Source: an optimization exercise on an open RTL-to-GDS flow (aim: small area). Production flows keep margins and buffers that such runs may drop. The RTL was checked by simulation tests, not by an equivalence proof against the original design. Some runs may be left out. An edit can pass the tests and still lose a function that they never use.

==> flow/design.v <==
`timescale 1ns / 1ps
module phase_gen_256(
    input nReset,
    input sysClk,
    input audioClkSync,
    output [10:0] reg_index,
    output reg_index_valid,
    input signed [23:0] s_axis_delta_tdata,
    input s_axis_delta_tvalid,
    output [10:0] m_bram_int_rdaddr,
    output [10:0] m_bram_int_wraddr,
    input signed [23:0] m_bram_int_rddata,
    output signed [23:0] m_bram_int_wrdata,
    output m_bram_int_we,
    output [15:0] m_axis_phase_tdata,
    output m_axis_phase_tvalid,
    output sync,
    output last
    );
parameter signed [23:0] M_TWO = 24'hC00000;
parameter signed [23:0] M_ONE = 24'hE00000;
parameter signed [23:0] ONE = 24'h200000;
reg [10:0] index;
reg index_valid;
reg [10:0] bram_int_rdIndex;
reg [10:0] bram_int_wrIndex;
reg signed [23:0] delta;
reg delta_valid;
reg signed [23:0] phase;
reg phase_valid;
reg signed [23:0] phasePlusDelta;
reg phasePlusDeltaValid;
always @(posedge sysClk)
begin
    if(~nReset)
    begin
        index_valid <= 1'b0;
        index <= 11'h7FF;
    end
    else
    begin
        if(audioClkSync)
        begin
            index_valid <= 1'b1;
            index <= 11'h000;
        end
        else if(index < 11'h7FF)
        begin
            index_valid <= 1'b1;
            index <= index + 11'h001;
        end
        else
        begin
            index_valid <= 1'b0;
        end
    end
end
always @(posedge sysClk)
begin
    if(~nReset)
    begin
        delta <= 24'h000000;
        delta_valid <= 1'b0;
        phasePlusDelta <= 24'b000000;
        phasePlusDeltaValid <= 1'b0;
        bram_int_rdIndex <= 11'h000;
    end
    else
    begin
        delta <= s_axis_delta_tdata;
        delta_valid <= s_axis_delta_tvalid;
        phasePlusDelta <= m_bram_int_rddata + delta;
        phasePlusDeltaValid <= delta_valid;
        if(s_axis_delta_tvalid)
        begin
            bram_int_rdIndex <= bram_int_rdIndex + 11'h001;
        end
        else
        begin
            bram_int_rdIndex <= 11'h000;
        end
    end
end
always @(posedge sysClk)
begin
    if(~nReset)
    begin
        phase <= 24'h000000;
        phase_valid <= 1'b0;
        bram_int_wrIndex <= 11'h7FF;
    end
    else
    begin
        if(phasePlusDeltaValid)
        begin
            if(phasePlusDelta < ONE)
            begin
                phase <= phasePlusDelta;
            end
            else
            begin
                phase <= M_TWO + phasePlusDelta;
            end
            phase_valid <= 1'b1;
            bram_int_wrIndex <= bram_int_wrIndex + 11'h001;
        end
        else
        begin
            phase_valid <= 1'b0;
            bram_int_wrIndex <= 11'h7FF;
        end
    end
end
assign reg_index = index;
assign reg_index_valid = index_valid;
assign m_bram_int_rdaddr = bram_int_rdIndex;
assign m_bram_int_wraddr = bram_int_wrIndex;
assign m_bram_int_wrdata = phase;
assign m_bram_int_we = phase_valid;
assign m_axis_phase_tdata = phase[23:8];
assign m_axis_phase_tvalid = phase_valid;
assign sync = index_valid & (index == 11'h000);
assign last = index_valid & (index == 11'h7FF);
endmodule
`timescale 1ns / 1ps
module DSP_reg_read
#(
    parameter EXT_MULT_DELAY = 4
)(
    input nReset,
    input aclk,
    output [10:0] m_bram_addr,
    input [31:0] m_bram_rddata,
    input [10:0] index,
    input index_valid,
    output [17:0] freq,
    output [17:0] freq_const,
    input [35:0] freqXconst,
    output [23:0] m_axis_delta_tdata,
    output m_axis_delta_tvalid,
    output [13:0] m_axis_gain_tdata,
    output m_axis_gain_tvalid
    );
reg bramDataValid;
reg [EXT_MULT_DELAY:0] freqXconstValid;
reg gainValid;
reg [13:0] gainBuffer;
reg [23:0] deltaBuffer;
always @(posedge aclk)
begin
    if(~nReset)
    begin
        bramDataValid <= 1'b0;
        freqXconstValid <= 0;
        gainValid <= 1'b0;
    end
    else
    begin
        bramDataValid <= index_valid;
        freqXconstValid <= {bramDataValid, freqXconstValid[EXT_MULT_DELAY:1]};
        gainValid <= bramDataValid;
    end 
end
always @(posedge aclk)
begin
    if(~nReset)
    begin
        gainBuffer <= 14'h0000;
        deltaBuffer <= 24'h000000;
    end
    else
    begin
        gainBuffer <= m_bram_rddata[31:18];
        deltaBuffer <= (freqXconst >> 14);
    end 
end
assign m_bram_addr = index;
assign freq = m_bram_rddata[17:0];
assign freq_const = 18'd143165;
assign m_axis_delta_tdata = deltaBuffer;
assign m_axis_delta_tvalid = freqXconstValid[0];
assign m_axis_gain_tdata = gainBuffer;
assign m_axis_gain_tvalid = gainValid;
endmodule
`timescale 1ns / 1ps
module mult_gen
#(
    parameter A_WIDTH = 18,
    parameter B_WIDTH = 18,
    parameter A_SIGNED = 0,
    parameter LATENCY = 4
)(
    input CLK,
    input [A_WIDTH-1:0] A,
    input [B_WIDTH-1:0] B,
    output [A_WIDTH+B_WIDTH-1:0] P
    );
reg [A_WIDTH-1:0] a_r;
reg [B_WIDTH-1:0] b_r;
reg [A_WIDTH+B_WIDTH-1:0] p_r [0:LATENCY-2];
wire [A_WIDTH+B_WIDTH-1:0] a_ext;
wire [A_WIDTH+B_WIDTH-1:0] prod;
integer i;
assign a_ext = A_SIGNED ? {{B_WIDTH{a_r[A_WIDTH-1]}}, a_r} : {{B_WIDTH{1'b0}}, a_r};
assign prod = a_ext * {{A_WIDTH{1'b0}}, b_r};
always @(posedge CLK)
begin
    a_r <= A;
    b_r <= B;
    p_r[0] <= prod;
    for(i=1; i<=LATENCY-2; i=i+1)
    begin
        p_r[i] <= p_r[i-1];
    end
end
assign P = p_r[LATENCY-2];
endmodule
`timescale 1ns / 1ps
module sin_cordic
#(
    parameter ITER = 16
)(
    input aclk,
    input nReset,
    input signed [15:0] s_axis_phase_tdata,
    input s_axis_phase_tvalid,
    output signed [15:0] m_axis_dout_tdata,
    output m_axis_dout_tvalid
    );
localparam signed [19:0] X_INIT = 20'd159188;  
localparam signed [15:0] HALF   = 16'sh1000;
localparam signed [15:0] M_HALF = 16'shF000;
localparam signed [15:0] ONE    = 16'sh2000;
function [19:0] atan_tab;
    input integer i;
    case(i)
     0: atan_tab = 20'd65536;
     1: atan_tab = 20'd38688;
     2: atan_tab = 20'd20442;
     3: atan_tab = 20'd10377;
     4: atan_tab = 20'd5208;
     5: atan_tab = 20'd2607;
     6: atan_tab = 20'd1304;
     7: atan_tab = 20'd652;
     8: atan_tab = 20'd326;
     9: atan_tab = 20'd163;
    10: atan_tab = 20'd81;
    11: atan_tab = 20'd41;
    12: atan_tab = 20'd20;
    13: atan_tab = 20'd10;
    14: atan_tab = 20'd5;
    15: atan_tab = 20'd3;
    default: atan_tab = 20'd0;
    endcase
endfunction
reg signed [19:0] x [0:ITER];
reg signed [19:0] y [0:ITER];
reg signed [19:0] z [0:ITER];
reg neg [0:ITER];
reg valid [0:ITER+1];
reg signed [15:0] dout;
integer i;
wire flip;
wire signed [15:0] coarse;
assign flip = (s_axis_phase_tdata > HALF) | (s_axis_phase_tdata < M_HALF);
assign coarse = (s_axis_phase_tdata > HALF) ? s_axis_phase_tdata - ONE :
                (s_axis_phase_tdata < M_HALF) ? s_axis_phase_tdata + ONE :
                s_axis_phase_tdata;
always @(posedge aclk)
begin
    x[0] <= X_INIT;
    y[0] <= 20'sd0;
    z[0] <= {{4{coarse[15]}}, coarse} << 5;
    neg[0] <= flip;
    for(i=0; i<ITER; i=i+1)
    begin
        if(z[i][19])
        begin
            x[i+1] <= x[i] + (y[i] >>> i);
            y[i+1] <= y[i] - (x[i] >>> i);
            z[i+1] <= z[i] + atan_tab(i);
        end
        else
        begin
            x[i+1] <= x[i] - (y[i] >>> i);
            y[i+1] <= y[i] + (x[i] >>> i);
            z[i+1] <= z[i] - atan_tab(i);
        end
        neg[i+1] <= neg[i];
    end
    dout <= neg[ITER] ? -y[ITER][19:4] : y[ITER][19:4];
end
always @(posedge aclk)
begin
    if(~nReset)
    begin
        for(i=0; i<=ITER+1; i=i+1)
        begin
            valid[i] <= 1'b0;
        end
    end
    else
    begin
        valid[0] <= s_axis_phase_tvalid;
        for(i=0; i<=ITER; i=i+1)
        begin
            valid[i+1] <= valid[i];
        end
    end
end
assign m_axis_dout_tdata = dout;
assign m_axis_dout_tvalid = valid[ITER+1];
endmodule
`timescale 1ns / 1ps
module delay
#(
    parameter WIDTH = 10,
    parameter DELAY = 16
)(
    input nReset,
    input aclk,
    input [WIDTH-1:0] s_axis_in_tdata,
    input s_axis_in_tvalid,
    output [WIDTH-1:0] m_axis_out_tdata,
    output m_axis_out_tvalid
    );
integer i;
reg [WIDTH-1:0] dataBuffer [0:DELAY-1];
reg validBuffer [0:DELAY-1];
always @(posedge aclk)
begin
    if(~nReset)
    begin
        for(i=0; i<=DELAY-1; i=i+1)
        begin
            dataBuffer[i] <= 64'd0;
            validBuffer[i] <= 1'b0;
        end
    end
    else
    begin
        for(i=0; i<=DELAY-2; i=i+1)
        begin
            dataBuffer[i] <= dataBuffer[i+1];
            validBuffer[i] <= validBuffer[i+1];
        end
        dataBuffer[DELAY-1] <= s_axis_in_tdata;
        validBuffer[DELAY-1] <= s_axis_in_tvalid;
    end
end
assign m_axis_out_tdata = dataBuffer[0];
assign m_axis_out_tvalid = validBuffer[0];
endmodule
`timescale 1ns / 1ps
module mult_sum
#(
    parameter CLEAR_DELAY = 30,
    parameter LAST_DELAY = 31
)(
    input nReset,
    input sysClk,
    input frameSync,
    input clear,
    input last,
    output sync,
    input signed [15:0] s_axis_sin_tdata,
    input s_axis_sin_tvalid,
    input [13:0] s_axis_gain_tdata,
    input s_axis_gain_tvalid,
    output signed [15:0] mult_A,
    output [13:0] mult_B,
    input signed [29:0] mult_P,
    output signed [15:0] outData,
    input [4:0] outGain
    );
wire signed [40:0] mult_P_ex;
assign mult_P_ex = mult_P[29] ? {11'h7FF, mult_P[29:0]} : {11'h000, mult_P[29:0]};
reg signed [40:0] sum;
reg signed [15:0] outDataBuffer;
reg outValid;
reg [CLEAR_DELAY-1:0] clear_delay;
reg [LAST_DELAY-1:0] last_delay;
reg [4:0] frameGain;
reg [4:0] outGainBuf;
wire signed [40:0] sum_gained;
assign sum_gained = sum >>> outGainBuf;
always @(posedge sysClk)
begin
    if(~nReset)
    begin
        frameGain <= 5'h00;
        outGainBuf <= 5'h00;
    end
    else
    begin
        if(frameSync)
        begin
            frameGain <= outGain;
        end
        if(last)
        begin
            outGainBuf <= frameGain;
        end
    end
end
always @(posedge sysClk)
begin
    if(~nReset)
    begin
        outDataBuffer <= 16'h0000;
        outValid <= 1'b0;
        sum <= 41'h00000000000;
        clear_delay <= 0;
        last_delay <= 0;
    end
    else
    begin
        if(last_delay[0])
        begin
            if(sum[40])
            begin
                outDataBuffer <= ~sum_gained > 41'h7FFF ? 16'h8000 : sum_gained[15:0];
            end
            else
            begin
                outDataBuffer <= sum_gained > 41'h7FFF ? 16'h7FFF : sum_gained[15:0];
            end
        end
        else
        begin
            outDataBuffer <= outDataBuffer;
        end
        outValid <= last_delay[0];
        if(clear_delay[0])
        begin
            sum <= mult_P_ex;
        end
        else
        begin
            sum <= sum + mult_P_ex;
        end
        clear_delay <= {clear,clear_delay[CLEAR_DELAY-1:1]};
        last_delay <= {last,last_delay[LAST_DELAY-1:1]};
    end
end
assign mult_A = s_axis_sin_tvalid ? s_axis_sin_tdata : 16'h0000;
assign mult_B = s_axis_sin_tvalid ? s_axis_gain_tdata : 14'h0000;
assign outData = outDataBuffer;
assign sync = outValid;
endmodule
`timescale 1ns / 1ps
module synth_engine(
    input clk,
    input rst_n,
    input audio_sync,
    input [4:0] out_gain,
    output [10:0] reg_addr,
    input [31:0] reg_rdata,
    output [10:0] ph_raddr,
    input [23:0] ph_rdata,
    output [10:0] ph_waddr,
    output [23:0] ph_wdata,
    output ph_we,
    output [15:0] out_data,
    output out_valid
    );
wire [10:0] reg_index;
wire reg_index_valid;
wire frame_first;
wire frame_last;
wire [17:0] freq;
wire [17:0] freq_const;
wire [35:0] freqXconst;
wire [23:0] delta_tdata;
wire delta_tvalid;
wire [13:0] gain_tdata;
wire gain_tvalid;
wire [15:0] phase_tdata;
wire phase_tvalid;
wire [15:0] sin_tdata;
wire sin_tvalid;
wire [13:0] gain_d_tdata;
wire gain_d_tvalid;
wire [15:0] mult_A;
wire [13:0] mult_B;
wire [29:0] mult_P;
phase_gen_256 phase_gen_256_0(
    .nReset(rst_n),
    .sysClk(clk),
    .audioClkSync(audio_sync),
    .reg_index(reg_index),
    .reg_index_valid(reg_index_valid),
    .s_axis_delta_tdata(delta_tdata),
    .s_axis_delta_tvalid(delta_tvalid),
    .m_bram_int_rdaddr(ph_raddr),
    .m_bram_int_wraddr(ph_waddr),
    .m_bram_int_rddata(ph_rdata),
    .m_bram_int_wrdata(ph_wdata),
    .m_bram_int_we(ph_we),
    .m_axis_phase_tdata(phase_tdata),
    .m_axis_phase_tvalid(phase_tvalid),
    .sync(frame_first),
    .last(frame_last)
    );
DSP_reg_read #(.EXT_MULT_DELAY(4)) DSP_reg_read_0(
    .nReset(rst_n),
    .aclk(clk),
    .m_bram_addr(reg_addr),
    .m_bram_rddata(reg_rdata),
    .index(reg_index),
    .index_valid(reg_index_valid),
    .freq(freq),
    .freq_const(freq_const),
    .freqXconst(freqXconst),
    .m_axis_delta_tdata(delta_tdata),
    .m_axis_delta_tvalid(delta_tvalid),
    .m_axis_gain_tdata(gain_tdata),
    .m_axis_gain_tvalid(gain_tvalid)
    );
mult_gen #(.A_WIDTH(18), .B_WIDTH(18), .A_SIGNED(0), .LATENCY(4)) mult_gen_1(
    .CLK(clk),
    .A(freq),
    .B(freq_const),
    .P(freqXconst)
    );
sin_cordic #(.ITER(16)) cordic_0(
    .aclk(clk),
    .nReset(rst_n),
    .s_axis_phase_tdata(phase_tdata),
    .s_axis_phase_tvalid(phase_tvalid),
    .m_axis_dout_tdata(sin_tdata),
    .m_axis_dout_tvalid(sin_tvalid)
    );
delay #(.WIDTH(14), .DELAY(25)) delay_0(
    .nReset(rst_n),
    .aclk(clk),
    .s_axis_in_tdata(gain_tdata),
    .s_axis_in_tvalid(gain_tvalid),
    .m_axis_out_tdata(gain_d_tdata),
    .m_axis_out_tvalid(gain_d_tvalid)
    );
mult_gen #(.A_WIDTH(16), .B_WIDTH(14), .A_SIGNED(1), .LATENCY(3)) mult_gen_0(
    .CLK(clk),
    .A(mult_A),
    .B(mult_B),
    .P(mult_P)
    );
mult_sum #(.CLEAR_DELAY(30), .LAST_DELAY(31)) mult_sum_0(
    .nReset(rst_n),
    .sysClk(clk),
    .frameSync(audio_sync),
    .clear(frame_first),
    .last(frame_last),
    .sync(out_valid),
    .s_axis_sin_tdata(sin_tdata),
    .s_axis_sin_tvalid(sin_tvalid),
    .s_axis_gain_tdata(gain_d_tdata),
    .s_axis_gain_tvalid(gain_d_tvalid),
    .mult_A(mult_A),
    .mult_B(mult_B),
    .mult_P(mult_P),
    .outData(out_data),
    .outGain(out_gain)
    );
endmodule
==> flow/run.sh <==
#!/bin/bash
# synth_recipe.tcl (not shown) runs the flow's synth.tcl, then flattens the netlist and writes it again
# the make line also repeats each setting of config.mk as NAME=value (left out here)
make -C /OpenROAD-flow-scripts/flow DESIGN_CONFIG=/design/flow/config.mk WORK_HOME=/design/flow/orfs CLKGATE_MAP_FILE= SYNTH_SCRIPT=/design/flow/synth_recipe.tcl finish
==> flow/config.mk <==
export PLATFORM = sky130hd
export DESIGN_NAME = synth_engine
export DESIGN_NICKNAME = synth_engine
export VERILOG_FILES = /design/flow/design.v
export SDC_FILE = /design/flow/constraint.sdc
export NUM_CORES = 4
export LEC_CHECK = 0
export CAP_MARGIN = 20
export CORE_MARGIN = 2
export CORE_UTILIZATION = 40
export SLEW_MARGIN = 20
==> flow/constraint.sdc <==
create_clock -name core_clock -period 10.0 [get_ports {clk}]
set_input_delay 2.0000 -clock core_clock [delete_from_list [all_inputs] [get_ports {clk}]]
set_output_delay 2.0000 -clock core_clock [all_outputs]
set_load 0.01 [all_outputs]
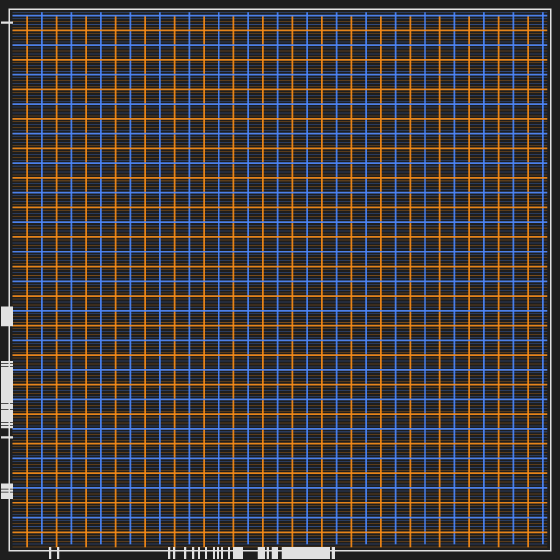
Fig. 1. Supply network (run 1).
Pins as bars on the die edge.
Blue stands for VDD. Orange stands for VSS.
139 signal pins sit on the boundary. 182 met1 rails follow the rows. 36 straps on met4. The core has 181 rows. 36 straps on met5.

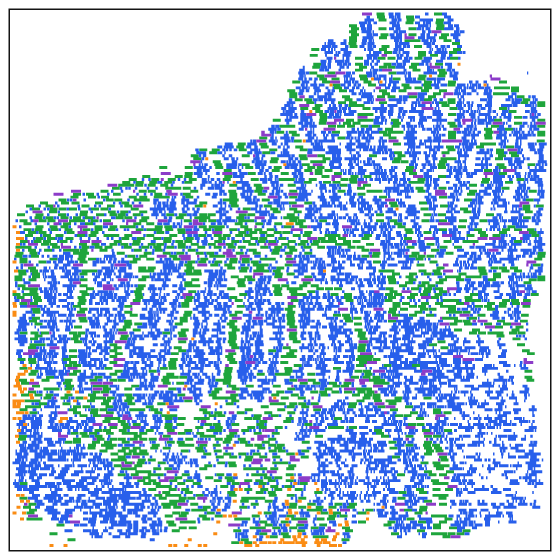
Fig. 2. Placed cells, one color a class (run 1).
Purple stands for clock drivers and dummy loads, cells 336, share of their area 6.1%. Green stands for flip-flops, cells 1678, share of their area 32%. Orange stands for other buffers and delay cells, cells 166, share of their area 1.5%. Blue stands for all other logic, cells 8436, share of their area 60%.

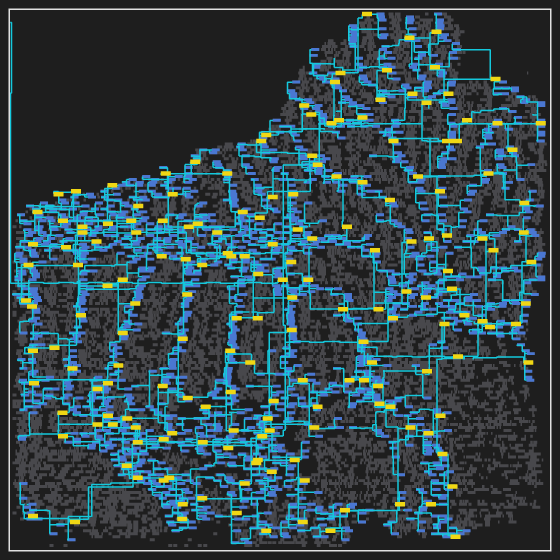
Fig. 3. Clock distribution (run 1).
Cyan stands for clock wires, length 21.4 mm. Yellow stands for cells driving clock nets, count 182. Blue stands for flip-flops, count 1678.
Position of the flops: spread over the die. There are 183 routed clock nets.

==> run_results.csv, run 1 <==
group,metric,value,unit
place,placed_cell_area,102000,sq um
final_layout,drive_above_1_share,4.66,%
critical_path,cp_slowest_cell,"dfxtp_1",
grt,overflow,0,
hold_path,hold_end,"cordic_0.z[5][1]",
sta,finalCritPeriodShare,69.9,%
critical_path,reg2reg_to,"mult_gen_0.p_r[0][29]",
sta,fin_crit,6.99,ns
sta,tns,0,ns
critical_path,crit_path_end,"mult_gen_0.p_r[0][29]",
final_layout,multi_input_area_share,55.3,%
logic_synthesis,ys_seq_elements,1678,
final_layout,bufAreaShareNonClock,1.49,%
critical_path,cp_top_family,"adder cells",
routing,first_pass_iters,7,
clock_network,htree_levels,4,
place,dp.cells,13500,
final_layout,multi_input_cells,7661,
sta,setup_viol,0,
routing,drt-total-wl,216,mm
sta,final_hold_viol_count,0,
logic_synthesis,ys_seq_area_share,34.5,%
logic_synthesis,async_flop_share,0,%
routing,drt-initial-drc-count,3523,
final_layout,multi_input_area,59800,sq um
grt,track_usage,17.3,%
routing,routed_via_density,5.05,
grt,gr-usage-met1,22.1,%
critical_path,worstPathMaxFanout,16,
final_layout,fillers,23200,
logic_synthesis,synthTopCellsByCount,"1678 x dfxtp_1, 1092 x ha_1, 853 x nor2_1",
critical_path,startpoint_type,"flop",
hold_path,min_path_cells,0,
final_layout,nets,12000,
critical_path,worstPathRequired,10.74,ns
critical_path,slowest_delay,0.77,ns
logic_synthesis,ys_top_cells_by_area,"dfxtp_1 34%, ha_1 14%, fa_1 7.6%, xnor2_1 5.9%, and2_1 4.6%",
final_layout,inv_count,775,
critical_path,r2r_start,"mult_gen_0.b_r[8]",
logic_synthesis,ys.flop_type,"dfxtp_1",
critical_path,cp.depth,21,
place,place_ws,2.97,ns
logic_synthesis,synth_cells,10400,
floorplan,start_util,40.1,%
place,place.gp.congestion,0.883,
floorplan,io_pins,139,
clock_network,cts_sinks,1678,
grt,grt_pass1_wl,357,mm
logic_synthesis,syn_area,97400,sq um
logic_synthesis,synth_largest_area_cell,"dfxtp_1",
floorplan,die-area,247000,sq um
logic_synthesis,yosysTopAreaCellShare,34.5,%
clock_network,post_cts_resized,0,
grt,grt_pass1_vias,70300,
clock_network,cts_hold_buf,0,
final_layout,n_all_buffers,166,
final_layout,final_util,44.7,%
critical_path,path_common_cell,"fa_1",
critical_path,end_kind,"flop",
sta,fin_worst_skew,0.0465,ns
final_layout,area_growth,11.2,%
floorplan,die_x,497,um
clock_network,cts_buffers,182,
clock_network,cts_tree,"built",
final_layout,final_area,108000,sq um
sta,max_slew_margin,32.1,%
floorplan,fp.dieH,497,um
grt,grt_util_met2,30.1,%
clock_network,cts.path.max_buffers,3,
sta,finalHoldWorstSlack,0.305,ns
critical_path,reg2reg_depth,21,
final_layout,n_clock_buffer,244,
final_layout,sh_seq_area,31.0,%
logic_synthesis,synth_edf_count,0,
sta,worst_pin_slew,1.01,ns
final_layout,stdcell_count,13800,
sta,rsz0062_at_grt,"false",
critical_path,startpoint,"mult_gen_0.b_r[8]",
run_status,outcome,"finished clean",
clock_network,cts_setup_buffers,0,
routing,drc,0,
sta,clock.fmax,0.143,GHz
critical_path,crit_arrival,7.74,ns
logic_synthesis,yosysMostFrequentCell,"dfxtp_1",
sta,fin_ws,3.01,ns
grt,grt_max_degree,278,
hold_path,hold_path_class,"reg -> reg",
final_layout,biggestCellCategory,"multi-input combinational cells",
final_layout,diodes,2,
final_layout,clkCellAreaFrac,5.85,%
critical_path,critPathBufInv,3,
floorplan,n_tap_cell,3202,
critical_path,path_cells,"nand2_1 -> fa_1 -> fa_1 -> inv_1 -> fa_1 -> fa_1 -> fa_1 -> inv_1 -> fa_1 -> inv_1 -> ha_1 -> a21o_1 -> a21oi_1 -> o21ai_0 -> o41ai_1 -> a31oi_1 -> a41o_1 -> o41ai_1 -> o21bai_1 -> a21oi_1 -> xnor2_1",
floorplan,rows,181,
hold_path,worstHoldStart,"cordic_0.z[4][1]",
clock_network,clk_pin_slew_worst_paths,0.07,ns
final_layout,final_common_cell,"dfxtp_1",
routing,wl_per_cell,15.6,um
clock_network,root_buffer,"clkbuf_16",
logic_synthesis,synth_nets,11900,
floorplan,core,243000,sq um
routing,vias,69800,
final_layout,seq_cells,1678,
logic_synthesis,syn_area_per_cell,9.41,sq um
routing,ant_nets,0,
logic_synthesis,synth_cell_type_count,100,
place,dpl.hpwl,169,mm
logic_synthesis,ys_warn_count,16,
grt,antenna_found_initial,9,
critical_path,critical_path_class,"reg -> reg",
sta,drv_slew,0,
flow_run,maxCapViolCount,0,
grt,top_usage_layer,"met2",
final_layout,final_cell_mix,"1672 x dfxtp_1, 1092 x ha_1, 853 x nor2_1",
final_layout,ff_latch_area,33600,sq um
critical_path,rrSetupSlack,3.01,ns
grt,grt_use_met3,2.33,%
place,port_buffers,138,
clock_network,clock_latency,0.84,ns
-- run 1: cell families (layout without fill, tap and decap cells) --
kind of cell             after synthesis  in the layout  synth area share, %
adder cells (fa/ha/maj)             1464           1464                 21.7
flip-flops                          1678           1678                 34.5
XOR/XNOR                             976            976                 8.78
AND/OR/NAND/NOR                     3087           3087                 16.0
buffers and inverters               1013           1277                 4.07
AO/OA/AOI/OAI                       1920           1920                 12.4
multiplexers                         213            213                 2.57
other                                  1              3              0.00385
-- run 1: metal layers --
metal	vias to the layer above	wire length [um]
li1	35500	-
met1	32900	99400
met2	1051	103000
met3	357	7140
met4	8	5910
met5	-	46
-- run 1: registers in the layout, summed over array words and instances, names as in the netlist, 24 cells and up --
name / count
cordic_0.z: 272
mult_sum_0.sum: 41
cordic_0.y: 296
cordic_0.x: 257
delay_0.dataBuffer: 350
mult_sum_0.last_delay: 31
mult_sum_0.clear_delay: 30
phase_gen_256_0.phase: 24
mult_gen_1.p_r: 66
phase_gen_256_0.phasePlusDelta: 24
mult_gen_0.p_r: 60
Fig. 4: run 1, routed metal, one color a layer
The bar under the picture is 100 um long. Two of the layers only.
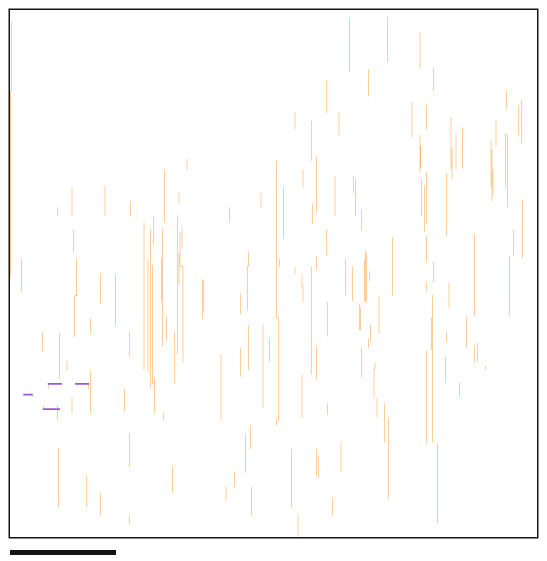

## Run 2: files that changed since run 1, shown whole
==> flow/design.v <==
`timescale 1ns / 1ps
module synth_engine(
    input clk,
    input rst_n,
    input audio_sync,
    input [4:0] out_gain,
    output [10:0] reg_addr,
    input [31:0] reg_rdata,
    output [10:0] ph_raddr,
    input [23:0] ph_rdata,
    output [10:0] ph_waddr,
    output [23:0] ph_wdata,
    output ph_we,
    output [15:0] out_data,
    output out_valid
    );
reg [10:0] cnt;
reg run;
reg v;                  
reg [4:0] gain_frame;   
reg [4:0] gain_out;     
wire cnt_last = &cnt;
always @(posedge clk) begin
    if (!rst_n) begin
        cnt <= 11'd0;
        run <= 1'b0;
        v <= 1'b0;
    end else begin
        v <= run;
        if (audio_sync) begin
            cnt <= 11'd0;
            run <= 1'b1;
        end else begin
            cnt <= cnt + {10'd0, run};
            if (cnt_last) run <= 1'b0;
        end
    end
end
always @(posedge clk) begin
    if (audio_sync) gain_frame <= out_gain;
    if (run & cnt_last) gain_out <= gain_frame;
end
assign reg_addr = cnt;
assign ph_raddr = cnt;
reg [21:0] pn1_q2;
reg v_q2;
reg signed [13:0] z_5_q3;
reg signed [9:0] z_9_q4;
reg pos_4_q3;
reg pos_4_q4;
reg pos_3_q3;
reg pos_3_q4;
reg pos_2_q3;
reg pos_2_q4;
reg pos_1_q3;
reg pos_1_q4;
reg pos_0_q3;
reg pos_0_q4;
reg pos_5_q4;
reg pos_6_q4;
reg pos_7_q4;
reg signed [19:0] x_8_q5;
reg signed [19:0] y_8_q5;
reg pos_8_q4;
reg pos_8_q5;
reg pos_9_q5;
reg pos_10_q5;
reg signed [19:0] x_11_q6;
reg signed [19:0] y_11_q6;
reg pos_11_q5;
reg pos_11_q6;
reg pos_12_q5;
reg pos_12_q6;
reg pos_13_q5;
reg pos_13_q6;
reg signed [19:0] x_14_q7;
reg signed [19:0] y_14_q7;
reg pos_14_q5;
reg pos_14_q6;
reg pos_14_q7;
reg pos_15_q5;
reg pos_15_q6;
reg pos_15_q7;
reg signed [15:0] sin_m_q8;
reg flip_q3;
reg flip_q4;
reg flip_q5;
reg flip_q6;
reg flip_q7;
reg flip_q8;
reg [13:0] g_q2;
reg [13:0] g_q3;
reg [13:0] g_q4;
reg [13:0] g_q5;
reg [13:0] g_q6;
reg [13:0] g_q7;
reg [13:0] g_q8;
reg v_q3;
reg v_q4;
reg v_q5;
reg v_q6;
reg v_q7;
reg v_q8;
reg first_q3;
reg first_q4;
reg first_q5;
reg first_q6;
reg first_q7;
reg first_q8;
reg last_q3;
reg last_q4;
reg last_q5;
reg last_q6;
reg last_q7;
reg last_q8;
always @(posedge clk) begin
    pn1_q2 <= pn1;
    z_5_q3 <= z_5;
    z_9_q4 <= z_9;
    pos_4_q3 <= pos_4;
    pos_4_q4 <= pos_4_q3;
    pos_3_q3 <= pos_3;
    pos_3_q4 <= pos_3_q3;
    pos_2_q3 <= pos_2;
    pos_2_q4 <= pos_2_q3;
    pos_1_q3 <= pos_1;
    pos_1_q4 <= pos_1_q3;
    pos_0_q3 <= pos_0;
    pos_0_q4 <= pos_0_q3;
    pos_5_q4 <= pos_5;
    pos_6_q4 <= pos_6;
    pos_7_q4 <= pos_7;
    x_8_q5 <= x_8;
    y_8_q5 <= y_8;
    pos_8_q4 <= pos_8;
    pos_8_q5 <= pos_8_q4;
    pos_9_q5 <= pos_9;
    pos_10_q5 <= pos_10;
    x_11_q6 <= x_11;
    y_11_q6 <= y_11;
    pos_11_q5 <= pos_11;
    pos_11_q6 <= pos_11_q5;
    pos_12_q5 <= pos_12;
    pos_12_q6 <= pos_12_q5;
    pos_13_q5 <= pos_13;
    pos_13_q6 <= pos_13_q5;
    x_14_q7 <= x_14;
    y_14_q7 <= y_14;
    pos_14_q5 <= pos_14;
    pos_14_q6 <= pos_14_q5;
    pos_14_q7 <= pos_14_q6;
    pos_15_q5 <= pos_15;
    pos_15_q6 <= pos_15_q5;
    pos_15_q7 <= pos_15_q6;
    sin_m_q8 <= sin_m;
    flip_q3 <= flip;
    flip_q4 <= flip_q3;
    flip_q5 <= flip_q4;
    flip_q6 <= flip_q5;
    flip_q7 <= flip_q6;
    flip_q8 <= flip_q7;
    g_q2 <= g;
    g_q3 <= g_q2;
    g_q4 <= g_q3;
    g_q5 <= g_q4;
    g_q6 <= g_q5;
    g_q7 <= g_q6;
    g_q8 <= g_q7;
    if (!rst_n) begin
        v_q2 <= 1'b0;
        v_q3 <= 1'b0;
        v_q4 <= 1'b0;
        v_q5 <= 1'b0;
        v_q6 <= 1'b0;
        v_q7 <= 1'b0;
        v_q8 <= 1'b0;
        first_q3 <= 1'b0;
        first_q4 <= 1'b0;
        first_q5 <= 1'b0;
        first_q6 <= 1'b0;
        first_q7 <= 1'b0;
        first_q8 <= 1'b0;
        last_q3 <= 1'b0;
        last_q4 <= 1'b0;
        last_q5 <= 1'b0;
        last_q6 <= 1'b0;
        last_q7 <= 1'b0;
        last_q8 <= 1'b0;
    end else begin
        v_q2 <= v;
        v_q3 <= v_q2;
        v_q4 <= v_q3;
        v_q5 <= v_q4;
        v_q6 <= v_q5;
        v_q7 <= v_q6;
        v_q8 <= v_q7;
        first_q3 <= first;
        first_q4 <= first_q3;
        first_q5 <= first_q4;
        first_q6 <= first_q5;
        first_q7 <= first_q6;
        first_q8 <= first_q7;
        last_q3 <= last;
        last_q4 <= last_q3;
        last_q5 <= last_q4;
        last_q6 <= last_q5;
        last_q7 <= last_q6;
        last_q8 <= last_q7;
    end
end
wire [13:0] g = reg_rdata[31:18];
wire [35:0] fx1 = {ph_rdata[21:0], 14'd0} + reg_rdata[17:0] * 18'd143165;
wire [21:0] pn1 = fx1[35:14];
reg [10:0] wcnt;
always @(posedge clk) begin
    if (!rst_n) wcnt <= 11'd0;
    else wcnt <= wcnt + {10'd0, v_q2};
end
assign ph_waddr = wcnt;
assign ph_wdata = {{2{pn1_q2[21]}}, pn1_q2};
assign ph_we = v_q2;
wire first = v_q2 & (wcnt == 11'd0);
wire last = v_q2 & (&wcnt);
wire [13:0] th = pn1_q2[21:8];
wire flip = (th[13] ^ th[12]) & (th[13] | (|th[11:0]));
wire signed [13:0] coarse = {th[13] ^ flip, th[12:0]};
wire signed [19:0] z_0 = {coarse[13], coarse, 5'd0};
wire pos_0 = ~z_0[19];
wire signed [17:0] z_1 = z_0[17:0] + (pos_0 ? -18'sd65536 : 18'sd65536);
wire pos_1 = ~z_1[17];
wire signed [16:0] z_2 = z_1[16:0] + (pos_1 ? -17'sd38688 : 17'sd38688);
wire pos_2 = ~z_2[16];
wire signed [15:0] z_3 = z_2[15:0] + (pos_2 ? -16'sd20442 : 16'sd20442);
wire pos_3 = ~z_3[15];
wire signed [14:0] z_4 = z_3[14:0] + (pos_3 ? -15'sd10377 : 15'sd10377);
wire pos_4 = ~z_4[14];
wire signed [13:0] z_5 = z_4[13:0] + (pos_4 ? -14'sd5208 : 14'sd5208);
wire pos_5 = ~z_5_q3[13];
wire signed [12:0] z_6 = z_5_q3[12:0] + (pos_5 ? -13'sd2607 : 13'sd2607);
wire pos_6 = ~z_6[12];
wire signed [11:0] z_7 = z_6[11:0] + (pos_6 ? -12'sd1304 : 12'sd1304);
wire pos_7 = ~z_7[11];
wire signed [10:0] z_8 = z_7[10:0] + (pos_7 ? -11'sd652 : 11'sd652);
wire pos_8 = ~z_8[10];
wire signed [9:0] z_9 = z_8[9:0] + (pos_8 ? -10'sd326 : 10'sd326);
wire pos_9 = ~z_9_q4[9];
wire signed [8:0] z_10 = z_9_q4[8:0] + (pos_9 ? -9'sd163 : 9'sd163);
wire pos_10 = ~z_10[8];
wire signed [7:0] z_11 = z_10[7:0] + (pos_10 ? -8'sd81 : 8'sd81);
wire pos_11 = ~z_11[7];
wire signed [6:0] z_12 = z_11[6:0] + (pos_11 ? -7'sd41 : 7'sd41);
wire pos_12 = ~z_12[6];
wire signed [5:0] z_13 = z_12[5:0] + (pos_12 ? -6'sd20 : 6'sd20);
wire pos_13 = ~z_13[5];
wire signed [4:0] z_14 = z_13[4:0] + (pos_13 ? -5'sd10 : 5'sd10);
wire pos_14 = ~z_14[4];
wire signed [3:0] z_15 = z_14[3:0] + (pos_14 ? -4'sd5 : 4'sd5);
wire pos_15 = ~z_15[3];
reg signed [19:0] x_5, y_5;
always @(*) begin
    case ({pos_4_q4, pos_3_q4, pos_2_q4, pos_1_q4, pos_0_q4})
    5'd0: begin x_5 = -20'sd28760; y_5 = -20'sd260389; end
    5'd1: begin x_5 = 20'sd260389; y_5 = -20'sd28758; end
    5'd2: begin x_5 = 20'sd191055; y_5 = -20'sd179240; end
    5'd3: begin x_5 = 20'sd179241; y_5 = 20'sd191058; end
    5'd4: begin x_5 = 20'sd97160; y_5 = -20'sd243290; end
    5'd5: begin x_5 = 20'sd243290; y_5 = 20'sd97161; end
    5'd6: begin x_5 = 20'sd252928; y_5 = -20'sd68246; end
    5'd7: begin x_5 = 20'sd68246; y_5 = 20'sd252929; end
    5'd8: begin x_5 = 20'sd36220; y_5 = -20'sd259457; end
    5'd9: begin x_5 = 20'sd259457; y_5 = 20'sd36222; end
    5'd10: begin x_5 = 20'sd229299; y_5 = -20'sd126697; end
    5'd11: begin x_5 = 20'sd126697; y_5 = 20'sd229300; end
    5'd12: begin x_5 = 20'sd154058; y_5 = -20'sd211888; end
    5'd13: begin x_5 = 20'sd211888; y_5 = 20'sd154057; end
    5'd14: begin x_5 = 20'sd261946; y_5 = -20'sd3887; end
    5'd15: begin x_5 = 20'sd3886; y_5 = 20'sd261945; end
    5'd16: begin x_5 = 20'sd3886; y_5 = -20'sd261945; end
    5'd17: begin x_5 = 20'sd261945; y_5 = 20'sd3886; end
    5'd18: begin x_5 = 20'sd211887; y_5 = -20'sd154058; end
    5'd19: begin x_5 = 20'sd154057; y_5 = 20'sd211888; end
    5'd20: begin x_5 = 20'sd126698; y_5 = -20'sd229300; end
    5'd21: begin x_5 = 20'sd229300; y_5 = 20'sd126697; end
    5'd22: begin x_5 = 20'sd259458; y_5 = -20'sd36222; end
    5'd23: begin x_5 = 20'sd36222; y_5 = 20'sd259457; end
    5'd24: begin x_5 = 20'sd68246; y_5 = -20'sd252929; end
    5'd25: begin x_5 = 20'sd252929; y_5 = 20'sd68246; end
    5'd26: begin x_5 = 20'sd243291; y_5 = -20'sd97161; end
    5'd27: begin x_5 = 20'sd97161; y_5 = 20'sd243290; end
    5'd28: begin x_5 = 20'sd179244; y_5 = -20'sd191058; end
    5'd29: begin x_5 = 20'sd191058; y_5 = 20'sd179241; end
    5'd30: begin x_5 = 20'sd260392; y_5 = 20'sd28759; end
    5'd31: begin x_5 = -20'sd28758; y_5 = 20'sd260389; end
    default: begin x_5 = 20'sd0; y_5 = 20'sd0; end
    endcase
end
wire signed [19:0] ys_5 = y_5 >>> 5;
wire signed [19:0] x_6 = x_5 + (ys_5 ^ {20{pos_5_q4}}) + {19'd0, pos_5_q4};
wire signed [19:0] xs_5 = x_5 >>> 5;
wire signed [19:0] y_6 = y_5 + (xs_5 ^ {20{~pos_5_q4}}) + {19'd0, ~pos_5_q4};
wire signed [19:0] ys_6 = y_6 >>> 6;
wire signed [19:0] x_7 = x_6 + (ys_6 ^ {20{pos_6_q4}}) + {19'd0, pos_6_q4};
wire signed [19:0] xs_6 = x_6 >>> 6;
wire signed [19:0] y_7 = y_6 + (xs_6 ^ {20{~pos_6_q4}}) + {19'd0, ~pos_6_q4};
wire signed [19:0] ys_7 = y_7 >>> 7;
wire signed [19:0] x_8 = x_7 + (ys_7 ^ {20{pos_7_q4}}) + {19'd0, pos_7_q4};
wire signed [19:0] xs_7 = x_7 >>> 7;
wire signed [19:0] y_8 = y_7 + (xs_7 ^ {20{~pos_7_q4}}) + {19'd0, ~pos_7_q4};
wire signed [19:0] ys_8 = y_8_q5 >>> 8;
wire signed [19:0] x_9 = x_8_q5 + (ys_8 ^ {20{pos_8_q5}}) + {19'd0, pos_8_q5};
wire signed [19:0] xs_8 = x_8_q5 >>> 8;
wire signed [19:0] y_9 = y_8_q5 + (xs_8 ^ {20{~pos_8_q5}}) + {19'd0, ~pos_8_q5};
wire signed [19:0] ys_9 = y_9 >>> 9;
wire signed [19:0] x_10 = x_9 + (ys_9 ^ {20{pos_9_q5}}) + {19'd0, pos_9_q5};
wire signed [19:0] xs_9 = x_9 >>> 9;
wire signed [19:0] y_10 = y_9 + (xs_9 ^ {20{~pos_9_q5}}) + {19'd0, ~pos_9_q5};
wire signed [19:0] ys_10 = y_10 >>> 10;
wire signed [19:0] x_11 = x_10 + (ys_10 ^ {20{pos_10_q5}}) + {19'd0, pos_10_q5};
wire signed [19:0] xs_10 = x_10 >>> 10;
wire signed [19:0] y_11 = y_10 + (xs_10 ^ {20{~pos_10_q5}}) + {19'd0, ~pos_10_q5};
wire signed [19:0] ys_11 = y_11_q6 >>> 11;
wire signed [19:0] x_12 = x_11_q6 + (ys_11 ^ {20{pos_11_q6}}) + {19'd0, pos_11_q6};
wire signed [19:0] xs_11 = x_11_q6 >>> 11;
wire signed [19:0] y_12 = y_11_q6 + (xs_11 ^ {20{~pos_11_q6}}) + {19'd0, ~pos_11_q6};
wire signed [19:0] ys_12 = y_12 >>> 12;
wire signed [19:0] x_13 = x_12 + (ys_12 ^ {20{pos_12_q6}}) + {19'd0, pos_12_q6};
wire signed [19:0] xs_12 = x_12 >>> 12;
wire signed [19:0] y_13 = y_12 + (xs_12 ^ {20{~pos_12_q6}}) + {19'd0, ~pos_12_q6};
wire signed [19:0] ys_13 = y_13 >>> 13;
wire signed [19:0] x_14 = x_13 + (ys_13 ^ {20{pos_13_q6}}) + {19'd0, pos_13_q6};
wire signed [19:0] xs_13 = x_13 >>> 13;
wire signed [19:0] y_14 = y_13 + (xs_13 ^ {20{~pos_13_q6}}) + {19'd0, ~pos_13_q6};
wire signed [19:0] x_15 = x_14_q7;
wire signed [19:0] xs_14 = x_14_q7 >>> 14;
wire signed [19:0] y_15 = y_14_q7 + (xs_14 ^ {20{~pos_14_q7}}) + {19'd0, ~pos_14_q7};
wire signed [19:0] xs_15 = x_15 >>> 15;
wire signed [19:0] y_16 = y_15 + (xs_15 ^ {20{~pos_15_q7}}) + {19'd0, ~pos_15_q7};
wire signed [15:0] sin_m = y_16[19:4];
wire signed [14:0] gs = {1'b0, g_q8};
wire signed [29:0] prod = sin_m_q8 * gs;
wire [40:0] prodx = {{11{prod[29]}}, prod} ^ {41{flip_q8}};
reg signed [40:0] sum;
reg out_v;
always @(posedge clk) begin
    if (v_q8) sum <= (first_q8 ? 41'sd0 : sum) + prodx + {40'd0, flip_q8};
    if (!rst_n) out_v <= 1'b0;
    else out_v <= last_q8;
end
wire signed [40:0] sh = sum >>> gain_out;
wire ovf = ~(&sh[40:15] | ~(|sh[40:15]));
assign out_data = ovf ? (sh[40] ? 16'h8000 : 16'h7FFF) : sh[15:0];
assign out_valid = out_v;
endmodule
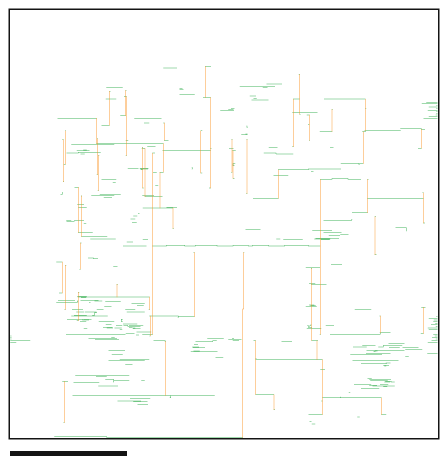
Fig. 5. Routed metal, one color a layer (run 2).
The bar under the picture is 100 um long. Two of the layers only.
Green stands for met3, wire length 3530 um. Orange stands for met4, wire length 1990 um.

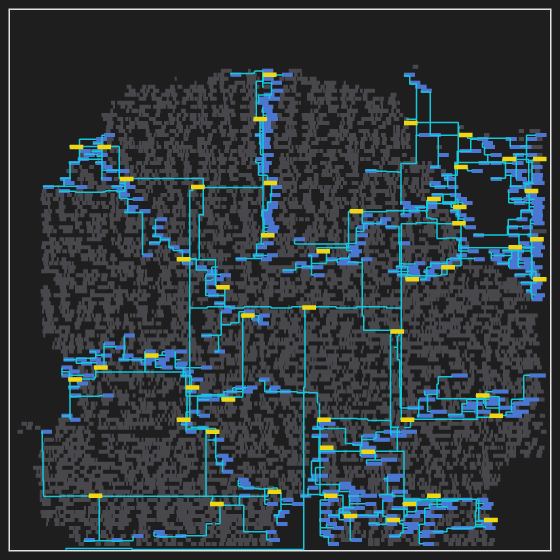
Fig. 6. Clock distribution (run 2).
Cyan stands for clock wires, length 6890 um. Blue stands for flip-flops, count 426. Yellow stands for cells driving clock nets, count 51.
There are 52 routed clock nets.

==> run_results.csv, run 2 <==
group,metric,value,unit
run_status,outcome,"finished clean",
hold_path,hold_path_class,"reg -> reg",
clock_network,cts_hold_buf,0,
clock_network,htree_levels,2,
grt,grt_use_met3,1.78,%
routing,ant_nets,0,
place,dpl.hpwl,97.7,mm
place,placed_cell_area,55700,sq um
grt,antenna_found_initial,0,
critical_path,path_common_cell,"fa_1",
critical_path,crit_arrival,9.64,ns
clock_network,cts_tree,"built",
routing,wl_per_cell,15.3,um
grt,gr-usage-met1,24.0,%
routing,drc,0,
critical_path,reg2reg_depth,31,
floorplan,fp.dieH,366,um
logic_synthesis,synth_largest_area_cell,"ha_1",
routing,drt-total-wl,120,mm
critical_path,cp_slowest_cell,"dfxtp_1",
grt,overflow,0,
logic_synthesis,ys_top_cells_by_area,"ha_1 17%, fa_1 15%, dfxtp_1 14%, xnor2_1 8.3%, inv_1 4.7%",
floorplan,die_x,366,um
sta,fin_ws,0.748,ns
hold_path,min_path_cells,0,
logic_synthesis,ys_warn_count,1,
routing,maxUsedRoutingLayer,"met4",
place,place_ws,0.320,ns
clock_network,cts_sinks,426,
critical_path,startpoint,"g_q8[0]",
routing,wl_met3,3.53,mm
final_layout,final_common_cell,"ha_1",
routing,first_pass_iters,7,
floorplan,io_pins,139,
critical_path,worstPathMaxFanout,18,
floorplan,start_util,40.4,%
final_layout,final_area,57600,sq um
sta,fin_worst_skew,0.0314,ns
final_layout,final_util,44.4,%
floorplan,core,130000,sq um
critical_path,reg2reg_to,"sum[40]",
sta,finalHoldWorstSlack,0.318,ns
grt,top_usage_layer,"met2",
critical_path,rrSetupSlack,0.75,ns
logic_synthesis,yosysTopAreaCellShare,17.4,%
routing,routed_via_density,5.17,
critical_path,critical_path_class,"reg -> reg",
grt,grt_max_degree,86,
logic_synthesis,yosysMostFrequentCell,"ha_1",
final_layout,area_growth,9.75,%
logic_synthesis,syn_area_per_cell,8.75,sq um
final_layout,largest_register,"sum",
sta,tns,0,ns
grt,grt_pass1_vias,40400,
grt,grt_util_met2,30.6,%
clock_network,cts.path.max_buffers,3,
clock_network,root_buffer,"clkbuf_16",
critical_path,worstPathRequired,10.39,ns
hold_path,worstHoldStart,"g_q7[10]",
floorplan,rows,132,
place,place.gp.congestion,0.863,
hold_path,hold_end,"g_q8[10]",
sta,clock.fmax,0.108,GHz
sta,drv_slew,0,
sta,rsz0062_at_grt,"false",
final_layout,reg_top3,"sum (41), pn1_q2 (22)",
grt,track_usage,17.8,%
sta,finalCritPeriodShare,92.5,%
routing,wl_met2,57.2,mm
sta,max_slew_margin,30.0,%
clock_network,post_cts_resized,0,
grt,grt_pass1_wl,201,mm
routing,drt-met1-wl,57.3,mm
logic_synthesis,synthTopCellsByCount,"729 x ha_1, 663 x inv_1, 496 x xnor2_1",
final_layout,final_cell_mix,"729 x ha_1, 661 x inv_1, 494 x xnor2_1",
critical_path,startpoint_type,"flop",
final_layout,nets,7247,
critical_path,cp.depth,31,
place,dp.cells,7753,
sta,final_hold_viol_count,0,
floorplan,die-area,134000,sq um
final_layout,drive_above_1_share,4.25,%
place,port_buffers,136,
logic_synthesis,async_flop_share,0,%
clock_network,cts_buffers,51,
clock_network,cts_setup_buffers,0,
logic_synthesis,synth_cell_type_count,96,
logic_synthesis,ys_seq_elements,426,
logic_synthesis,ys_seq_area_share,17.2,%
critical_path,cp_top_family,"adder cells",
critical_path,crit_path_end,"sum[40]",
critical_path,critPathBufInv,3,
sta,worst_pin_slew,1.05,ns
clock_network,clk_pin_slew_worst_paths,0.06,ns
flow_run,maxCapViolCount,0,
routing,vias,40600,
logic_synthesis,syn_area,52500,sq um
logic_synthesis,ys.flop_type,"dfxtp_1",
clock_network,clock_latency,0.66,ns
critical_path,end_kind,"flop",
sta,setup_viol,0,
logic_synthesis,synth_nets,7173,
critical_path,slowest_delay,0.73,ns
final_layout,stdcell_count,7856,
final_layout,fillers,12800,
final_layout,largest_reg_flops,41,
logic_synthesis,synth_cells,5996,
routing,drt-initial-drc-count,2260,
critical_path,r2r_start,"g_q8[0]",
logic_synthesis,synth_edf_count,51,
sta,fin_crit,9.25,ns
-- run 2: cell types whose count changed in the layout (fill, tap and decap cells not counted), sizes merged, moves of 180 or more --
cell / previous run / this run
ha: 1092 / 729
a21oi: 619 / 400
dfxtp: 1678 / 375
and2: 715 / 160
nor2: 853 / 371
nor3: 296 / 99
clkbuf: 244 / 64
-- run 2: kinds of logic (layout without fill, tap and decap cells) --
family / Yosys count / count (layout) / synth area share, %
other cells: 0 / 1 / 0
buf+inv: 839 / 956 / 6.13
flops: 426 / 426 / 17.2
fa+ha+maj: 1116 / 1116 / 32.1
simple gates: 1493 / 1493 / 13.8
mux: 106 / 106 / 2.62
xor+xnor: 712 / 712 / 12.2
compound gates: 1304 / 1304 / 16.0
-- run 2: cell type report --
| type | instances | area, sq um | share of cell area [%] |
|---|---|---|---|
| multi-input cells | 4731 | 40300 | 69.9 |
| flip-flops and latches | 426 | 9050 | 15.7 |
| inverters | 672 | 2520 | 4.38 |
| well taps | 1742 | 2180 | 3.78 |
| repair buffers | 188 | 1750 | 3.04 |
| clock buffers | 64 | 1420 | 2.46 |
| clock inverters | 32 | 410 | 0.712 |
| diodes | 1 | 2.50 | 0.00434 |
Fig. 7: run 2, supply network
Pins as bars on the die edge.
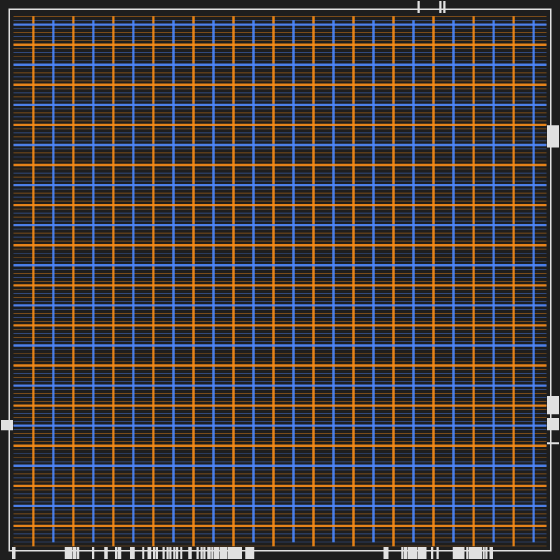

==> run 2 -> run 3 <==
--- a/flow/design.v
+++ b/flow/design.v
@@ -47,4 +47,5 @@
 reg signed [13:0] z_5_q3;
 reg signed [9:0] z_9_q4;
+reg pos_5_q4;
 reg pos_4_q3;
 reg pos_4_q4;
@@ -57,5 +58,4 @@
 reg pos_0_q3;
 reg pos_0_q4;
-reg pos_5_q4;
 reg pos_6_q4;
 reg pos_7_q4;
@@ -118,4 +118,5 @@
     z_5_q3 <= z_5;
     z_9_q4 <= z_9;
+    pos_5_q4 <= pos_5;
     pos_4_q3 <= pos_4;
     pos_4_q4 <= pos_4_q3;
@@ -128,5 +129,4 @@
     pos_0_q3 <= pos_0;
     pos_0_q4 <= pos_0_q3;
-    pos_5_q4 <= pos_5;
     pos_6_q4 <= pos_6;
     pos_7_q4 <= pos_7;
@@ -210,5 +210,8 @@
 end
 wire [13:0] g = reg_rdata[31:18];
-wire [35:0] fx1 = {ph_rdata[21:0], 14'd0} + reg_rdata[17:0] * 18'd143165;
+wire [17:0] f = reg_rdata[17:0];
+wire [19:0] u = {2'b00, f} + {1'b0, f, 1'b0};
+wire [25:0] u65 = {6'd0, u} + {u, 6'd0};
+wire [35:0] fx1 = {ph_rdata[21:0], 14'd0} + {1'b0, f, 17'd0} + {4'd0, u, 12'd0} - {10'd0, u65};
 wire [21:0] pn1 = fx1[35:14];
 reg [10:0] wcnt;
@@ -257,46 +260,74 @@
 wire signed [3:0] z_15 = z_14[3:0] + (pos_14 ? -4'sd5 : 4'sd5);
 wire pos_15 = ~z_15[3];
-reg signed [19:0] x_5, y_5;
+reg signed [19:0] x_6, y_6;
 always @(*) begin
-    case ({pos_4_q4, pos_3_q4, pos_2_q4, pos_1_q4, pos_0_q4})
-    5'd0: begin x_5 = -20'sd28760; y_5 = -20'sd260389; end
-    5'd1: begin x_5 = 20'sd260389; y_5 = -20'sd28758; end
-    5'd2: begin x_5 = 20'sd191055; y_5 = -20'sd179240; end
-    5'd3: begin x_5 = 20'sd179241; y_5 = 20'sd191058; end
-    5'd4: begin x_5 = 20'sd97160; y_5 = -20'sd243290; end
-    5'd5: begin x_5 = 20'sd243290; y_5 = 20'sd97161; end
-    5'd6: begin x_5 = 20'sd252928; y_5 = -20'sd68246; end
-    5'd7: begin x_5 = 20'sd68246; y_5 = 20'sd252929; end
-    5'd8: begin x_5 = 20'sd36220; y_5 = -20'sd259457; end
-    5'd9: begin x_5 = 20'sd259457; y_5 = 20'sd36222; end
-    5'd10: begin x_5 = 20'sd229299; y_5 = -20'sd126697; end
-    5'd11: begin x_5 = 20'sd126697; y_5 = 20'sd229300; end
-    5'd12: begin x_5 = 20'sd154058; y_5 = -20'sd211888; end
-    5'd13: begin x_5 = 20'sd211888; y_5 = 20'sd154057; end
-    5'd14: begin x_5 = 20'sd261946; y_5 = -20'sd3887; end
-    5'd15: begin x_5 = 20'sd3886; y_5 = 20'sd261945; end
-    5'd16: begin x_5 = 20'sd3886; y_5 = -20'sd261945; end
-    5'd17: begin x_5 = 20'sd261945; y_5 = 20'sd3886; end
-    5'd18: begin x_5 = 20'sd211887; y_5 = -20'sd154058; end
-    5'd19: begin x_5 = 20'sd154057; y_5 = 20'sd211888; end
-    5'd20: begin x_5 = 20'sd126698; y_5 = -20'sd229300; end
-    5'd21: begin x_5 = 20'sd229300; y_5 = 20'sd126697; end
-    5'd22: begin x_5 = 20'sd259458; y_5 = -20'sd36222; end
-    5'd23: begin x_5 = 20'sd36222; y_5 = 20'sd259457; end
-    5'd24: begin x_5 = 20'sd68246; y_5 = -20'sd252929; end
-    5'd25: begin x_5 = 20'sd252929; y_5 = 20'sd68246; end
-    5'd26: begin x_5 = 20'sd243291; y_5 = -20'sd97161; end
-    5'd27: begin x_5 = 20'sd97161; y_5 = 20'sd243290; end
-    5'd28: begin x_5 = 20'sd179244; y_5 = -20'sd191058; end
-    5'd29: begin x_5 = 20'sd191058; y_5 = 20'sd179241; end
-    5'd30: begin x_5 = 20'sd260392; y_5 = 20'sd28759; end
-    5'd31: begin x_5 = -20'sd28758; y_5 = 20'sd260389; end
-    default: begin x_5 = 20'sd0; y_5 = 20'sd0; end
+    case ({pos_5_q4, pos_4_q4, pos_3_q4, pos_2_q4, pos_1_q4, pos_0_q4})
+    6'd0: begin x_6 = -20'sd36898; y_6 = -20'sd259490; end
+    6'd1: begin x_6 = 20'sd259490; y_6 = -20'sd36895; end
+    6'd2: begin x_6 = 20'sd185453; y_6 = -20'sd185210; end
+    6'd3: begin x_6 = 20'sd185211; y_6 = 20'sd185457; end
+    6'd4: begin x_6 = 20'sd89557; y_6 = -20'sd246326; end
+    6'd5: begin x_6 = 20'sd246326; y_6 = 20'sd89559; end
+    6'd6: begin x_6 = 20'sd250795; y_6 = -20'sd76150; end
+    6'd7: begin x_6 = 20'sd76150; y_6 = 20'sd250797; end
+    6'd8: begin x_6 = 20'sd28111; y_6 = -20'sd260588; end
+    6'd9: begin x_6 = 20'sd260588; y_6 = 20'sd28114; end
+    6'd10: begin x_6 = 20'sd225339; y_6 = -20'sd133862; end
+    6'd11: begin x_6 = 20'sd133862; y_6 = 20'sd225341; end
+    6'd12: begin x_6 = 20'sd147436; y_6 = -20'sd216702; end
+    6'd13: begin x_6 = 20'sd216702; y_6 = 20'sd147436; end
+    6'd14: begin x_6 = 20'sd261824; y_6 = -20'sd12072; end
+    6'd15: begin x_6 = 20'sd12071; y_6 = 20'sd261824; end
+    6'd16: begin x_6 = -20'sd4300; y_6 = -20'sd262066; end
+    6'd17: begin x_6 = 20'sd262066; y_6 = -20'sd4299; end
+    6'd18: begin x_6 = 20'sd207072; y_6 = -20'sd160679; end
+    6'd19: begin x_6 = 20'sd160678; y_6 = 20'sd207074; end
+    6'd20: begin x_6 = 20'sd119532; y_6 = -20'sd233259; end
+    6'd21: begin x_6 = 20'sd233259; y_6 = 20'sd119532; end
+    6'd22: begin x_6 = 20'sd258326; y_6 = -20'sd44330; end
+    6'd23: begin x_6 = 20'sd44330; y_6 = 20'sd258326; end
+    6'd24: begin x_6 = 20'sd60341; y_6 = -20'sd255061; end
+    6'd25: begin x_6 = 20'sd255061; y_6 = 20'sd60342; end
+    6'd26: begin x_6 = 20'sd240254; y_6 = -20'sd104763; end
+    6'd27: begin x_6 = 20'sd104763; y_6 = 20'sd240254; end
+    6'd28: begin x_6 = 20'sd173273; y_6 = -20'sd196659; end
+    6'd29: begin x_6 = 20'sd196659; y_6 = 20'sd173271; end
+    6'd30: begin x_6 = 20'sd261290; y_6 = 20'sd20622; end
+    6'd31: begin x_6 = -20'sd20621; y_6 = 20'sd261288; end
+    6'd32: begin x_6 = -20'sd20622; y_6 = -20'sd261288; end
+    6'd33: begin x_6 = 20'sd261288; y_6 = -20'sd20621; end
+    6'd34: begin x_6 = 20'sd196657; y_6 = -20'sd173270; end
+    6'd35: begin x_6 = 20'sd173271; y_6 = 20'sd196659; end
+    6'd36: begin x_6 = 20'sd104763; y_6 = -20'sd240254; end
+    6'd37: begin x_6 = 20'sd240254; y_6 = 20'sd104763; end
+    6'd38: begin x_6 = 20'sd255061; y_6 = -20'sd60342; end
+    6'd39: begin x_6 = 20'sd60342; y_6 = 20'sd255061; end
+    6'd40: begin x_6 = 20'sd44329; y_6 = -20'sd258326; end
+    6'd41: begin x_6 = 20'sd258326; y_6 = 20'sd44330; end
+    6'd42: begin x_6 = 20'sd233259; y_6 = -20'sd119532; end
+    6'd43: begin x_6 = 20'sd119532; y_6 = 20'sd233259; end
+    6'd44: begin x_6 = 20'sd160680; y_6 = -20'sd207074; end
+    6'd45: begin x_6 = 20'sd207074; y_6 = 20'sd160678; end
+    6'd46: begin x_6 = 20'sd262068; y_6 = 20'sd4298; end
+    6'd47: begin x_6 = -20'sd4299; y_6 = 20'sd262066; end
+    6'd48: begin x_6 = 20'sd12072; y_6 = -20'sd261824; end
+    6'd49: begin x_6 = 20'sd261824; y_6 = 20'sd12071; end
+    6'd50: begin x_6 = 20'sd216702; y_6 = -20'sd147437; end
+    6'd51: begin x_6 = 20'sd147436; y_6 = 20'sd216702; end
+    6'd52: begin x_6 = 20'sd133864; y_6 = -20'sd225341; end
+    6'd53: begin x_6 = 20'sd225341; y_6 = 20'sd133862; end
+    6'd54: begin x_6 = 20'sd260590; y_6 = -20'sd28114; end
+    6'd55: begin x_6 = 20'sd28114; y_6 = 20'sd260588; end
+    6'd56: begin x_6 = 20'sd76151; y_6 = -20'sd250797; end
+    6'd57: begin x_6 = 20'sd250797; y_6 = 20'sd76150; end
+    6'd58: begin x_6 = 20'sd246328; y_6 = -20'sd89559; end
+    6'd59: begin x_6 = 20'sd89559; y_6 = 20'sd246326; end
+    6'd60: begin x_6 = 20'sd185215; y_6 = -20'sd185457; end
+    6'd61: begin x_6 = 20'sd185457; y_6 = 20'sd185211; end
+    6'd62: begin x_6 = 20'sd259494; y_6 = 20'sd36896; end
+    6'd63: begin x_6 = -20'sd36895; y_6 = 20'sd259490; end
+    default: begin x_6 = 20'sd0; y_6 = 20'sd0; end
     endcase
 end
-wire signed [19:0] ys_5 = y_5 >>> 5;
-wire signed [19:0] x_6 = x_5 + (ys_5 ^ {20{pos_5_q4}}) + {19'd0, pos_5_q4};
-wire signed [19:0] xs_5 = x_5 >>> 5;
-wire signed [19:0] y_6 = y_5 + (xs_5 ^ {20{~pos_5_q4}}) + {19'd0, ~pos_5_q4};
 wire signed [19:0] ys_6 = y_6 >>> 6;
 wire signed [19:0] x_7 = x_6 + (ys_6 ^ {20{pos_6_q4}}) + {19'd0, pos_6_q4};
@@ -343,5 +374,5 @@
 reg out_v;
 always @(posedge clk) begin
-    if (v_q8) sum <= (first_q8 ? 41'sd0 : sum) + prodx + {40'd0, flip_q8};
+    sum <= (first_q8 ? 41'sd0 : sum) + prodx + {40'd0, flip_q8};
     if (!rst_n) out_v <= 1'b0;
     else out_v <= last_q8;
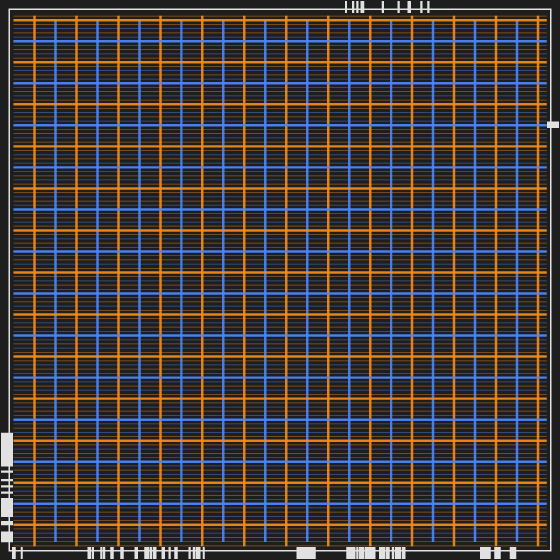
Fig. 8. Supply network (run 3).
Pins as bars on the die edge.
Orange stands for VSS. Blue stands for VDD.
127 met1 rails follow the rows. 25 straps on met4.

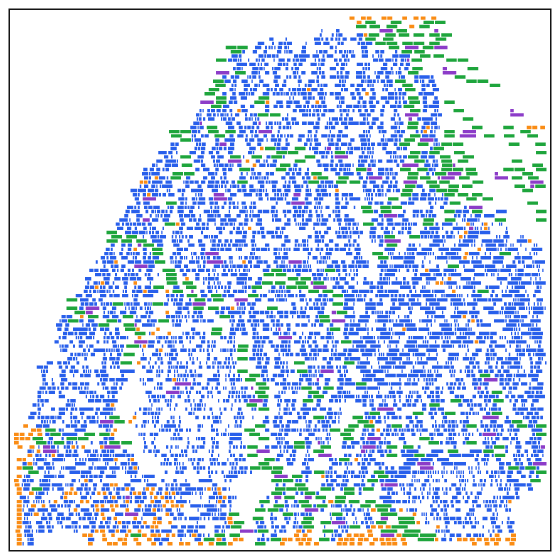
Fig. 9. Placed cells, one color a class (run 3).
Green stands for flip-flops, cells 419, share of their area 16%. Orange stands for other buffers and delay cells, cells 289, share of their area 4.9%. Purple stands for clock drivers and dummy loads, cells 101, share of their area 3.7%. Blue stands for all other logic, cells 5024, share of their area 75%.

==> run_results.csv, run 3 <==
group,metric,value,unit
final_layout,multi_input_area,36600,sq um
final_layout,sh_seq_area,15.9,%
hold_path,hold_path_class,"reg -> reg",
sta,finalCritPeriodShare,96.8,%
critical_path,slowest_delay,0.50,ns
critical_path,startpoint_type,"input pin",
grt,grt_util_met2,33.5,%
routing,first_pass_iters,6,
routing,drt-initial-drc-count,2474,
clock_network,clock_latency,0.68,ns
place,dpl.hpwl,95.3,mm
logic_synthesis,syn_area,47700,sq um
logic_synthesis,yosys.area_share.simple,14.9,%
logic_synthesis,synth_fa_ha_area_share,27.5,%
routing,wl_per_cell,16.1,um
grt,grt_max_degree,100,
clock_network,cts_sinks,419,
critical_path,cp_slowest_cell,"fa_1",
final_layout,clkCellAreaFrac,3.61,%
final_layout,drive_above_1_share,7.20,%
place,place_ws,-0.590,ns
clock_network,clk_pin_slew_worst_paths,0.07,ns
final_layout,nets,6733,
logic_synthesis,synth_compound_area_share,17.7,%
floorplan,start_util,40.3,%
final_layout,seq_cells,419,
place,place.gp.congestion,0.883,
grt,antenna_found_initial,2,
routing,maxUsedRoutingLayer,"met4",
logic_synthesis,ys_seq_elements,419,
critical_path,worstPathMaxFanout,4,
final_layout,area_growth,12.4,%
logic_synthesis,ys_top_cells_by_area,"dfxtp_1 17%, ha_1 16%, fa_1 11%, xnor2_1 8.8%, inv_1 4.3%",
sta,fin_crit,9.68,ns
grt,grt_pass1_vias,38600,
routing,drc,0,
floorplan,rows,126,
final_layout,multi_input_area_share,68.4,%
final_layout,biggestCellCategory,"multi-input combinational cells",
critical_path,worstPathRequired,10.62,ns
clock_network,cts.path.max_buffers,3,
floorplan,die-area,122000,sq um
critical_path,crit_arrival,10.29,ns
floorplan,die_x,349,um
run_status,outcome,"finished clean",
logic_synthesis,muxShareOfSynthArea,3.19,%
sta,clock.fmax,0.103,GHz
clock_network,cts_hold_buf,0,
routing,ant_nets,0,
critical_path,end_kind,"flop",
logic_synthesis,yosysMostFrequentCell,"ha_1",
final_layout,largest_reg_flops,41,
floorplan,fp.dieH,349,um
routing,drt-total-wl,119,mm
routing,wl_met2,56.8,mm
sta,drv_slew,0,
clock_network,cts_tree,"built",
sta,final_hold_viol_count,0,
final_layout,final_common_cell,"ha_1",
critical_path,critical_path_class,"in -> reg",
final_layout,bufAreaShareNonClock,4.69,%
logic_synthesis,synthTopCellsByCount,"608 x ha_1, 545 x inv_1, 480 x xnor2_1",
critical_path,cp_top_family,"compound AO/OA/AOI/OAI gates",
floorplan,n_tap_cell,1536,
final_layout,diodes,1,
logic_synthesis,synth_cell_type_count,111,
routing,wl_met3,5.43,mm
routing,drt-met1-wl,53.4,mm
flow_run,maxCapViolCount,0,
final_layout,final_cell_mix,"605 x ha_1, 543 x inv_1, 467 x xnor2_1",
final_layout,largest_register,"sum",
sta,fin_ws,0.323,ns
floorplan,io_pins,139,
floorplan,core,118000,sq um
logic_synthesis,synth_largest_area_cell,"dfxtp_1",
final_layout,ff_latch_area,8510,sq um
logic_synthesis,ys_warn_count,1,
logic_synthesis,async_flop_share,0,%
logic_synthesis,synth_xor_area_share,13.1,%
sta,setup_viol,0,
final_layout,multi_input_cells,4473,
grt,grt_use_met3,2.63,%
sta,worst_pin_slew,1.01,ns
critical_path,critPathBufInv,8,
clock_network,root_buffer,"clkbuf_16",
logic_synthesis,synth_edf_count,10,
clock_network,cts_buffers,54,
sta,fin_worst_skew,0.0400,ns
grt,overflow,0,
final_layout,inv_count,551,
final_layout,reg_top3,"sum (41), pn1_q2 (22)",
grt,grt_pass1_wl,195,mm
final_layout,n_all_buffers,289,
final_layout,n_clock_buffer,70,
logic_synthesis,ys_seq_area_share,17.8,%
logic_synthesis,synth_top_family_by_area,"adder cells",
clock_network,htree_levels,2,
final_layout,fillers,11600,
place,port_buffers,136,
[run 3: cell count changes after synthesis, moves of 18 or more]
cell      before  now
a21oi_1      400  382
buf_1         12   32
dfxtp_1      375  409
edfxtp_1      51   10
fa_1         384  273
ha_1         729  608
inv_1        663  545
nand2_1      413  432
[run 3: final timing paths]
check	startpoint	endpoint	slack, ns	cells past startpoint
min	g_q5[2]	g_q6[2]	0.32	0
max	reg_rdata[2]	pn1_q2[21]	0.32	39
min reg2reg	g_q5[2]	g_q6[2]	0.32	0
max reg2reg	g_q8[1]	sum[40]	0.62	33
[run 3: repair_timing]
action                                  4_1_cts  5_1_grt
setup buffers                                 0       10
resized for setup                             0       68
endpoints found under the setup margin        0       26
endpoints found under the hold margin         0        0
[run 3: through the flow]
stage | util, % | setup TNS (ns) | std cells
floorplan | - | 0 | 5625
global placement | 43.4 | -2.31 | 7258
detailed placement | 43.4 | -2.68 | 7258
CTS | 45.0 | 0 | 7359
global route | 45.3 | -0.112 | 7369
finish | 45.3 | 0 | 7370
Fig. 10: run 3, clock distribution
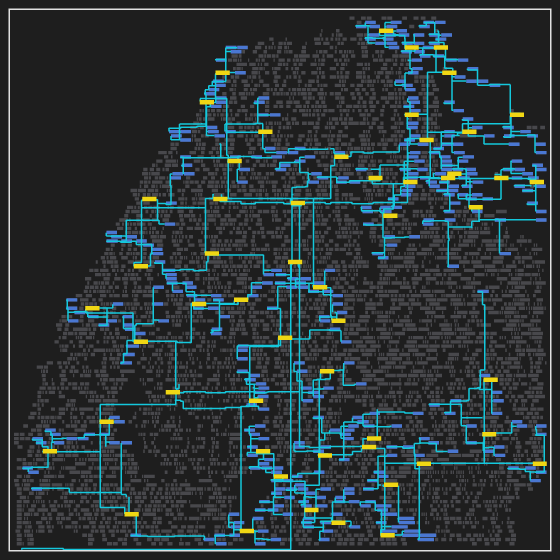

==> run 3 -> run 4 <==
--- a/flow/design.v
+++ b/flow/design.v
@@ -335,29 +335,36 @@
 wire signed [19:0] y_7 = y_6 + (xs_6 ^ {20{~pos_6_q4}}) + {19'd0, ~pos_6_q4};
 wire signed [19:0] ys_7 = y_7 >>> 7;
-wire signed [19:0] x_8 = x_7 + (ys_7 ^ {20{pos_7_q4}}) + {19'd0, pos_7_q4};
+wire [18:0] xh_8 = x_7[19:1] + (ys_7[19:1] ^ {19{pos_7_q4}}) + {18'd0, pos_7_q4};
+wire signed [19:0] x_8 = {xh_8, 1'd0};
 wire signed [19:0] xs_7 = x_7 >>> 7;
 wire signed [19:0] y_8 = y_7 + (xs_7 ^ {20{~pos_7_q4}}) + {19'd0, ~pos_7_q4};
 wire signed [19:0] ys_8 = y_8_q5 >>> 8;
-wire signed [19:0] x_9 = x_8_q5 + (ys_8 ^ {20{pos_8_q5}}) + {19'd0, pos_8_q5};
+wire [18:0] xh_9 = x_8_q5[19:1] + (ys_8[19:1] ^ {19{pos_8_q5}}) + {18'd0, pos_8_q5};
+wire signed [19:0] x_9 = {xh_9, 1'd0};
 wire signed [19:0] xs_8 = x_8_q5 >>> 8;
 wire signed [19:0] y_9 = y_8_q5 + (xs_8 ^ {20{~pos_8_q5}}) + {19'd0, ~pos_8_q5};
 wire signed [19:0] ys_9 = y_9 >>> 9;
-wire signed [19:0] x_10 = x_9 + (ys_9 ^ {20{pos_9_q5}}) + {19'd0, pos_9_q5};
+wire [16:0] xh_10 = x_9[19:3] + (ys_9[19:3] ^ {17{pos_9_q5}}) + {16'd0, pos_9_q5};
+wire signed [19:0] x_10 = {xh_10, 3'd0};
 wire signed [19:0] xs_9 = x_9 >>> 9;
 wire signed [19:0] y_10 = y_9 + (xs_9 ^ {20{~pos_9_q5}}) + {19'd0, ~pos_9_q5};
 wire signed [19:0] ys_10 = y_10 >>> 10;
-wire signed [19:0] x_11 = x_10 + (ys_10 ^ {20{pos_10_q5}}) + {19'd0, pos_10_q5};
+wire [15:0] xh_11 = x_10[19:4] + (ys_10[19:4] ^ {16{pos_10_q5}}) + {15'd0, pos_10_q5};
+wire signed [19:0] x_11 = {xh_11, 4'd0};
 wire signed [19:0] xs_10 = x_10 >>> 10;
 wire signed [19:0] y_11 = y_10 + (xs_10 ^ {20{~pos_10_q5}}) + {19'd0, ~pos_10_q5};
 wire signed [19:0] ys_11 = y_11_q6 >>> 11;
-wire signed [19:0] x_12 = x_11_q6 + (ys_11 ^ {20{pos_11_q6}}) + {19'd0, pos_11_q6};
+wire [15:0] xh_12 = x_11_q6[19:4] + (ys_11[19:4] ^ {16{pos_11_q6}}) + {15'd0, pos_11_q6};
+wire signed [19:0] x_12 = {xh_12, 4'd0};
 wire signed [19:0] xs_11 = x_11_q6 >>> 11;
 wire signed [19:0] y_12 = y_11_q6 + (xs_11 ^ {20{~pos_11_q6}}) + {19'd0, ~pos_11_q6};
 wire signed [19:0] ys_12 = y_12 >>> 12;
-wire signed [19:0] x_13 = x_12 + (ys_12 ^ {20{pos_12_q6}}) + {19'd0, pos_12_q6};
+wire [15:0] xh_13 = x_12[19:4] + (ys_12[19:4] ^ {16{pos_12_q6}}) + {15'd0, pos_12_q6};
+wire signed [19:0] x_13 = {xh_13, 4'd0};
 wire signed [19:0] xs_12 = x_12 >>> 12;
 wire signed [19:0] y_13 = y_12 + (xs_12 ^ {20{~pos_12_q6}}) + {19'd0, ~pos_12_q6};
 wire signed [19:0] ys_13 = y_13 >>> 13;
-wire signed [19:0] x_14 = x_13 + (ys_13 ^ {20{pos_13_q6}}) + {19'd0, pos_13_q6};
+wire [15:0] xh_14 = x_13[19:4] + (ys_13[19:4] ^ {16{pos_13_q6}}) + {15'd0, pos_13_q6};
+wire signed [19:0] x_14 = {xh_14, 4'd0};
 wire signed [19:0] xs_13 = x_13 >>> 13;
 wire signed [19:0] y_14 = y_13 + (xs_13 ^ {20{~pos_13_q6}}) + {19'd0, ~pos_13_q6};
@@ -374,8 +381,9 @@
 reg out_v;
 always @(posedge clk) begin
-    sum <= (first_q8 ? 41'sd0 : sum) + prodx + {40'd0, flip_q8};
+    sum <= sum_next;
     if (!rst_n) out_v <= 1'b0;
     else out_v <= last_q8;
 end
+wire [40:0] sum_next = (first_q8 ? 41'sd0 : sum) + prodx + {40'd0, flip_q8};
 wire signed [40:0] sh = sum >>> gain_out;
 wire ovf = ~(&sh[40:15] | ~(|sh[40:15]));
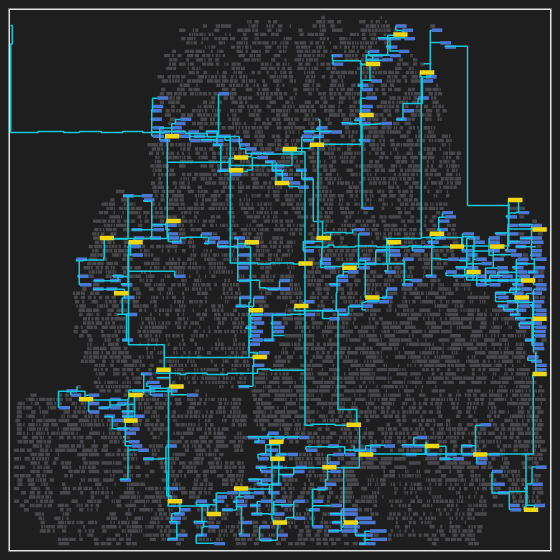
Fig. 11. Clock distribution (run 4).
Cyan stands for clock wires, length 6470 um. Yellow stands for cells driving clock nets, count 51. Blue stands for flip-flops, count 414.
Position of the flops: spread over the die.

==> run_results.csv, run 4 <==
group,metric,value,unit
logic_synthesis,synth_compound_area_share,17.8,%
sta,fin_crit,9.30,ns
sta,worst_pin_slew,0.922,ns
clock_network,cts_tree,"built",
critical_path,rrSetupSlack,0.70,ns
final_layout,largest_reg_flops,41,
critical_path,r2r_start,"pn1_q2[15]",
place,placed_cell_area,50000,sq um
logic_synthesis,ys_seq_elements,414,
final_layout,final_area,51900,sq um
logic_synthesis,synth_cell_type_count,92,
routing,drt-initial-drc-count,2295,
routing,first_pass_iters,6,
logic_synthesis,synth_nets,6442,
final_layout,reg_top3,"sum (41), pn1_q2 (22)",
critical_path,crit_path_end,"z_5_q3[13]",
routing,wl_per_cell,16.0,um
final_layout,nets,6544,
critical_path,reg2reg_to,"z_5_q3[13]",
floorplan,io_pins,139,
critical_path,cp.depth,39,
sta,final_hold_viol_count,0,
hold_path,hold_end,"g_q5[1]",
logic_synthesis,muxShareOfSynthArea,3.31,%
critical_path,cp_top_family,"compound AO/OA/AOI/OAI gates",
clock_network,cts.path.max_buffers,3,
final_layout,multi_input_area,35700,sq um
grt,overflow,0,
final_layout,area_growth,10.9,%
sta,fin_ws,0.701,ns
logic_synthesis,synth_edf_count,10,
place,place_ws,0.130,ns
sta,max_slew_margin,37.7,%
critical_path,crit_arrival,9.79,ns
logic_synthesis,ys_warn_count,1,
logic_synthesis,syn_area_per_cell,8.48,sq um
critical_path,end_kind,"flop",
hold_path,min_path_cells,0,
grt,antenna_found_initial,2,
floorplan,rows,125,
logic_synthesis,synth_top_family_by_area,"adder cells",
critical_path,worstPathRequired,10.50,ns
place,place.gp.congestion,0.913,
logic_synthesis,synthTopCellsByCount,"588 x ha_1, 525 x inv_1, 453 x xnor2_1",
logic_synthesis,yosys.area_share.simple,15.5,%
grt,grt_pass1_vias,37100,
floorplan,core,116000,sq um
final_layout,final_cell_mix,"588 x ha_1, 524 x inv_1, 447 x xnor2_1",
sta,drv_slew,0,
logic_synthesis,async_flop_share,0,%
place,port_buffers,136,
critical_path,worstPathMaxFanout,14,
final_layout,ff_latch_area,8400,sq um
logic_synthesis,ys.flop_type,"dfxtp_1",
critical_path,path_common_cell,"ha_1",
critical_path,critPathBufInv,4,
run_status,outcome,"finished clean",
logic_synthesis,syn_area,46800,sq um
logic_synthesis,ys_top_cells_by_area,"dfxtp_1 17%, ha_1 16%, fa_1 12%, xnor2_1 8.5%, inv_1 4.2%",
critical_path,startpoint_type,"flop",
grt,grt_pass1_wl,190,mm
routing,vias,38300,
routing,ant_nets,0,
clock_network,htree_levels,2,
floorplan,die-area,120000,sq um
critical_path,cp_slowest_cell,"or4_1",
logic_synthesis,synth_fa_ha_area_share,27.3,%
floorplan,die_x,346,um
critical_path,reg2reg_depth,39,
logic_synthesis,ys_seq_area_share,17.9,%
critical_path,startpoint,"pn1_q2[15]",
floorplan,fp.dieH,346,um
sta,finalCritPeriodShare,93.0,%
clock_network,root_buffer,"clkbuf_16",
final_layout,drive_above_1_share,5.37,%
clock_network,cts_buffers,51,
sta,setup_viol,0,
sta,clock.fmax,0.108,GHz
grt,track_usage,19.0,%
final_layout,final_common_cell,"ha_1",
logic_synthesis,synth_cells,5518,
critical_path,critical_path_class,"reg -> reg",
flow_run,maxCapViolCount,0,
final_layout,largest_register,"sum",
place,dpl.hpwl,92.5,mm
logic_synthesis,yosysTopAreaCellShare,17.3,%
place,dp.cells,7080,
final_layout,stdcell_count,7185,
logic_synthesis,synth_largest_area_cell,"dfxtp_1",
final_layout,final_util,44.7,%
final_layout,fillers,11400,
logic_synthesis,synth_xor_area_share,12.2,%
hold_path,hold_path_class,"reg -> reg",
clock_network,clk_pin_slew_worst_paths,0.06,ns
routing,drc,0,
routing,drt-total-wl,115,mm
logic_synthesis,yosysMostFrequentCell,"ha_1",
floorplan,start_util,40.3,%
routing,routed_via_density,5.32,
grt,grt_max_degree,79,
sta,finalHoldWorstSlack,0.313,ns
critical_path,slowest_delay,0.55,ns
sta,tns,0,ns
hold_path,worstHoldStart,"g_q4[1]",
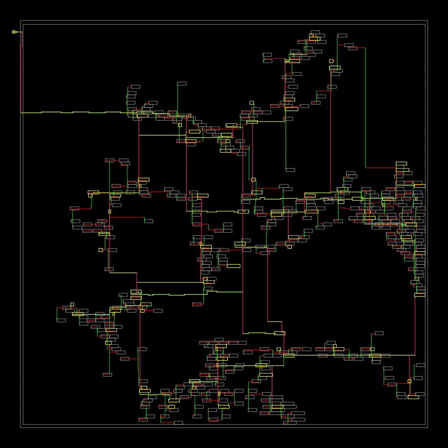
Fig. 12. The clock network (run 4).
Clock Sinks: 414
clk_skew: 0.0249 ns
Clock Latency Late Sink: 0.62 ns

[run 4: kinds of logic after synthesis]
family	count (synthesis)
AND/OR/NAND/NOR	1489
buffers and inverters	713
XOR/XNOR	644
flip-flops	414
adder cells (fa/ha/maj)	860
multiplexers	105
AO/OA/AOI/OAI	1293
[run 4: timing repair]
item	4_1_cts	5_1_grt
resized for setup	0	16
hold buffers	0	0
setup endpoints to repair	0	11
setup buffers	0	11
[run 4: layer usage]
layer | up-vias | track usage (%) | wire, um
li1 | 19200 | - | -
met1 | 18100 | 26.3 | 54300
met2 | 772 | 31.6 | 53100
met3 | 140 | 2.11 | 5210
met4 | 0 | 4.26 | 2200
met5 | - | 0 | 0
[run 4: cell type report]
class	instances	share of cell area, %
inverter	531	3.85
multi-input combinational	4391	68.9
sequential	414	16.2
clock inverter	29	0.682
tap	1524	3.67
antenna	1	0.00482
clock buffer	64	2.73
timing repair buffer	231	4.02
Fig. 13: run 4, supply network
Pins as bars on the die edge.
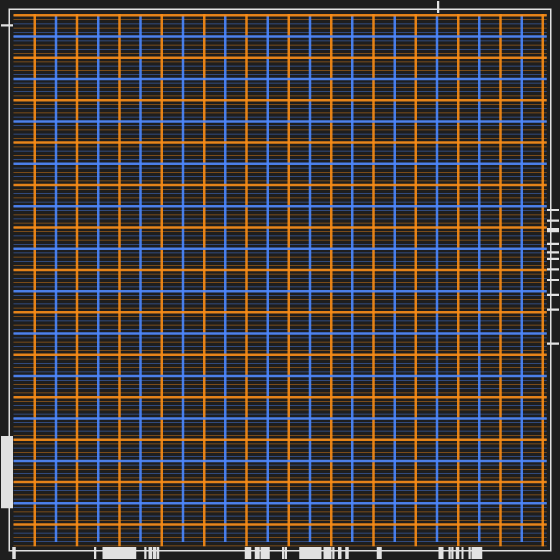

==> run 4 -> run 5 <==
--- a/flow/design.v
+++ b/flow/design.v
@@ -72,8 +72,9 @@
 reg pos_12_q5;
 reg pos_12_q6;
+reg signed [19:0] x_13_q7;
+reg signed [19:0] y_13_q7;
 reg pos_13_q5;
 reg pos_13_q6;
-reg signed [19:0] x_14_q7;
-reg signed [19:0] y_14_q7;
+reg pos_13_q7;
 reg pos_14_q5;
 reg pos_14_q6;
@@ -143,8 +144,9 @@
     pos_12_q5 <= pos_12;
     pos_12_q6 <= pos_12_q5;
+    x_13_q7 <= x_13;
+    y_13_q7 <= y_13;
     pos_13_q5 <= pos_13;
     pos_13_q6 <= pos_13_q5;
-    x_14_q7 <= x_14;
-    y_14_q7 <= y_14;
+    pos_13_q7 <= pos_13_q6;
     pos_14_q5 <= pos_14;
     pos_14_q6 <= pos_14_q5;
@@ -364,14 +366,12 @@
 wire signed [19:0] xs_12 = x_12 >>> 12;
 wire signed [19:0] y_13 = y_12 + (xs_12 ^ {20{~pos_12_q6}}) + {19'd0, ~pos_12_q6};
-wire signed [19:0] ys_13 = y_13 >>> 13;
-wire [15:0] xh_14 = x_13[19:4] + (ys_13[19:4] ^ {16{pos_13_q6}}) + {15'd0, pos_13_q6};
+wire signed [19:0] ys_13 = y_13_q7 >>> 13;
+wire [15:0] xh_14 = x_13_q7[19:4] + (ys_13[19:4] ^ {16{pos_13_q7}}) + {15'd0, pos_13_q7};
 wire signed [19:0] x_14 = {xh_14, 4'd0};
-wire signed [19:0] xs_13 = x_13 >>> 13;
-wire signed [19:0] y_14 = y_13 + (xs_13 ^ {20{~pos_13_q6}}) + {19'd0, ~pos_13_q6};
-wire signed [19:0] x_15 = x_14_q7;
-wire signed [19:0] xs_14 = x_14_q7 >>> 14;
-wire signed [19:0] y_15 = y_14_q7 + (xs_14 ^ {20{~pos_14_q7}}) + {19'd0, ~pos_14_q7};
+wire signed [19:0] xs_13 = x_13_q7 >>> 13;
+wire signed [19:0] x_15 = x_14;
+wire signed [19:0] xs_14 = x_14 >>> 14;
 wire signed [19:0] xs_15 = x_15 >>> 15;
-wire signed [19:0] y_16 = y_15 + (xs_15 ^ {20{~pos_15_q7}}) + {19'd0, ~pos_15_q7};
+wire signed [19:0] y_16 = y_13_q7 + (xs_13 ^ {20{~pos_13_q7}}) + (xs_14 ^ {20{~pos_14_q7}}) + (xs_15 ^ {20{~pos_15_q7}}) + {19'd0, ~pos_13_q7} + {19'd0, ~pos_14_q7} + {19'd0, ~pos_15_q7};
 wire signed [15:0] sin_m = y_16[19:4];
 wire signed [14:0] gs = {1'b0, g_q8};
@@ -386,7 +386,27 @@
 end
 wire [40:0] sum_next = (first_q8 ? 41'sd0 : sum) + prodx + {40'd0, flip_q8};
-wire signed [40:0] sh = sum >>> gain_out;
-wire ovf = ~(&sh[40:15] | ~(|sh[40:15]));
-assign out_data = ovf ? (sh[40] ? 16'h8000 : 16'h7FFF) : sh[15:0];
+wire [30:0] osh1; wire [22:0] osh2; wire [18:0] osh3; wire [16:0] osh4; wire [15:0] osh5;
+genvar ok;
+generate
+for (ok = 0; ok < 31; ok = ok + 1) begin : osl1
+    assign osh1[ok] = gain_out[4] ? sum[(ok + 16 > 40) ? 40 : ok + 16] : sum[ok];
+end
+for (ok = 0; ok < 23; ok = ok + 1) begin : osl2
+    assign osh2[ok] = gain_out[3] ? osh1[ok + 8] : osh1[ok];
+end
+for (ok = 0; ok < 19; ok = ok + 1) begin : osl3
+    assign osh3[ok] = gain_out[2] ? osh2[ok + 4] : osh2[ok];
+end
+for (ok = 0; ok < 17; ok = ok + 1) begin : osl4
+    assign osh4[ok] = gain_out[1] ? osh3[ok + 2] : osh3[ok];
+end
+for (ok = 0; ok < 16; ok = ok + 1) begin : osl5
+    assign osh5[ok] = gain_out[0] ? osh4[ok + 1] : osh4[ok];
+end
+endgenerate
+wire [24:0] odiff = sum[39:15] ^ {25{sum[40]}};
+wire [24:0] omask = {25{1'b1}} << gain_out;
+wire ovf = |(odiff & omask);
+assign out_data = ovf ? {sum[40], {15{~sum[40]}}} : osh5;
 assign out_valid = out_v;
 endmodule
--- a/flow/config.mk
+++ b/flow/config.mk
@@ -6,6 +6,6 @@
 export NUM_CORES = 4
 export LEC_CHECK = 0
-export CAP_MARGIN = 20
+export CAP_MARGIN = 0
 export CORE_MARGIN = 2
-export CORE_UTILIZATION = 40
-export SLEW_MARGIN = 20
+export CORE_UTILIZATION = 65
+export SLEW_MARGIN = 0
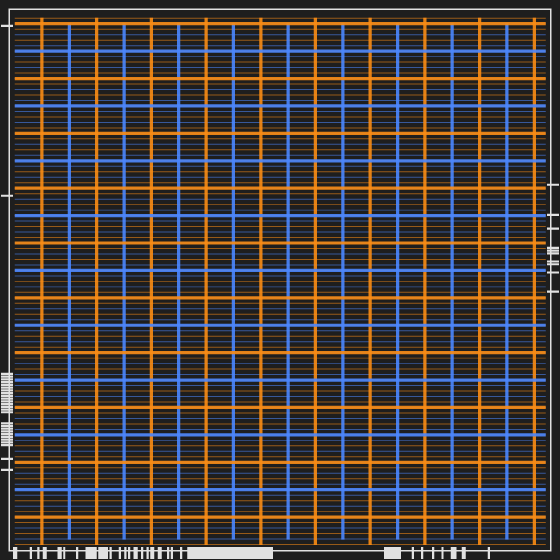
Fig. 14. Supply network (run 5).
Pins as bars on the die edge.
Orange stands for VSS. Blue stands for VDD.
19 straps on met5. 139 signal pins sit on the boundary.

==> run_results.csv, run 5 <==
group,metric,value,unit
final_layout,final_common_cell,"ha_1",
clock_network,clk_pin_slew_worst_paths,0.06,ns
logic_synthesis,syn_area_per_cell,8.57,sq um
critical_path,crit_path_end,"pos_15_q5",
clock_network,cts_buffers,47,
critical_path,cp.depth,46,
sta,rsz0062_at_grt,"true",
place,place_ws,-0.113,ns
critical_path,cp_slowest_cell,"dfxtp_1",
logic_synthesis,ys_warn_count,1,
sta,setup_viol,0,
grt,overflow,0,
clock_network,cts.path.max_buffers,3,
sta,finalCritPeriodShare,93.7,%
logic_synthesis,synth_cell_type_count,96,
logic_synthesis,yosysTopAreaCellShare,18.3,%
sta,fin_worst_skew,0.0314,ns
logic_synthesis,synth_compound_area_share,17.1,%
routing,drc,0,
critical_path,path_common_cell,"a21oi_1",
sta,drv_slew,0,
sta,clock.fmax,0.107,GHz
clock_network,cts_sinks,425,
logic_synthesis,synth_fa_ha_area_share,28.3,%
floorplan,fp.dieH,268,um
critical_path,worstPathMaxFanout,6,
clock_network,htree_levels,2,
floorplan,core,68800,sq um
hold_path,hold_path_class,"reg -> reg",
final_layout,final_area,49400,sq um
logic_synthesis,ys.flop_type,"dfxtp_1",
critical_path,rrSetupSlack,0.63,ns
floorplan,rows,96,
logic_synthesis,synth_top_family_by_area,"adder cells",
clock_network,cts_tree,"built",
final_layout,reg_top3,"sum (41), pn1_q2 (22)",
final_layout,drive_above_1_share,4.95,%
logic_synthesis,ys_seq_area_share,19.0,%
critical_path,slowest_delay,0.49,ns
critical_path,cp_top_family,"compound AO/OA/AOI/OAI gates",
routing,wl_per_cell,17.0,um
run_status,outcome,"finished clean",
critical_path,startpoint,"z_9_q4[9]",
critical_path,critical_path_class,"reg -> reg",
sta,worst_pin_slew,1.23,ns
sta,fin_ws,0.627,ns
logic_synthesis,muxShareOfSynthArea,2.48,%
logic_synthesis,synth_edf_count,10,
place,dp.cells,6257,
place,port_buffers,136,
grt,grt_max_degree,98,
routing,first_pass_iters,6,
floorplan,start_util,65.8,%
grt,track_usage,30.1,%
routing,drt-initial-drc-count,2669,
final_layout,diodes,0,
critical_path,r2r_start,"z_9_q4[9]",
floorplan,io_pins,139,
critical_path,worstPathRequired,10.52,ns
critical_path,critPathBufInv,6,
routing,drt-total-wl,108,mm
logic_synthesis,ys_seq_elements,425,
sta,max_slew_margin,17.5,%
grt,grt_pass1_wl,177,mm
logic_synthesis,yosysMostFrequentCell,"ha_1",
routing,ant_nets,0,
final_layout,largest_reg_flops,41,
clock_network,root_buffer,"clkbuf_16",
flow_run,maxCapViolCount,0,
critical_path,reg2reg_to,"pos_15_q5",
logic_synthesis,ys_top_cells_by_area,"dfxtp_1 18%, ha_1 15%, fa_1 13%, xnor2_1 9.1%, a21oi_1 4.3%",
final_layout,final_util,71.7,%
clock_network,clock_latency,0.60,ns
critical_path,crit_arrival,9.90,ns
grt,antenna_found_initial,1,
logic_synthesis,synthTopCellsByCount,"558 x ha_1, 485 x inv_1, 473 x xnor2_1",
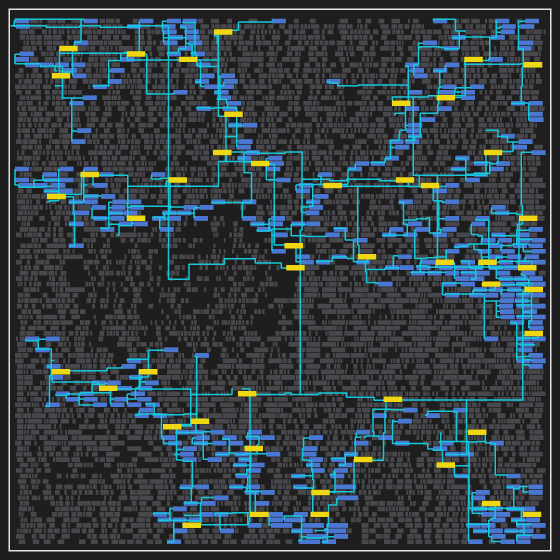
Fig. 15. Clock distribution (run 5).
Blue stands for flip-flops, count 425. Cyan stands for clock wires, length 5800 um. Yellow stands for cells driving clock nets, count 47.
Position of the flops: spread over the die.

run 5: per-layer routing:
| metal | vias up | track usage [%] | wire [um] |
|---|---|---|---|
| met5 | - | 0 | 0 |
| met4 | 0 | 7.91 | 2710 |
| met3 | 183 | 3.73 | 5900 |
| met2 | 968 | 50.3 | 50300 |
| met1 | 17600 | 41.2 | 49100 |
| li1 | 18300 | - | - |
run 5: how the worst min path moves through the flow:
stage	startpoint	endpoint	slack, ns	cells after the start
floorplan	flip_q3	flip_q4	0.31	0
global placement	g_q2[0]	g_q3[0]	0.31	0
detailed placement	g_q3[3]	g_q4[3]	0.31	0
CTS	flip_q5	flip_q6	0.32	0
global route	g_q3[0]	g_q4[0]	0.33	0
finish	g_q7[10]	g_q8[10]	0.32	0
run 5: cell type report:
class	instances	area [sq um]
clock buffer	55	1240
sequential	425	8610
fill	5672	19500
timing repair buffer	210	1920
clock inverter	32	358
tap	931	1160
inverter	492	1850
multi-input combinational	4204	34200
run 5: what timing repair did:
item / in CTS / in global routing
hold buffers: 0 / 0
setup endpoints to repair: 0 / 7
setup buffers: 0 / 5
resized for setup: 0 / 13
Fig. 16: run 5, the clock network
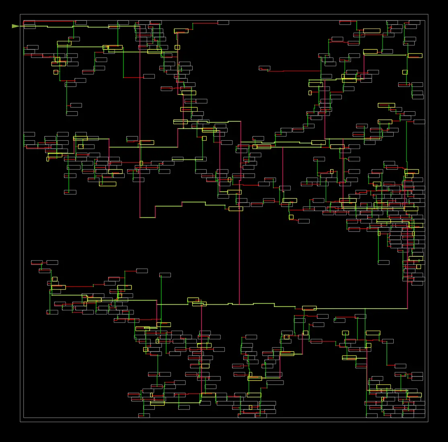

## Run 6: large edit since run 5, in outline
flow/design.v: 412 -> 1124 lines; modules unchanged: 0
  synth_engine: edited, 411 -> 1123 lines
--- a/flow/config.mk
+++ b/flow/config.mk
@@ -9,3 +9,5 @@
 export CORE_MARGIN = 2
 export CORE_UTILIZATION = 65
+export CTS_CLUSTER_DIAMETER = 80
+export CTS_CLUSTER_SIZE = 30
 export SLEW_MARGIN = 0
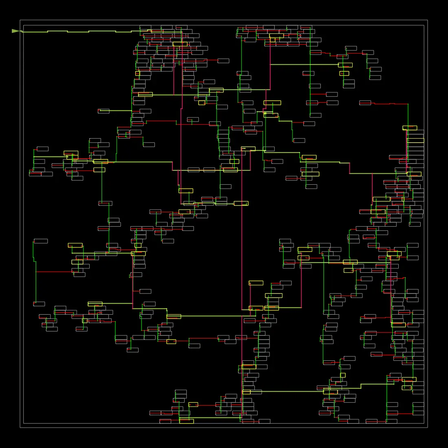
Fig. 17. The clock network (run 6).
Clock Latency Late Sink: 0.63 ns
Seq cells: 425
layout clock buffer count: 33
Num CTS Buffers: 30

==> run_results.csv, run 6 <==
group,metric,value,unit
run_status,outcome,"finished clean",
critical_path,worstPathMaxFanout,4,
floorplan,die_x,265,um
critical_path,critPathBufInv,6,
sta,max_slew_margin,26.4,%
logic_synthesis,ys_top_cells_by_area,"dfxtp_1 19%, ha_1 14%, fa_1 13%, xnor2_1 8.0%, a21oi_1 4.2%",
final_layout,final_util,71.2,%
hold_path,min_path_cells,0,
logic_synthesis,ys_seq_area_share,19.5,%
final_layout,fillers,5462,
final_layout,final_cell_mix,"504 x ha_1, 479 x inv_1, 409 x dfxtp_1",
hold_path,worstHoldStart,"g_q5[4]",
hold_path,hold_end,"g_q6[4]",
sta,tns,0,ns
critical_path,reg2reg_to,"z_5_q3[13]",
grt,overflow,0,
final_layout,stdcell_count,6112,
clock_network,cts.path.max_buffers,3,
sta,finalCritPeriodShare,94.0,%
floorplan,die-area,70000,sq um
critical_path,rrSetupSlack,0.71,ns
sta,rsz0062_at_grt,"false",
routing,drc,0,
place,placed_cell_area,46400,sq um
logic_synthesis,yosys.area_share.simple,15.1,%
logic_synthesis,synth_cells,5141,
logic_synthesis,ys.flop_type,"dfxtp_1",
critical_path,slowest_delay,0.51,ns
logic_synthesis,async_flop_share,0,%
final_layout,inv_count,491,
critical_path,end_kind,"flop",
final_layout,drive_above_1_share,4.73,%
final_layout,final_common_cell,"ha_1",
final_layout,multi_input_area_share,69.1,%
sta,fin_worst_skew,0.0267,ns
grt,antenna_found_initial,2,
critical_path,cp_slowest_cell,"fa_1",
final_layout,nets,6069,
clock_network,htree_levels,1,
sta,finalHoldWorstSlack,0.301,ns
logic_synthesis,ys_warn_count,1,
final_layout,biggestCellCategory,"multi-input combinational cells",
hold_path,hold_path_class,"reg -> reg",
place,dp.cells,6051,
logic_synthesis,synth_largest_area_cell,"dfxtp_1",
place,place_ws,-0.160,ns
floorplan,io_pins,139,
clock_network,cts_tree,"built",
final_layout,ff_latch_area,8620,sq um
critical_path,startpoint_type,"input pin",
clock_network,clk_pin_slew_worst_paths,0.11,ns
floorplan,core,67200,sq um
final_layout,n_all_buffers,218,
place,place.gp.congestion,0.983,
final_layout,diodes,0,
logic_synthesis,synth_nets,5995,
grt,grt_max_degree,96,
logic_synthesis,synth_compound_area_share,17.8,%
logic_synthesis,synth_edf_count,10,
logic_synthesis,syn_area_per_cell,8.58,sq um
sta,fin_crit,9.40,ns
final_layout,multi_input_cells,4049,
floorplan,fp.dieH,265,um
sta,worst_pin_slew,1.10,ns
place,dpl.hpwl,83.1,mm
routing,drt-total-wl,107,mm
logic_synthesis,yosysMostFrequentCell,"ha_1",
final_layout,largest_reg_flops,41,
clock_network,cts_sinks,425,
logic_synthesis,syn_area,44100,sq um
final_layout,area_growth,8.31,%
logic_synthesis,synth_fa_ha_area_share,27.3,%
routing,ant_nets,0,
flow_run,maxCapViolCount,0,
critical_path,r2r_start,"pn1_q2[8]",
final_layout,clkCellAreaFrac,2.54,%
final_layout,reg_top3,"sum (41), pn1_q2 (22)",
final_layout,sh_seq_area,18.0,%
routing,wl_per_cell,17.5,um
sta,fin_ws,0.603,ns
final_layout,largest_register,"sum",
logic_synthesis,ys_seq_elements,425,
sta,setup_viol,0,
critical_path,cp_top_family,"compound AO/OA/AOI/OAI gates",
logic_synthesis,yosysTopAreaCellShare,18.8,%
critical_path,crit_arrival,9.95,ns
logic_synthesis,muxShareOfSynthArea,2.58,%
final_layout,bufAreaShareNonClock,4.14,%
floorplan,n_tap_cell,873,
logic_synthesis,synthTopCellsByCount,"505 x ha_1, 481 x inv_1, 415 x dfxtp_1",
floorplan,start_util,65.7,%
routing,drt-initial-drc-count,2471,
sta,final_hold_viol_count,0,
clock_network,root_buffer,"clkbuf_16",
critical_path,worstPathRequired,10.55,ns
routing,routed_via_density,5.91,
critical_path,reg2reg_depth,36,
routing,vias,36100,
final_layout,final_area,47800,sq um
routing,first_pass_iters,7,
critical_path,path_common_cell,"a21oi_1",
final_layout,multi_input_area,33000,sq um
grt,grt_pass1_wl,175,mm
grt,track_usage,30.3,%
floorplan,rows,95,
grt,grt_pass1_vias,35200,
logic_synthesis,synth_cell_type_count,95,
critical_path,critical_path_class,"in -> reg",
sta,drv_slew,0,
sta,clock.fmax,0.106,GHz
logic_synthesis,synth_top_family_by_area,"adder cells",
critical_path,startpoint,"reg_rdata[1]",
logic_synthesis,synth_xor_area_share,11.9,%
place,port_buffers,136,
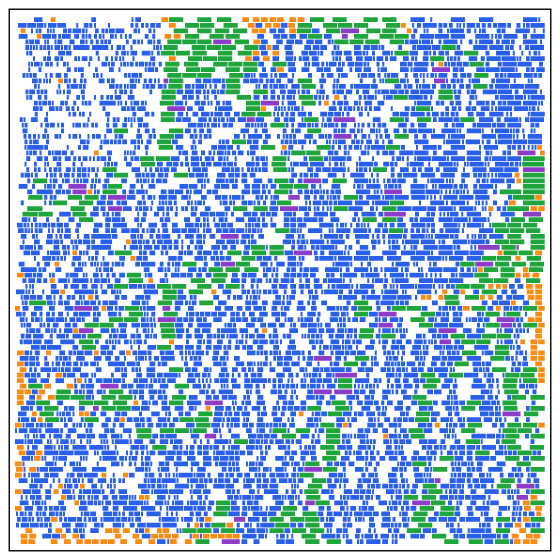
Fig. 18. Placed cells, one color a class (run 6).
Green stands for flip-flops, cells 425, share of their area 18%. Blue stands for all other logic, cells 4540, share of their area 75%. Purple stands for clock drivers and dummy loads, cells 56, share of their area 2.6%. Orange stands for other buffers and delay cells, cells 218, share of their area 4.2%.

[run 6: cell count changes after synthesis, moves of 27 or more]
cell     change
a21o_1      +27
and2_1      +56
ha_1        -53
nand2_1     -41
nor2b_1     -51
o21a_1      -27
xnor2_1     -71
xor2_1      +28
[run 6: layer usage]
| layer | up-vias | global-route usage (%) | routed length [um] |
|---|---|---|---|
| li1 | 17800 | - | - |
| met1 | 17000 | 38.6 | 45500 |
| met2 | 1085 | 53.8 | 52000 |
| met3 | 260 | 3.29 | 6240 |
| met4 | 0 | 9.38 | 3470 |
| met5 | - | 0 | 0 |
[run 6: worst max-delay path by stage]
stage | end | slack [ns] | cells after the start
2_1_floorplan | z_9_q4[9] | 0.43 | 49
3_3_place_gp | pn1_q2[21] | -0.004 | 38
3_5_place_dp | pn1_q2[21] | -0.16 | 38
4_1_cts | pos_15_q5 | 0.29 | 46
5_1_grt | z_5_q3[13] | 0.006 | 36
6_report | pn1_q2[21] | 0.60 | 39
[run 6: repair_timing]
action,CTS,global route
buffers inserted,0,5
setup endpoints to repair,0,9
gates resized for setup,0,26
hold endpoints to repair,0,0
hold buffers,0,0
Fig. 19: run 6, supply network
Pins as bars on the die edge.
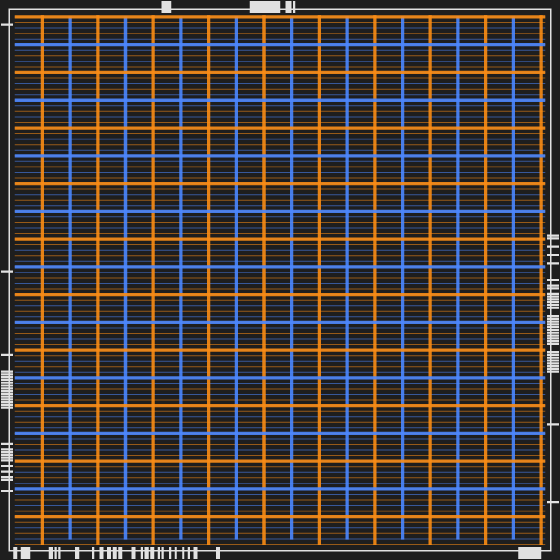

==> run 6 -> run 7 <==
--- a/flow/config.mk
+++ b/flow/config.mk
@@ -8,6 +8,6 @@
 export CAP_MARGIN = 0
 export CORE_MARGIN = 2
-export CORE_UTILIZATION = 65
-export CTS_CLUSTER_DIAMETER = 80
-export CTS_CLUSTER_SIZE = 30
+export CORE_UTILIZATION = 72
+export CTS_CLUSTER_DIAMETER = 70
+export CTS_CLUSTER_SIZE = 35
 export SLEW_MARGIN = 0
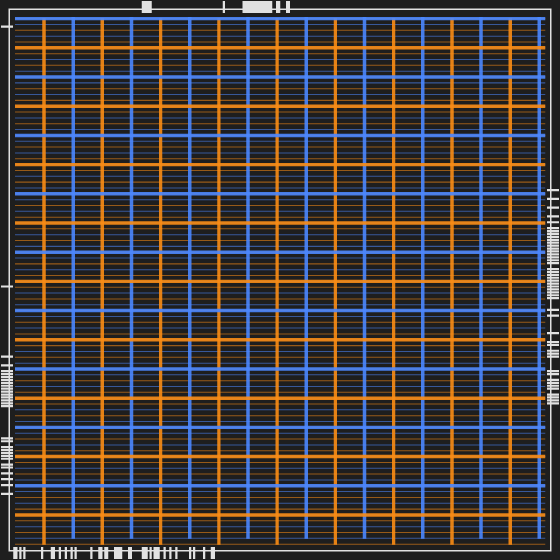
Fig. 20. Supply network (run 7).
Pins as bars on the die edge.
Orange stands for VSS. Blue stands for VDD.
91 met1 rails follow the rows. 18 straps on met4. 18 straps on met5.

==> run_results.csv, run 7 <==
group,metric,value,unit
logic_synthesis,synth_compound_area_share,17.8,%
clock_network,cts_sinks,425,
place,placed_cell_area,46300,sq um
final_layout,final_cell_mix,"505 x ha_1, 478 x inv_1, 410 x dfxtp_1",
grt,grt_use_met3,3.45,%
routing,wl_per_cell,18.2,um
critical_path,end_kind,"flop",
logic_synthesis,synth_fa_ha_area_share,27.3,%
logic_synthesis,synth_largest_area_cell,"dfxtp_1",
place,place.gp.congestion,0.979,
critical_path,worstPathMaxFanout,3,
sta,drv_slew,0,
floorplan,die_x,252,um
final_layout,multi_input_cells,4049,
floorplan,core,60500,sq um
logic_synthesis,ys_top_cells_by_area,"dfxtp_1 19%, ha_1 14%, fa_1 13%, xnor2_1 8.0%, a21oi_1 4.2%",
floorplan,fp.dieH,252,um
logic_synthesis,yosys.area_share.simple,15.1,%
clock_network,cts.path.max_buffers,3,
final_layout,area_growth,8.22,%
clock_network,root_buffer,"clkbuf_16",
logic_synthesis,yosysTopAreaCellShare,18.8,%
final_layout,reg_top3,"sum (41), pn1_q2 (22)",
grt,overflow,0,
logic_synthesis,ys_seq_area_share,19.5,%
critical_path,critPathBufInv,3,
logic_synthesis,async_flop_share,0,%
final_layout,diodes,1,
grt,grt_pass1_wl,178,mm
floorplan,io_pins,139,
sta,setup_viol,0,
logic_synthesis,syn_area,44100,sq um
logic_synthesis,yosysMostFrequentCell,"ha_1",
hold_path,hold_path_class,"reg -> reg",
grt,grt_max_degree,95,
final_layout,drive_above_1_share,4.66,%
clock_network,htree_levels,1,
flow_run,maxCapViolCount,0,
logic_synthesis,syn_area_per_cell,8.58,sq um
grt,gr-usage-met1,42.4,%
routing,ant_nets,0,
final_layout,multi_input_area_share,69.2,%
final_layout,seq_cells,425,
sta,max_slew_margin,24.5,%
grt,grt_util_met2,61.2,%
logic_synthesis,ys_seq_elements,425,
grt,track_usage,34.2,%
routing,drt-initial-drc-count,2996,
final_layout,largest_reg_flops,41,
critical_path,worstPathRequired,10.54,ns
sta,fin_ws,0.624,ns
place,dp.cells,5958,
grt,top_usage_layer,"met2",
logic_synthesis,synth_cell_type_count,95,
final_layout,final_util,79.0,%
critical_path,cp_slowest_cell,"fa_1",
final_layout,multi_input_area,33000,sq um
routing,drc,0,
clock_network,clock_latency,0.62,ns
logic_synthesis,synth_edf_count,10,
sta,finalCritPeriodShare,93.8,%
critical_path,slowest_delay,0.50,ns
critical_path,crit_arrival,9.91,ns
final_layout,ff_latch_area,8620,sq um
clock_network,cts_hold_buf,0,
routing,first_pass_iters,6,
logic_synthesis,ys_warn_count,1,
clock_network,cts_tree,"built",
sta,worst_pin_slew,1.13,ns
final_layout,n_clock_buffer,30,
sta,tns,0,ns
clock_network,cts_buffers,29,
sta,fin_crit,9.38,ns
critical_path,cp_top_family,"compound AO/OA/AOI/OAI gates",
sta,finalHoldWorstSlack,0.301,ns
floorplan,rows,90,
grt,antenna_found_initial,1,
final_layout,clkCellAreaFrac,2.76,%
logic_synthesis,muxShareOfSynthArea,2.58,%
final_layout,inv_count,491,
critical_path,path_common_cell,"o21ai_0",
sta,fin_worst_skew,0.0264,ns
final_layout,biggestCellCategory,"multi-input combinational cells",
floorplan,die-area,63300,sq um
place,dpl.hpwl,82.9,mm
logic_synthesis,ys.flop_type,"dfxtp_1",
floorplan,start_util,73.0,%
place,place_ws,-0.0801,ns
routing,routed_via_density,6.12,
clock_network,clk_pin_slew_worst_paths,0.11,ns
logic_synthesis,synth_nets,5995,
routing,drt-total-wl,109,mm
final_layout,nets,6064,
logic_synthesis,synth_top_family_by_area,"adder cells",
final_layout,final_common_cell,"ha_1",
final_layout,fillers,4252,
place,port_buffers,136,
run_status,outcome,"finished clean",
logic_synthesis,synth_cells,5141,
critical_path,startpoint_type,"input pin",
final_layout,n_all_buffers,214,
logic_synthesis,synth_xor_area_share,11.9,%
critical_path,critical_path_class,"in -> reg",
logic_synthesis,synthTopCellsByCount,"505 x ha_1, 481 x inv_1, 415 x dfxtp_1",
final_layout,final_area,47700,sq um
final_layout,sh_seq_area,18.0,%
grt,grt_pass1_vias,36200,
final_layout,bufAreaShareNonClock,4.08,%
final_layout,stdcell_count,6015,
routing,vias,36800,
final_layout,largest_register,"sum",
sta,final_hold_viol_count,0,
floorplan,n_tap_cell,782,
sta,clock.fmax,0.107,GHz
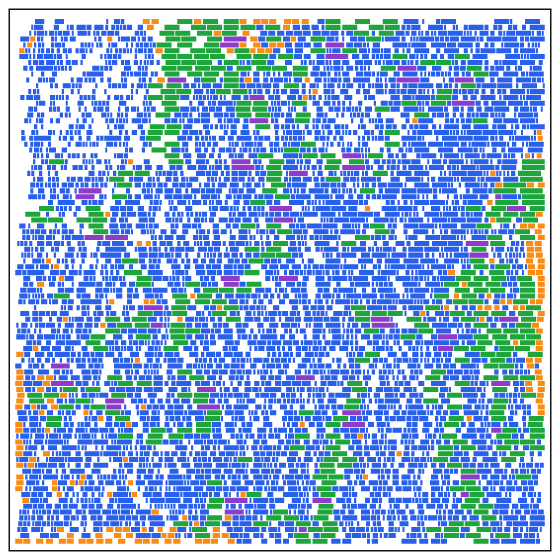
Fig. 21. Placed cells, one color a class (run 7).
Green stands for flip-flops, cells 425, share of their area 18%. Blue stands for all other logic, cells 4540, share of their area 75%. Purple stands for clock drivers and dummy loads, cells 53, share of their area 2.8%. Orange stands for other buffers and delay cells, cells 214, share of their area 4.2%.

-- run 7: cell types whose count changed in the layout (fill, tap and decap cells not counted), sizes merged --
cell | before | now
clkinv | 13 | 23
inv | 498 | 488
buf | 82 | 78
clkbuf | 33 | 30
bufinv | 0 | 1
clkinvlp | 3 | 2
diode | 0 | 1
-- run 7: what timing repair did --
item | in CTS | in global routing
setup endpoints to repair | 0 | 10
resized for setup | 0 | 30
setup buffers | 0 | 3
-- run 7: final timing paths --
kind	start	end	slack (ns)	cells after the start
setup / recovery	reg_rdata[1]	pn1_q2[21]	0.62	40
hold / removal	g_q5[2]	g_q6[2]	0.30	0
hold reg to reg	g_q5[2]	g_q6[2]	0.30	0
setup reg to reg	pn1_q2[8]	z_5_q3[13]	0.68	38
-- run 7: per-layer routing --
| layer | routed length, um | vias up |
|---|---|---|
| met1 | 44600 | 17300 |
| met3 | 6720 | 337 |
| li1 | - | 17800 |
| met2 | 53500 | 1345 |
| met4 | 4560 | 0 |
| met5 | 0 | - |
Fig. 22: run 7, the clock network
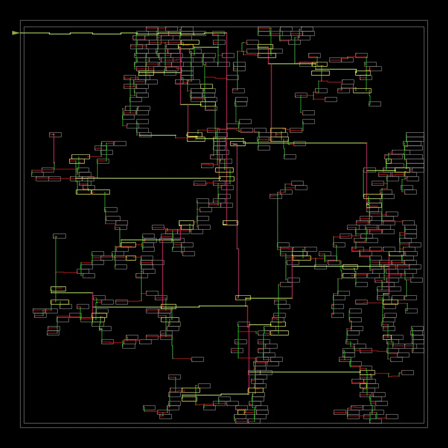

--- run 8: outline of the changes from run 7 ---
flow/design.v: 1124 -> 1097 lines; modules unchanged: 0
  synth_engine: edited, 1123 -> 1096 lines
--- a/flow/config.mk
+++ b/flow/config.mk
@@ -8,6 +8,6 @@
 export CAP_MARGIN = 0
 export CORE_MARGIN = 2
-export CORE_UTILIZATION = 72
-export CTS_CLUSTER_DIAMETER = 70
-export CTS_CLUSTER_SIZE = 35
+export CORE_UTILIZATION = 65
+export CTS_CLUSTER_DIAMETER = 80
+export CTS_CLUSTER_SIZE = 30
 export SLEW_MARGIN = 0
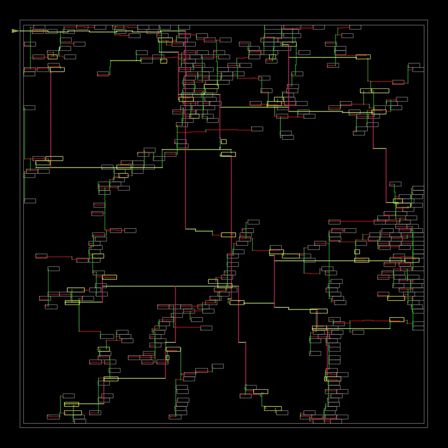
Fig. 23. The clock network (run 8).
clk_skew: 0.0357 ns
Seq cells: 365

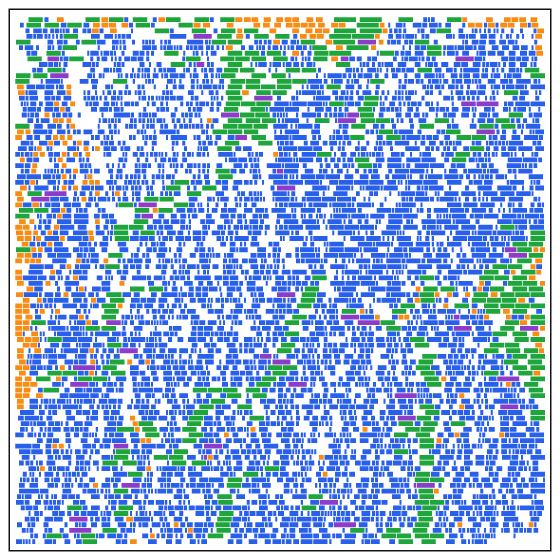
Fig. 24. Placed cells, one color a class (run 8).
Green stands for flip-flops, cells 365, share of their area 16%. Blue stands for all other logic, cells 4608, share of their area 76%. Orange stands for other buffers and delay cells, cells 281, share of their area 5.3%. Purple stands for clock drivers and dummy loads, cells 50, share of their area 2.4%.

==> run_results.csv, run 8 <==
group,metric,value,unit
logic_synthesis,synth_fa_ha_area_share,28.0,%
logic_synthesis,synth_cells,5150,
sta,worst_pin_slew,1.22,ns
logic_synthesis,ys_warn_count,1,
final_layout,multi_input_area_share,70.4,%
sta,rsz0062_at_grt,"true",
floorplan,start_util,65.7,%
critical_path,crit_arrival,9.96,ns
clock_network,clock_latency,0.63,ns
logic_synthesis,syn_area,43200,sq um
final_layout,inv_count,511,
grt,antenna_found_initial,1,
place,port_buffers,136,
sta,finalCritPeriodShare,94.5,%
critical_path,worstPathMaxFanout,4,
final_layout,biggestCellCategory,"multi-input combinational cells",
logic_synthesis,ys_seq_area_share,17.2,%
grt,grt_pass1_vias,35100,
floorplan,fp.dieH,262,um
logic_synthesis,synth_largest_area_cell,"dfxtp_1",
critical_path,slowest_delay,0.48,ns
final_layout,ff_latch_area,7420,sq um
critical_path,rrSetupSlack,0.63,ns
sta,final_hold_viol_count,0,
flow_run,maxCapViolCount,0,
logic_synthesis,synth_xor_area_share,11.8,%
final_layout,nets,6140,
logic_synthesis,synth_nets,6007,
routing,drc,0,
run_status,outcome,"finished clean",
logic_synthesis,muxShareOfSynthArea,2.23,%
sta,fin_crit,9.45,ns
final_layout,clkCellAreaFrac,2.38,%
logic_synthesis,yosysTopAreaCellShare,16.5,%
sta,setup_viol,0,
routing,first_pass_iters,8,
logic_synthesis,yosysMostFrequentCell,"ha_1",
sta,finalHoldWorstSlack,0.332,ns
clock_network,cts_buffers,27,
place,place.gp.congestion,0.955,
final_layout,reg_top3,"sum (41), pn1_q2 (22)",
final_layout,fillers,5386,
clock_network,root_buffer,"clkbuf_16",
final_layout,area_growth,9.39,%
critical_path,end_kind,"flop",
logic_synthesis,synth_top_family_by_area,"adder cells",
floorplan,n_tap_cell,864,
floorplan,core,65700,sq um
floorplan,rows,94,
grt,top_usage_layer,"met2",
final_layout,largest_reg_flops,41,
final_layout,largest_register,"sum",
critical_path,cp_slowest_cell,"clkdlybuf4s50_1",
routing,vias,36400,
routing,ant_nets,0,
routing,drt-total-wl,107,mm
sta,clock.fmax,0.106,GHz
grt,track_usage,31.2,%
routing,routed_via_density,5.90,
clock_network,clk_pin_slew_worst_paths,0.10,ns
place,dpl.hpwl,84.3,mm
floorplan,die-area,68500,sq um
logic_synthesis,synth_compound_area_share,18.5,%
grt,grt_util_met2,53.7,%
grt,grt_max_degree,94,
logic_synthesis,ys.flop_type,"dfxtp_1",
final_layout,bufAreaShareNonClock,5.19,%
sta,max_slew_margin,17.6,%
final_layout,final_cell_mix,"507 x ha_1, 500 x inv_1, 402 x xnor2_1",
logic_synthesis,synth_cell_type_count,112,
final_layout,n_all_buffers,281,
place,dp.cells,6115,
logic_synthesis,ys_top_cells_by_area,"dfxtp_1 16%, ha_1 15%, fa_1 13%, xnor2_1 8.3%, inv_1 4.4%",
clock_network,cts.path.max_buffers,3,
clock_network,cts_tree,"built",
## run 8: worst paths after layout
check / startpoint / endpoint / cells after the start
max: reg_rdata[1] / pn1_q2[20] / 37
min: g_q2[8] / g_q3[8] / 0
max reg2reg: pn1_q2[8] / z_5_q3[13] / 37
min reg2reg: g_q2[8] / g_q3[8] / 0
## run 8: routing by layer
metal	share of wire, %	wire length (um)
met2	48	51000
met3	5.9	6340
met4	3.5	3710
met1	43	46100
met5	0	0
## run 8: timing repair
action	CTS	global route
resized for setup	0	31
endpoints found under the setup margin	0	26
buffers inserted	0	3
## run 8: metrics by stage
| step | setup WS [ns] | cell area, sq um |
|---|---|---|
| global placement | -0.203 | 46000 |
| global route | -0.0665 | 47200 |
| floorplan | 0.244 | 43200 |
| finish | 0.552 | 47200 |
| detailed placement | -0.281 | 46000 |
| CTS | 0.253 | 47100 |

==> notes/layouts.md <==
Pictures saved along the way, in no particular order.

Placed cells, one color a class.
image #1
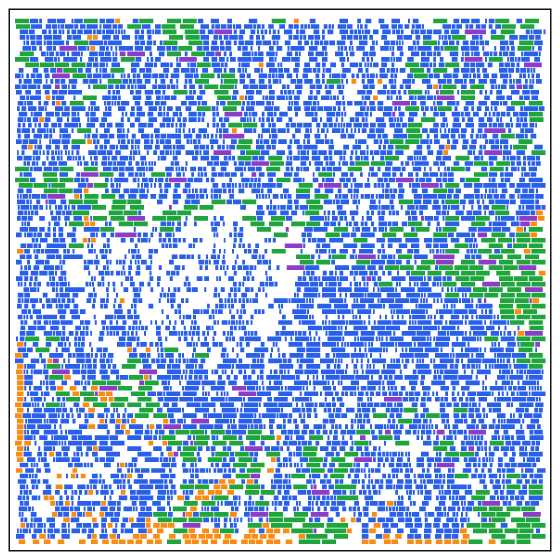
image #2
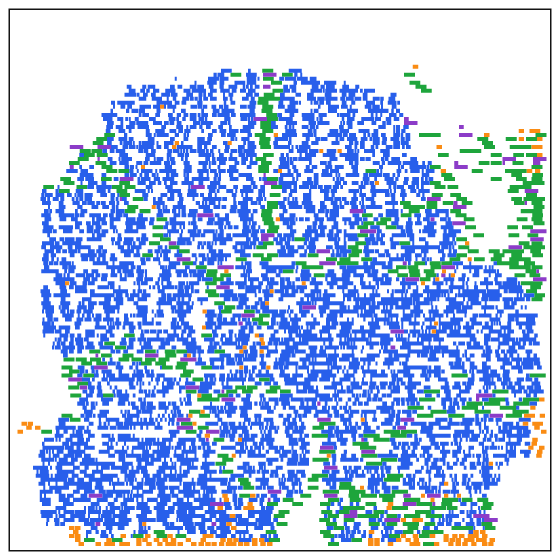
image #3
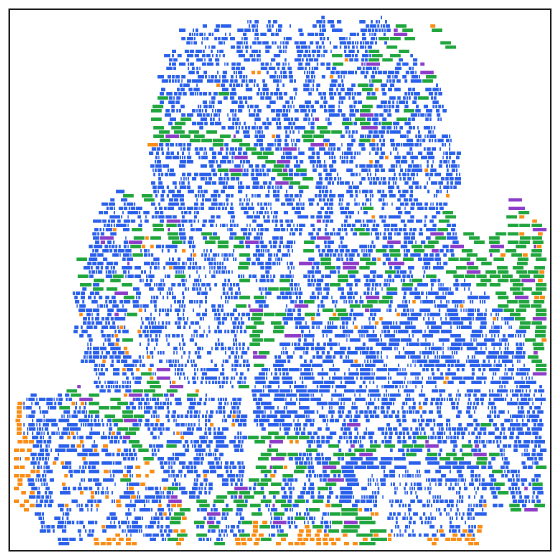
For run 4, see image #3.
For run 2, see image #2.
For run 5, see image #1.
The one with the highest utilization is image #1.

Key to image #2:
Purple stands for clock drivers and dummy loads, cells 96, share of their area 3.3%. Green stands for flip-flops, cells 426, share of their area 16%. Blue stands for all other logic, cells 5403, share of their area 77%. Orange stands for other buffers and delay cells, cells 188, share of their area 3.2%.


==> screenshots <==
The clock network.
Plate I
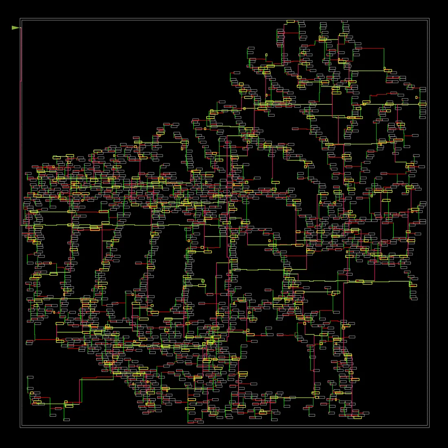
Plate II
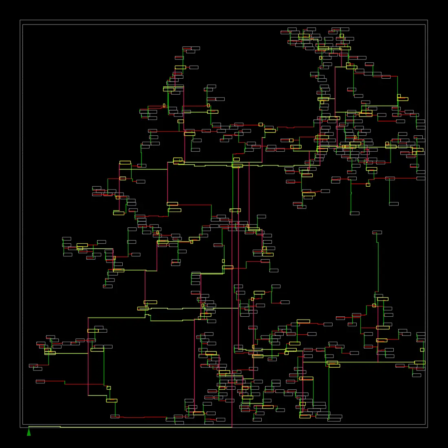
Plate III
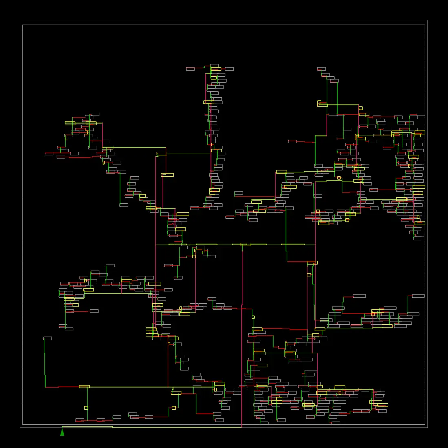
Plate I: run 1
Plate II: run 3
Plate III: run 2
Of these, most sequential cells: Plate I
Of these, most clock buffers: Plate I

## afterwards: timing with drivers on the ports
The flow's constraints put no driver on any port. The routed layouts listed below were extracted and timed again, unchanged, in two steps.
Step 1 (the two cells are an assumption about what drives the block):
set clk [get_ports {clk}]
set_driving_cell -lib_cell sky130_fd_sc_hd__clkbuf_16 $clk
set_driving_cell -lib_cell sky130_fd_sc_hd__buf_2 [delete_from_list [all_inputs] $clk]
Step 2 moves the port delays by t, midway between the first and last clock arrival at a register: inputs arrive t later, outputs are due t later. That takes back most of the time a late clock gives input paths.
Slacks: ideal ports / drivers / drivers and shift; pairs: ideal ports / drivers.
run | t, ns | setup WS [ns] | clock arrival spread, ns | worst register clock-pin slew, ns | worst data-port slew with drivers (ns)
run 1 | 0.903 | 3.007 / 3.007 / 3.007 | 0.050 / 0.050 | 0.07 / 0.07 | 0.11
run 2 | 0.707 | 0.748 / 0.748 / 0.748 | 0.031 / 0.032 | 0.07 / 0.07 | 0.08
run 3 | 0.732 | 0.323 / 0.374 / -0.358 | 0.050 / 0.051 | 0.07 / 0.07 | 0.05
run 4 | 0.680 | 0.701 / 0.701 / 0.155 | 0.026 / 0.026 | 0.07 / 0.07 | 0.07
run 5 | 0.655 | 0.627 / 0.627 / 0.056 | 0.032 / 0.032 | 0.07 / 0.07 | 0.05
run 6 | 0.684 | 0.603 / 0.647 / -0.038 | 0.027 / 0.027 | 0.11 / 0.11 | 0.07
run 7 | 0.681 | 0.624 / 0.662 / -0.019 | 0.030 / 0.030 | 0.12 / 0.12 | 0.07
run 8 | 0.679 | 0.552 / 0.601 / -0.078 | 0.036 / 0.036 | 0.11 / 0.11 | 0.05
With both steps, setup timing fails in run 3, run 6, run 7 and run 8, where it was met with ideal ports. The setup slack of run 3, which loses most, moves by +0.051 ns with the drivers and by -0.681 ns with both steps.
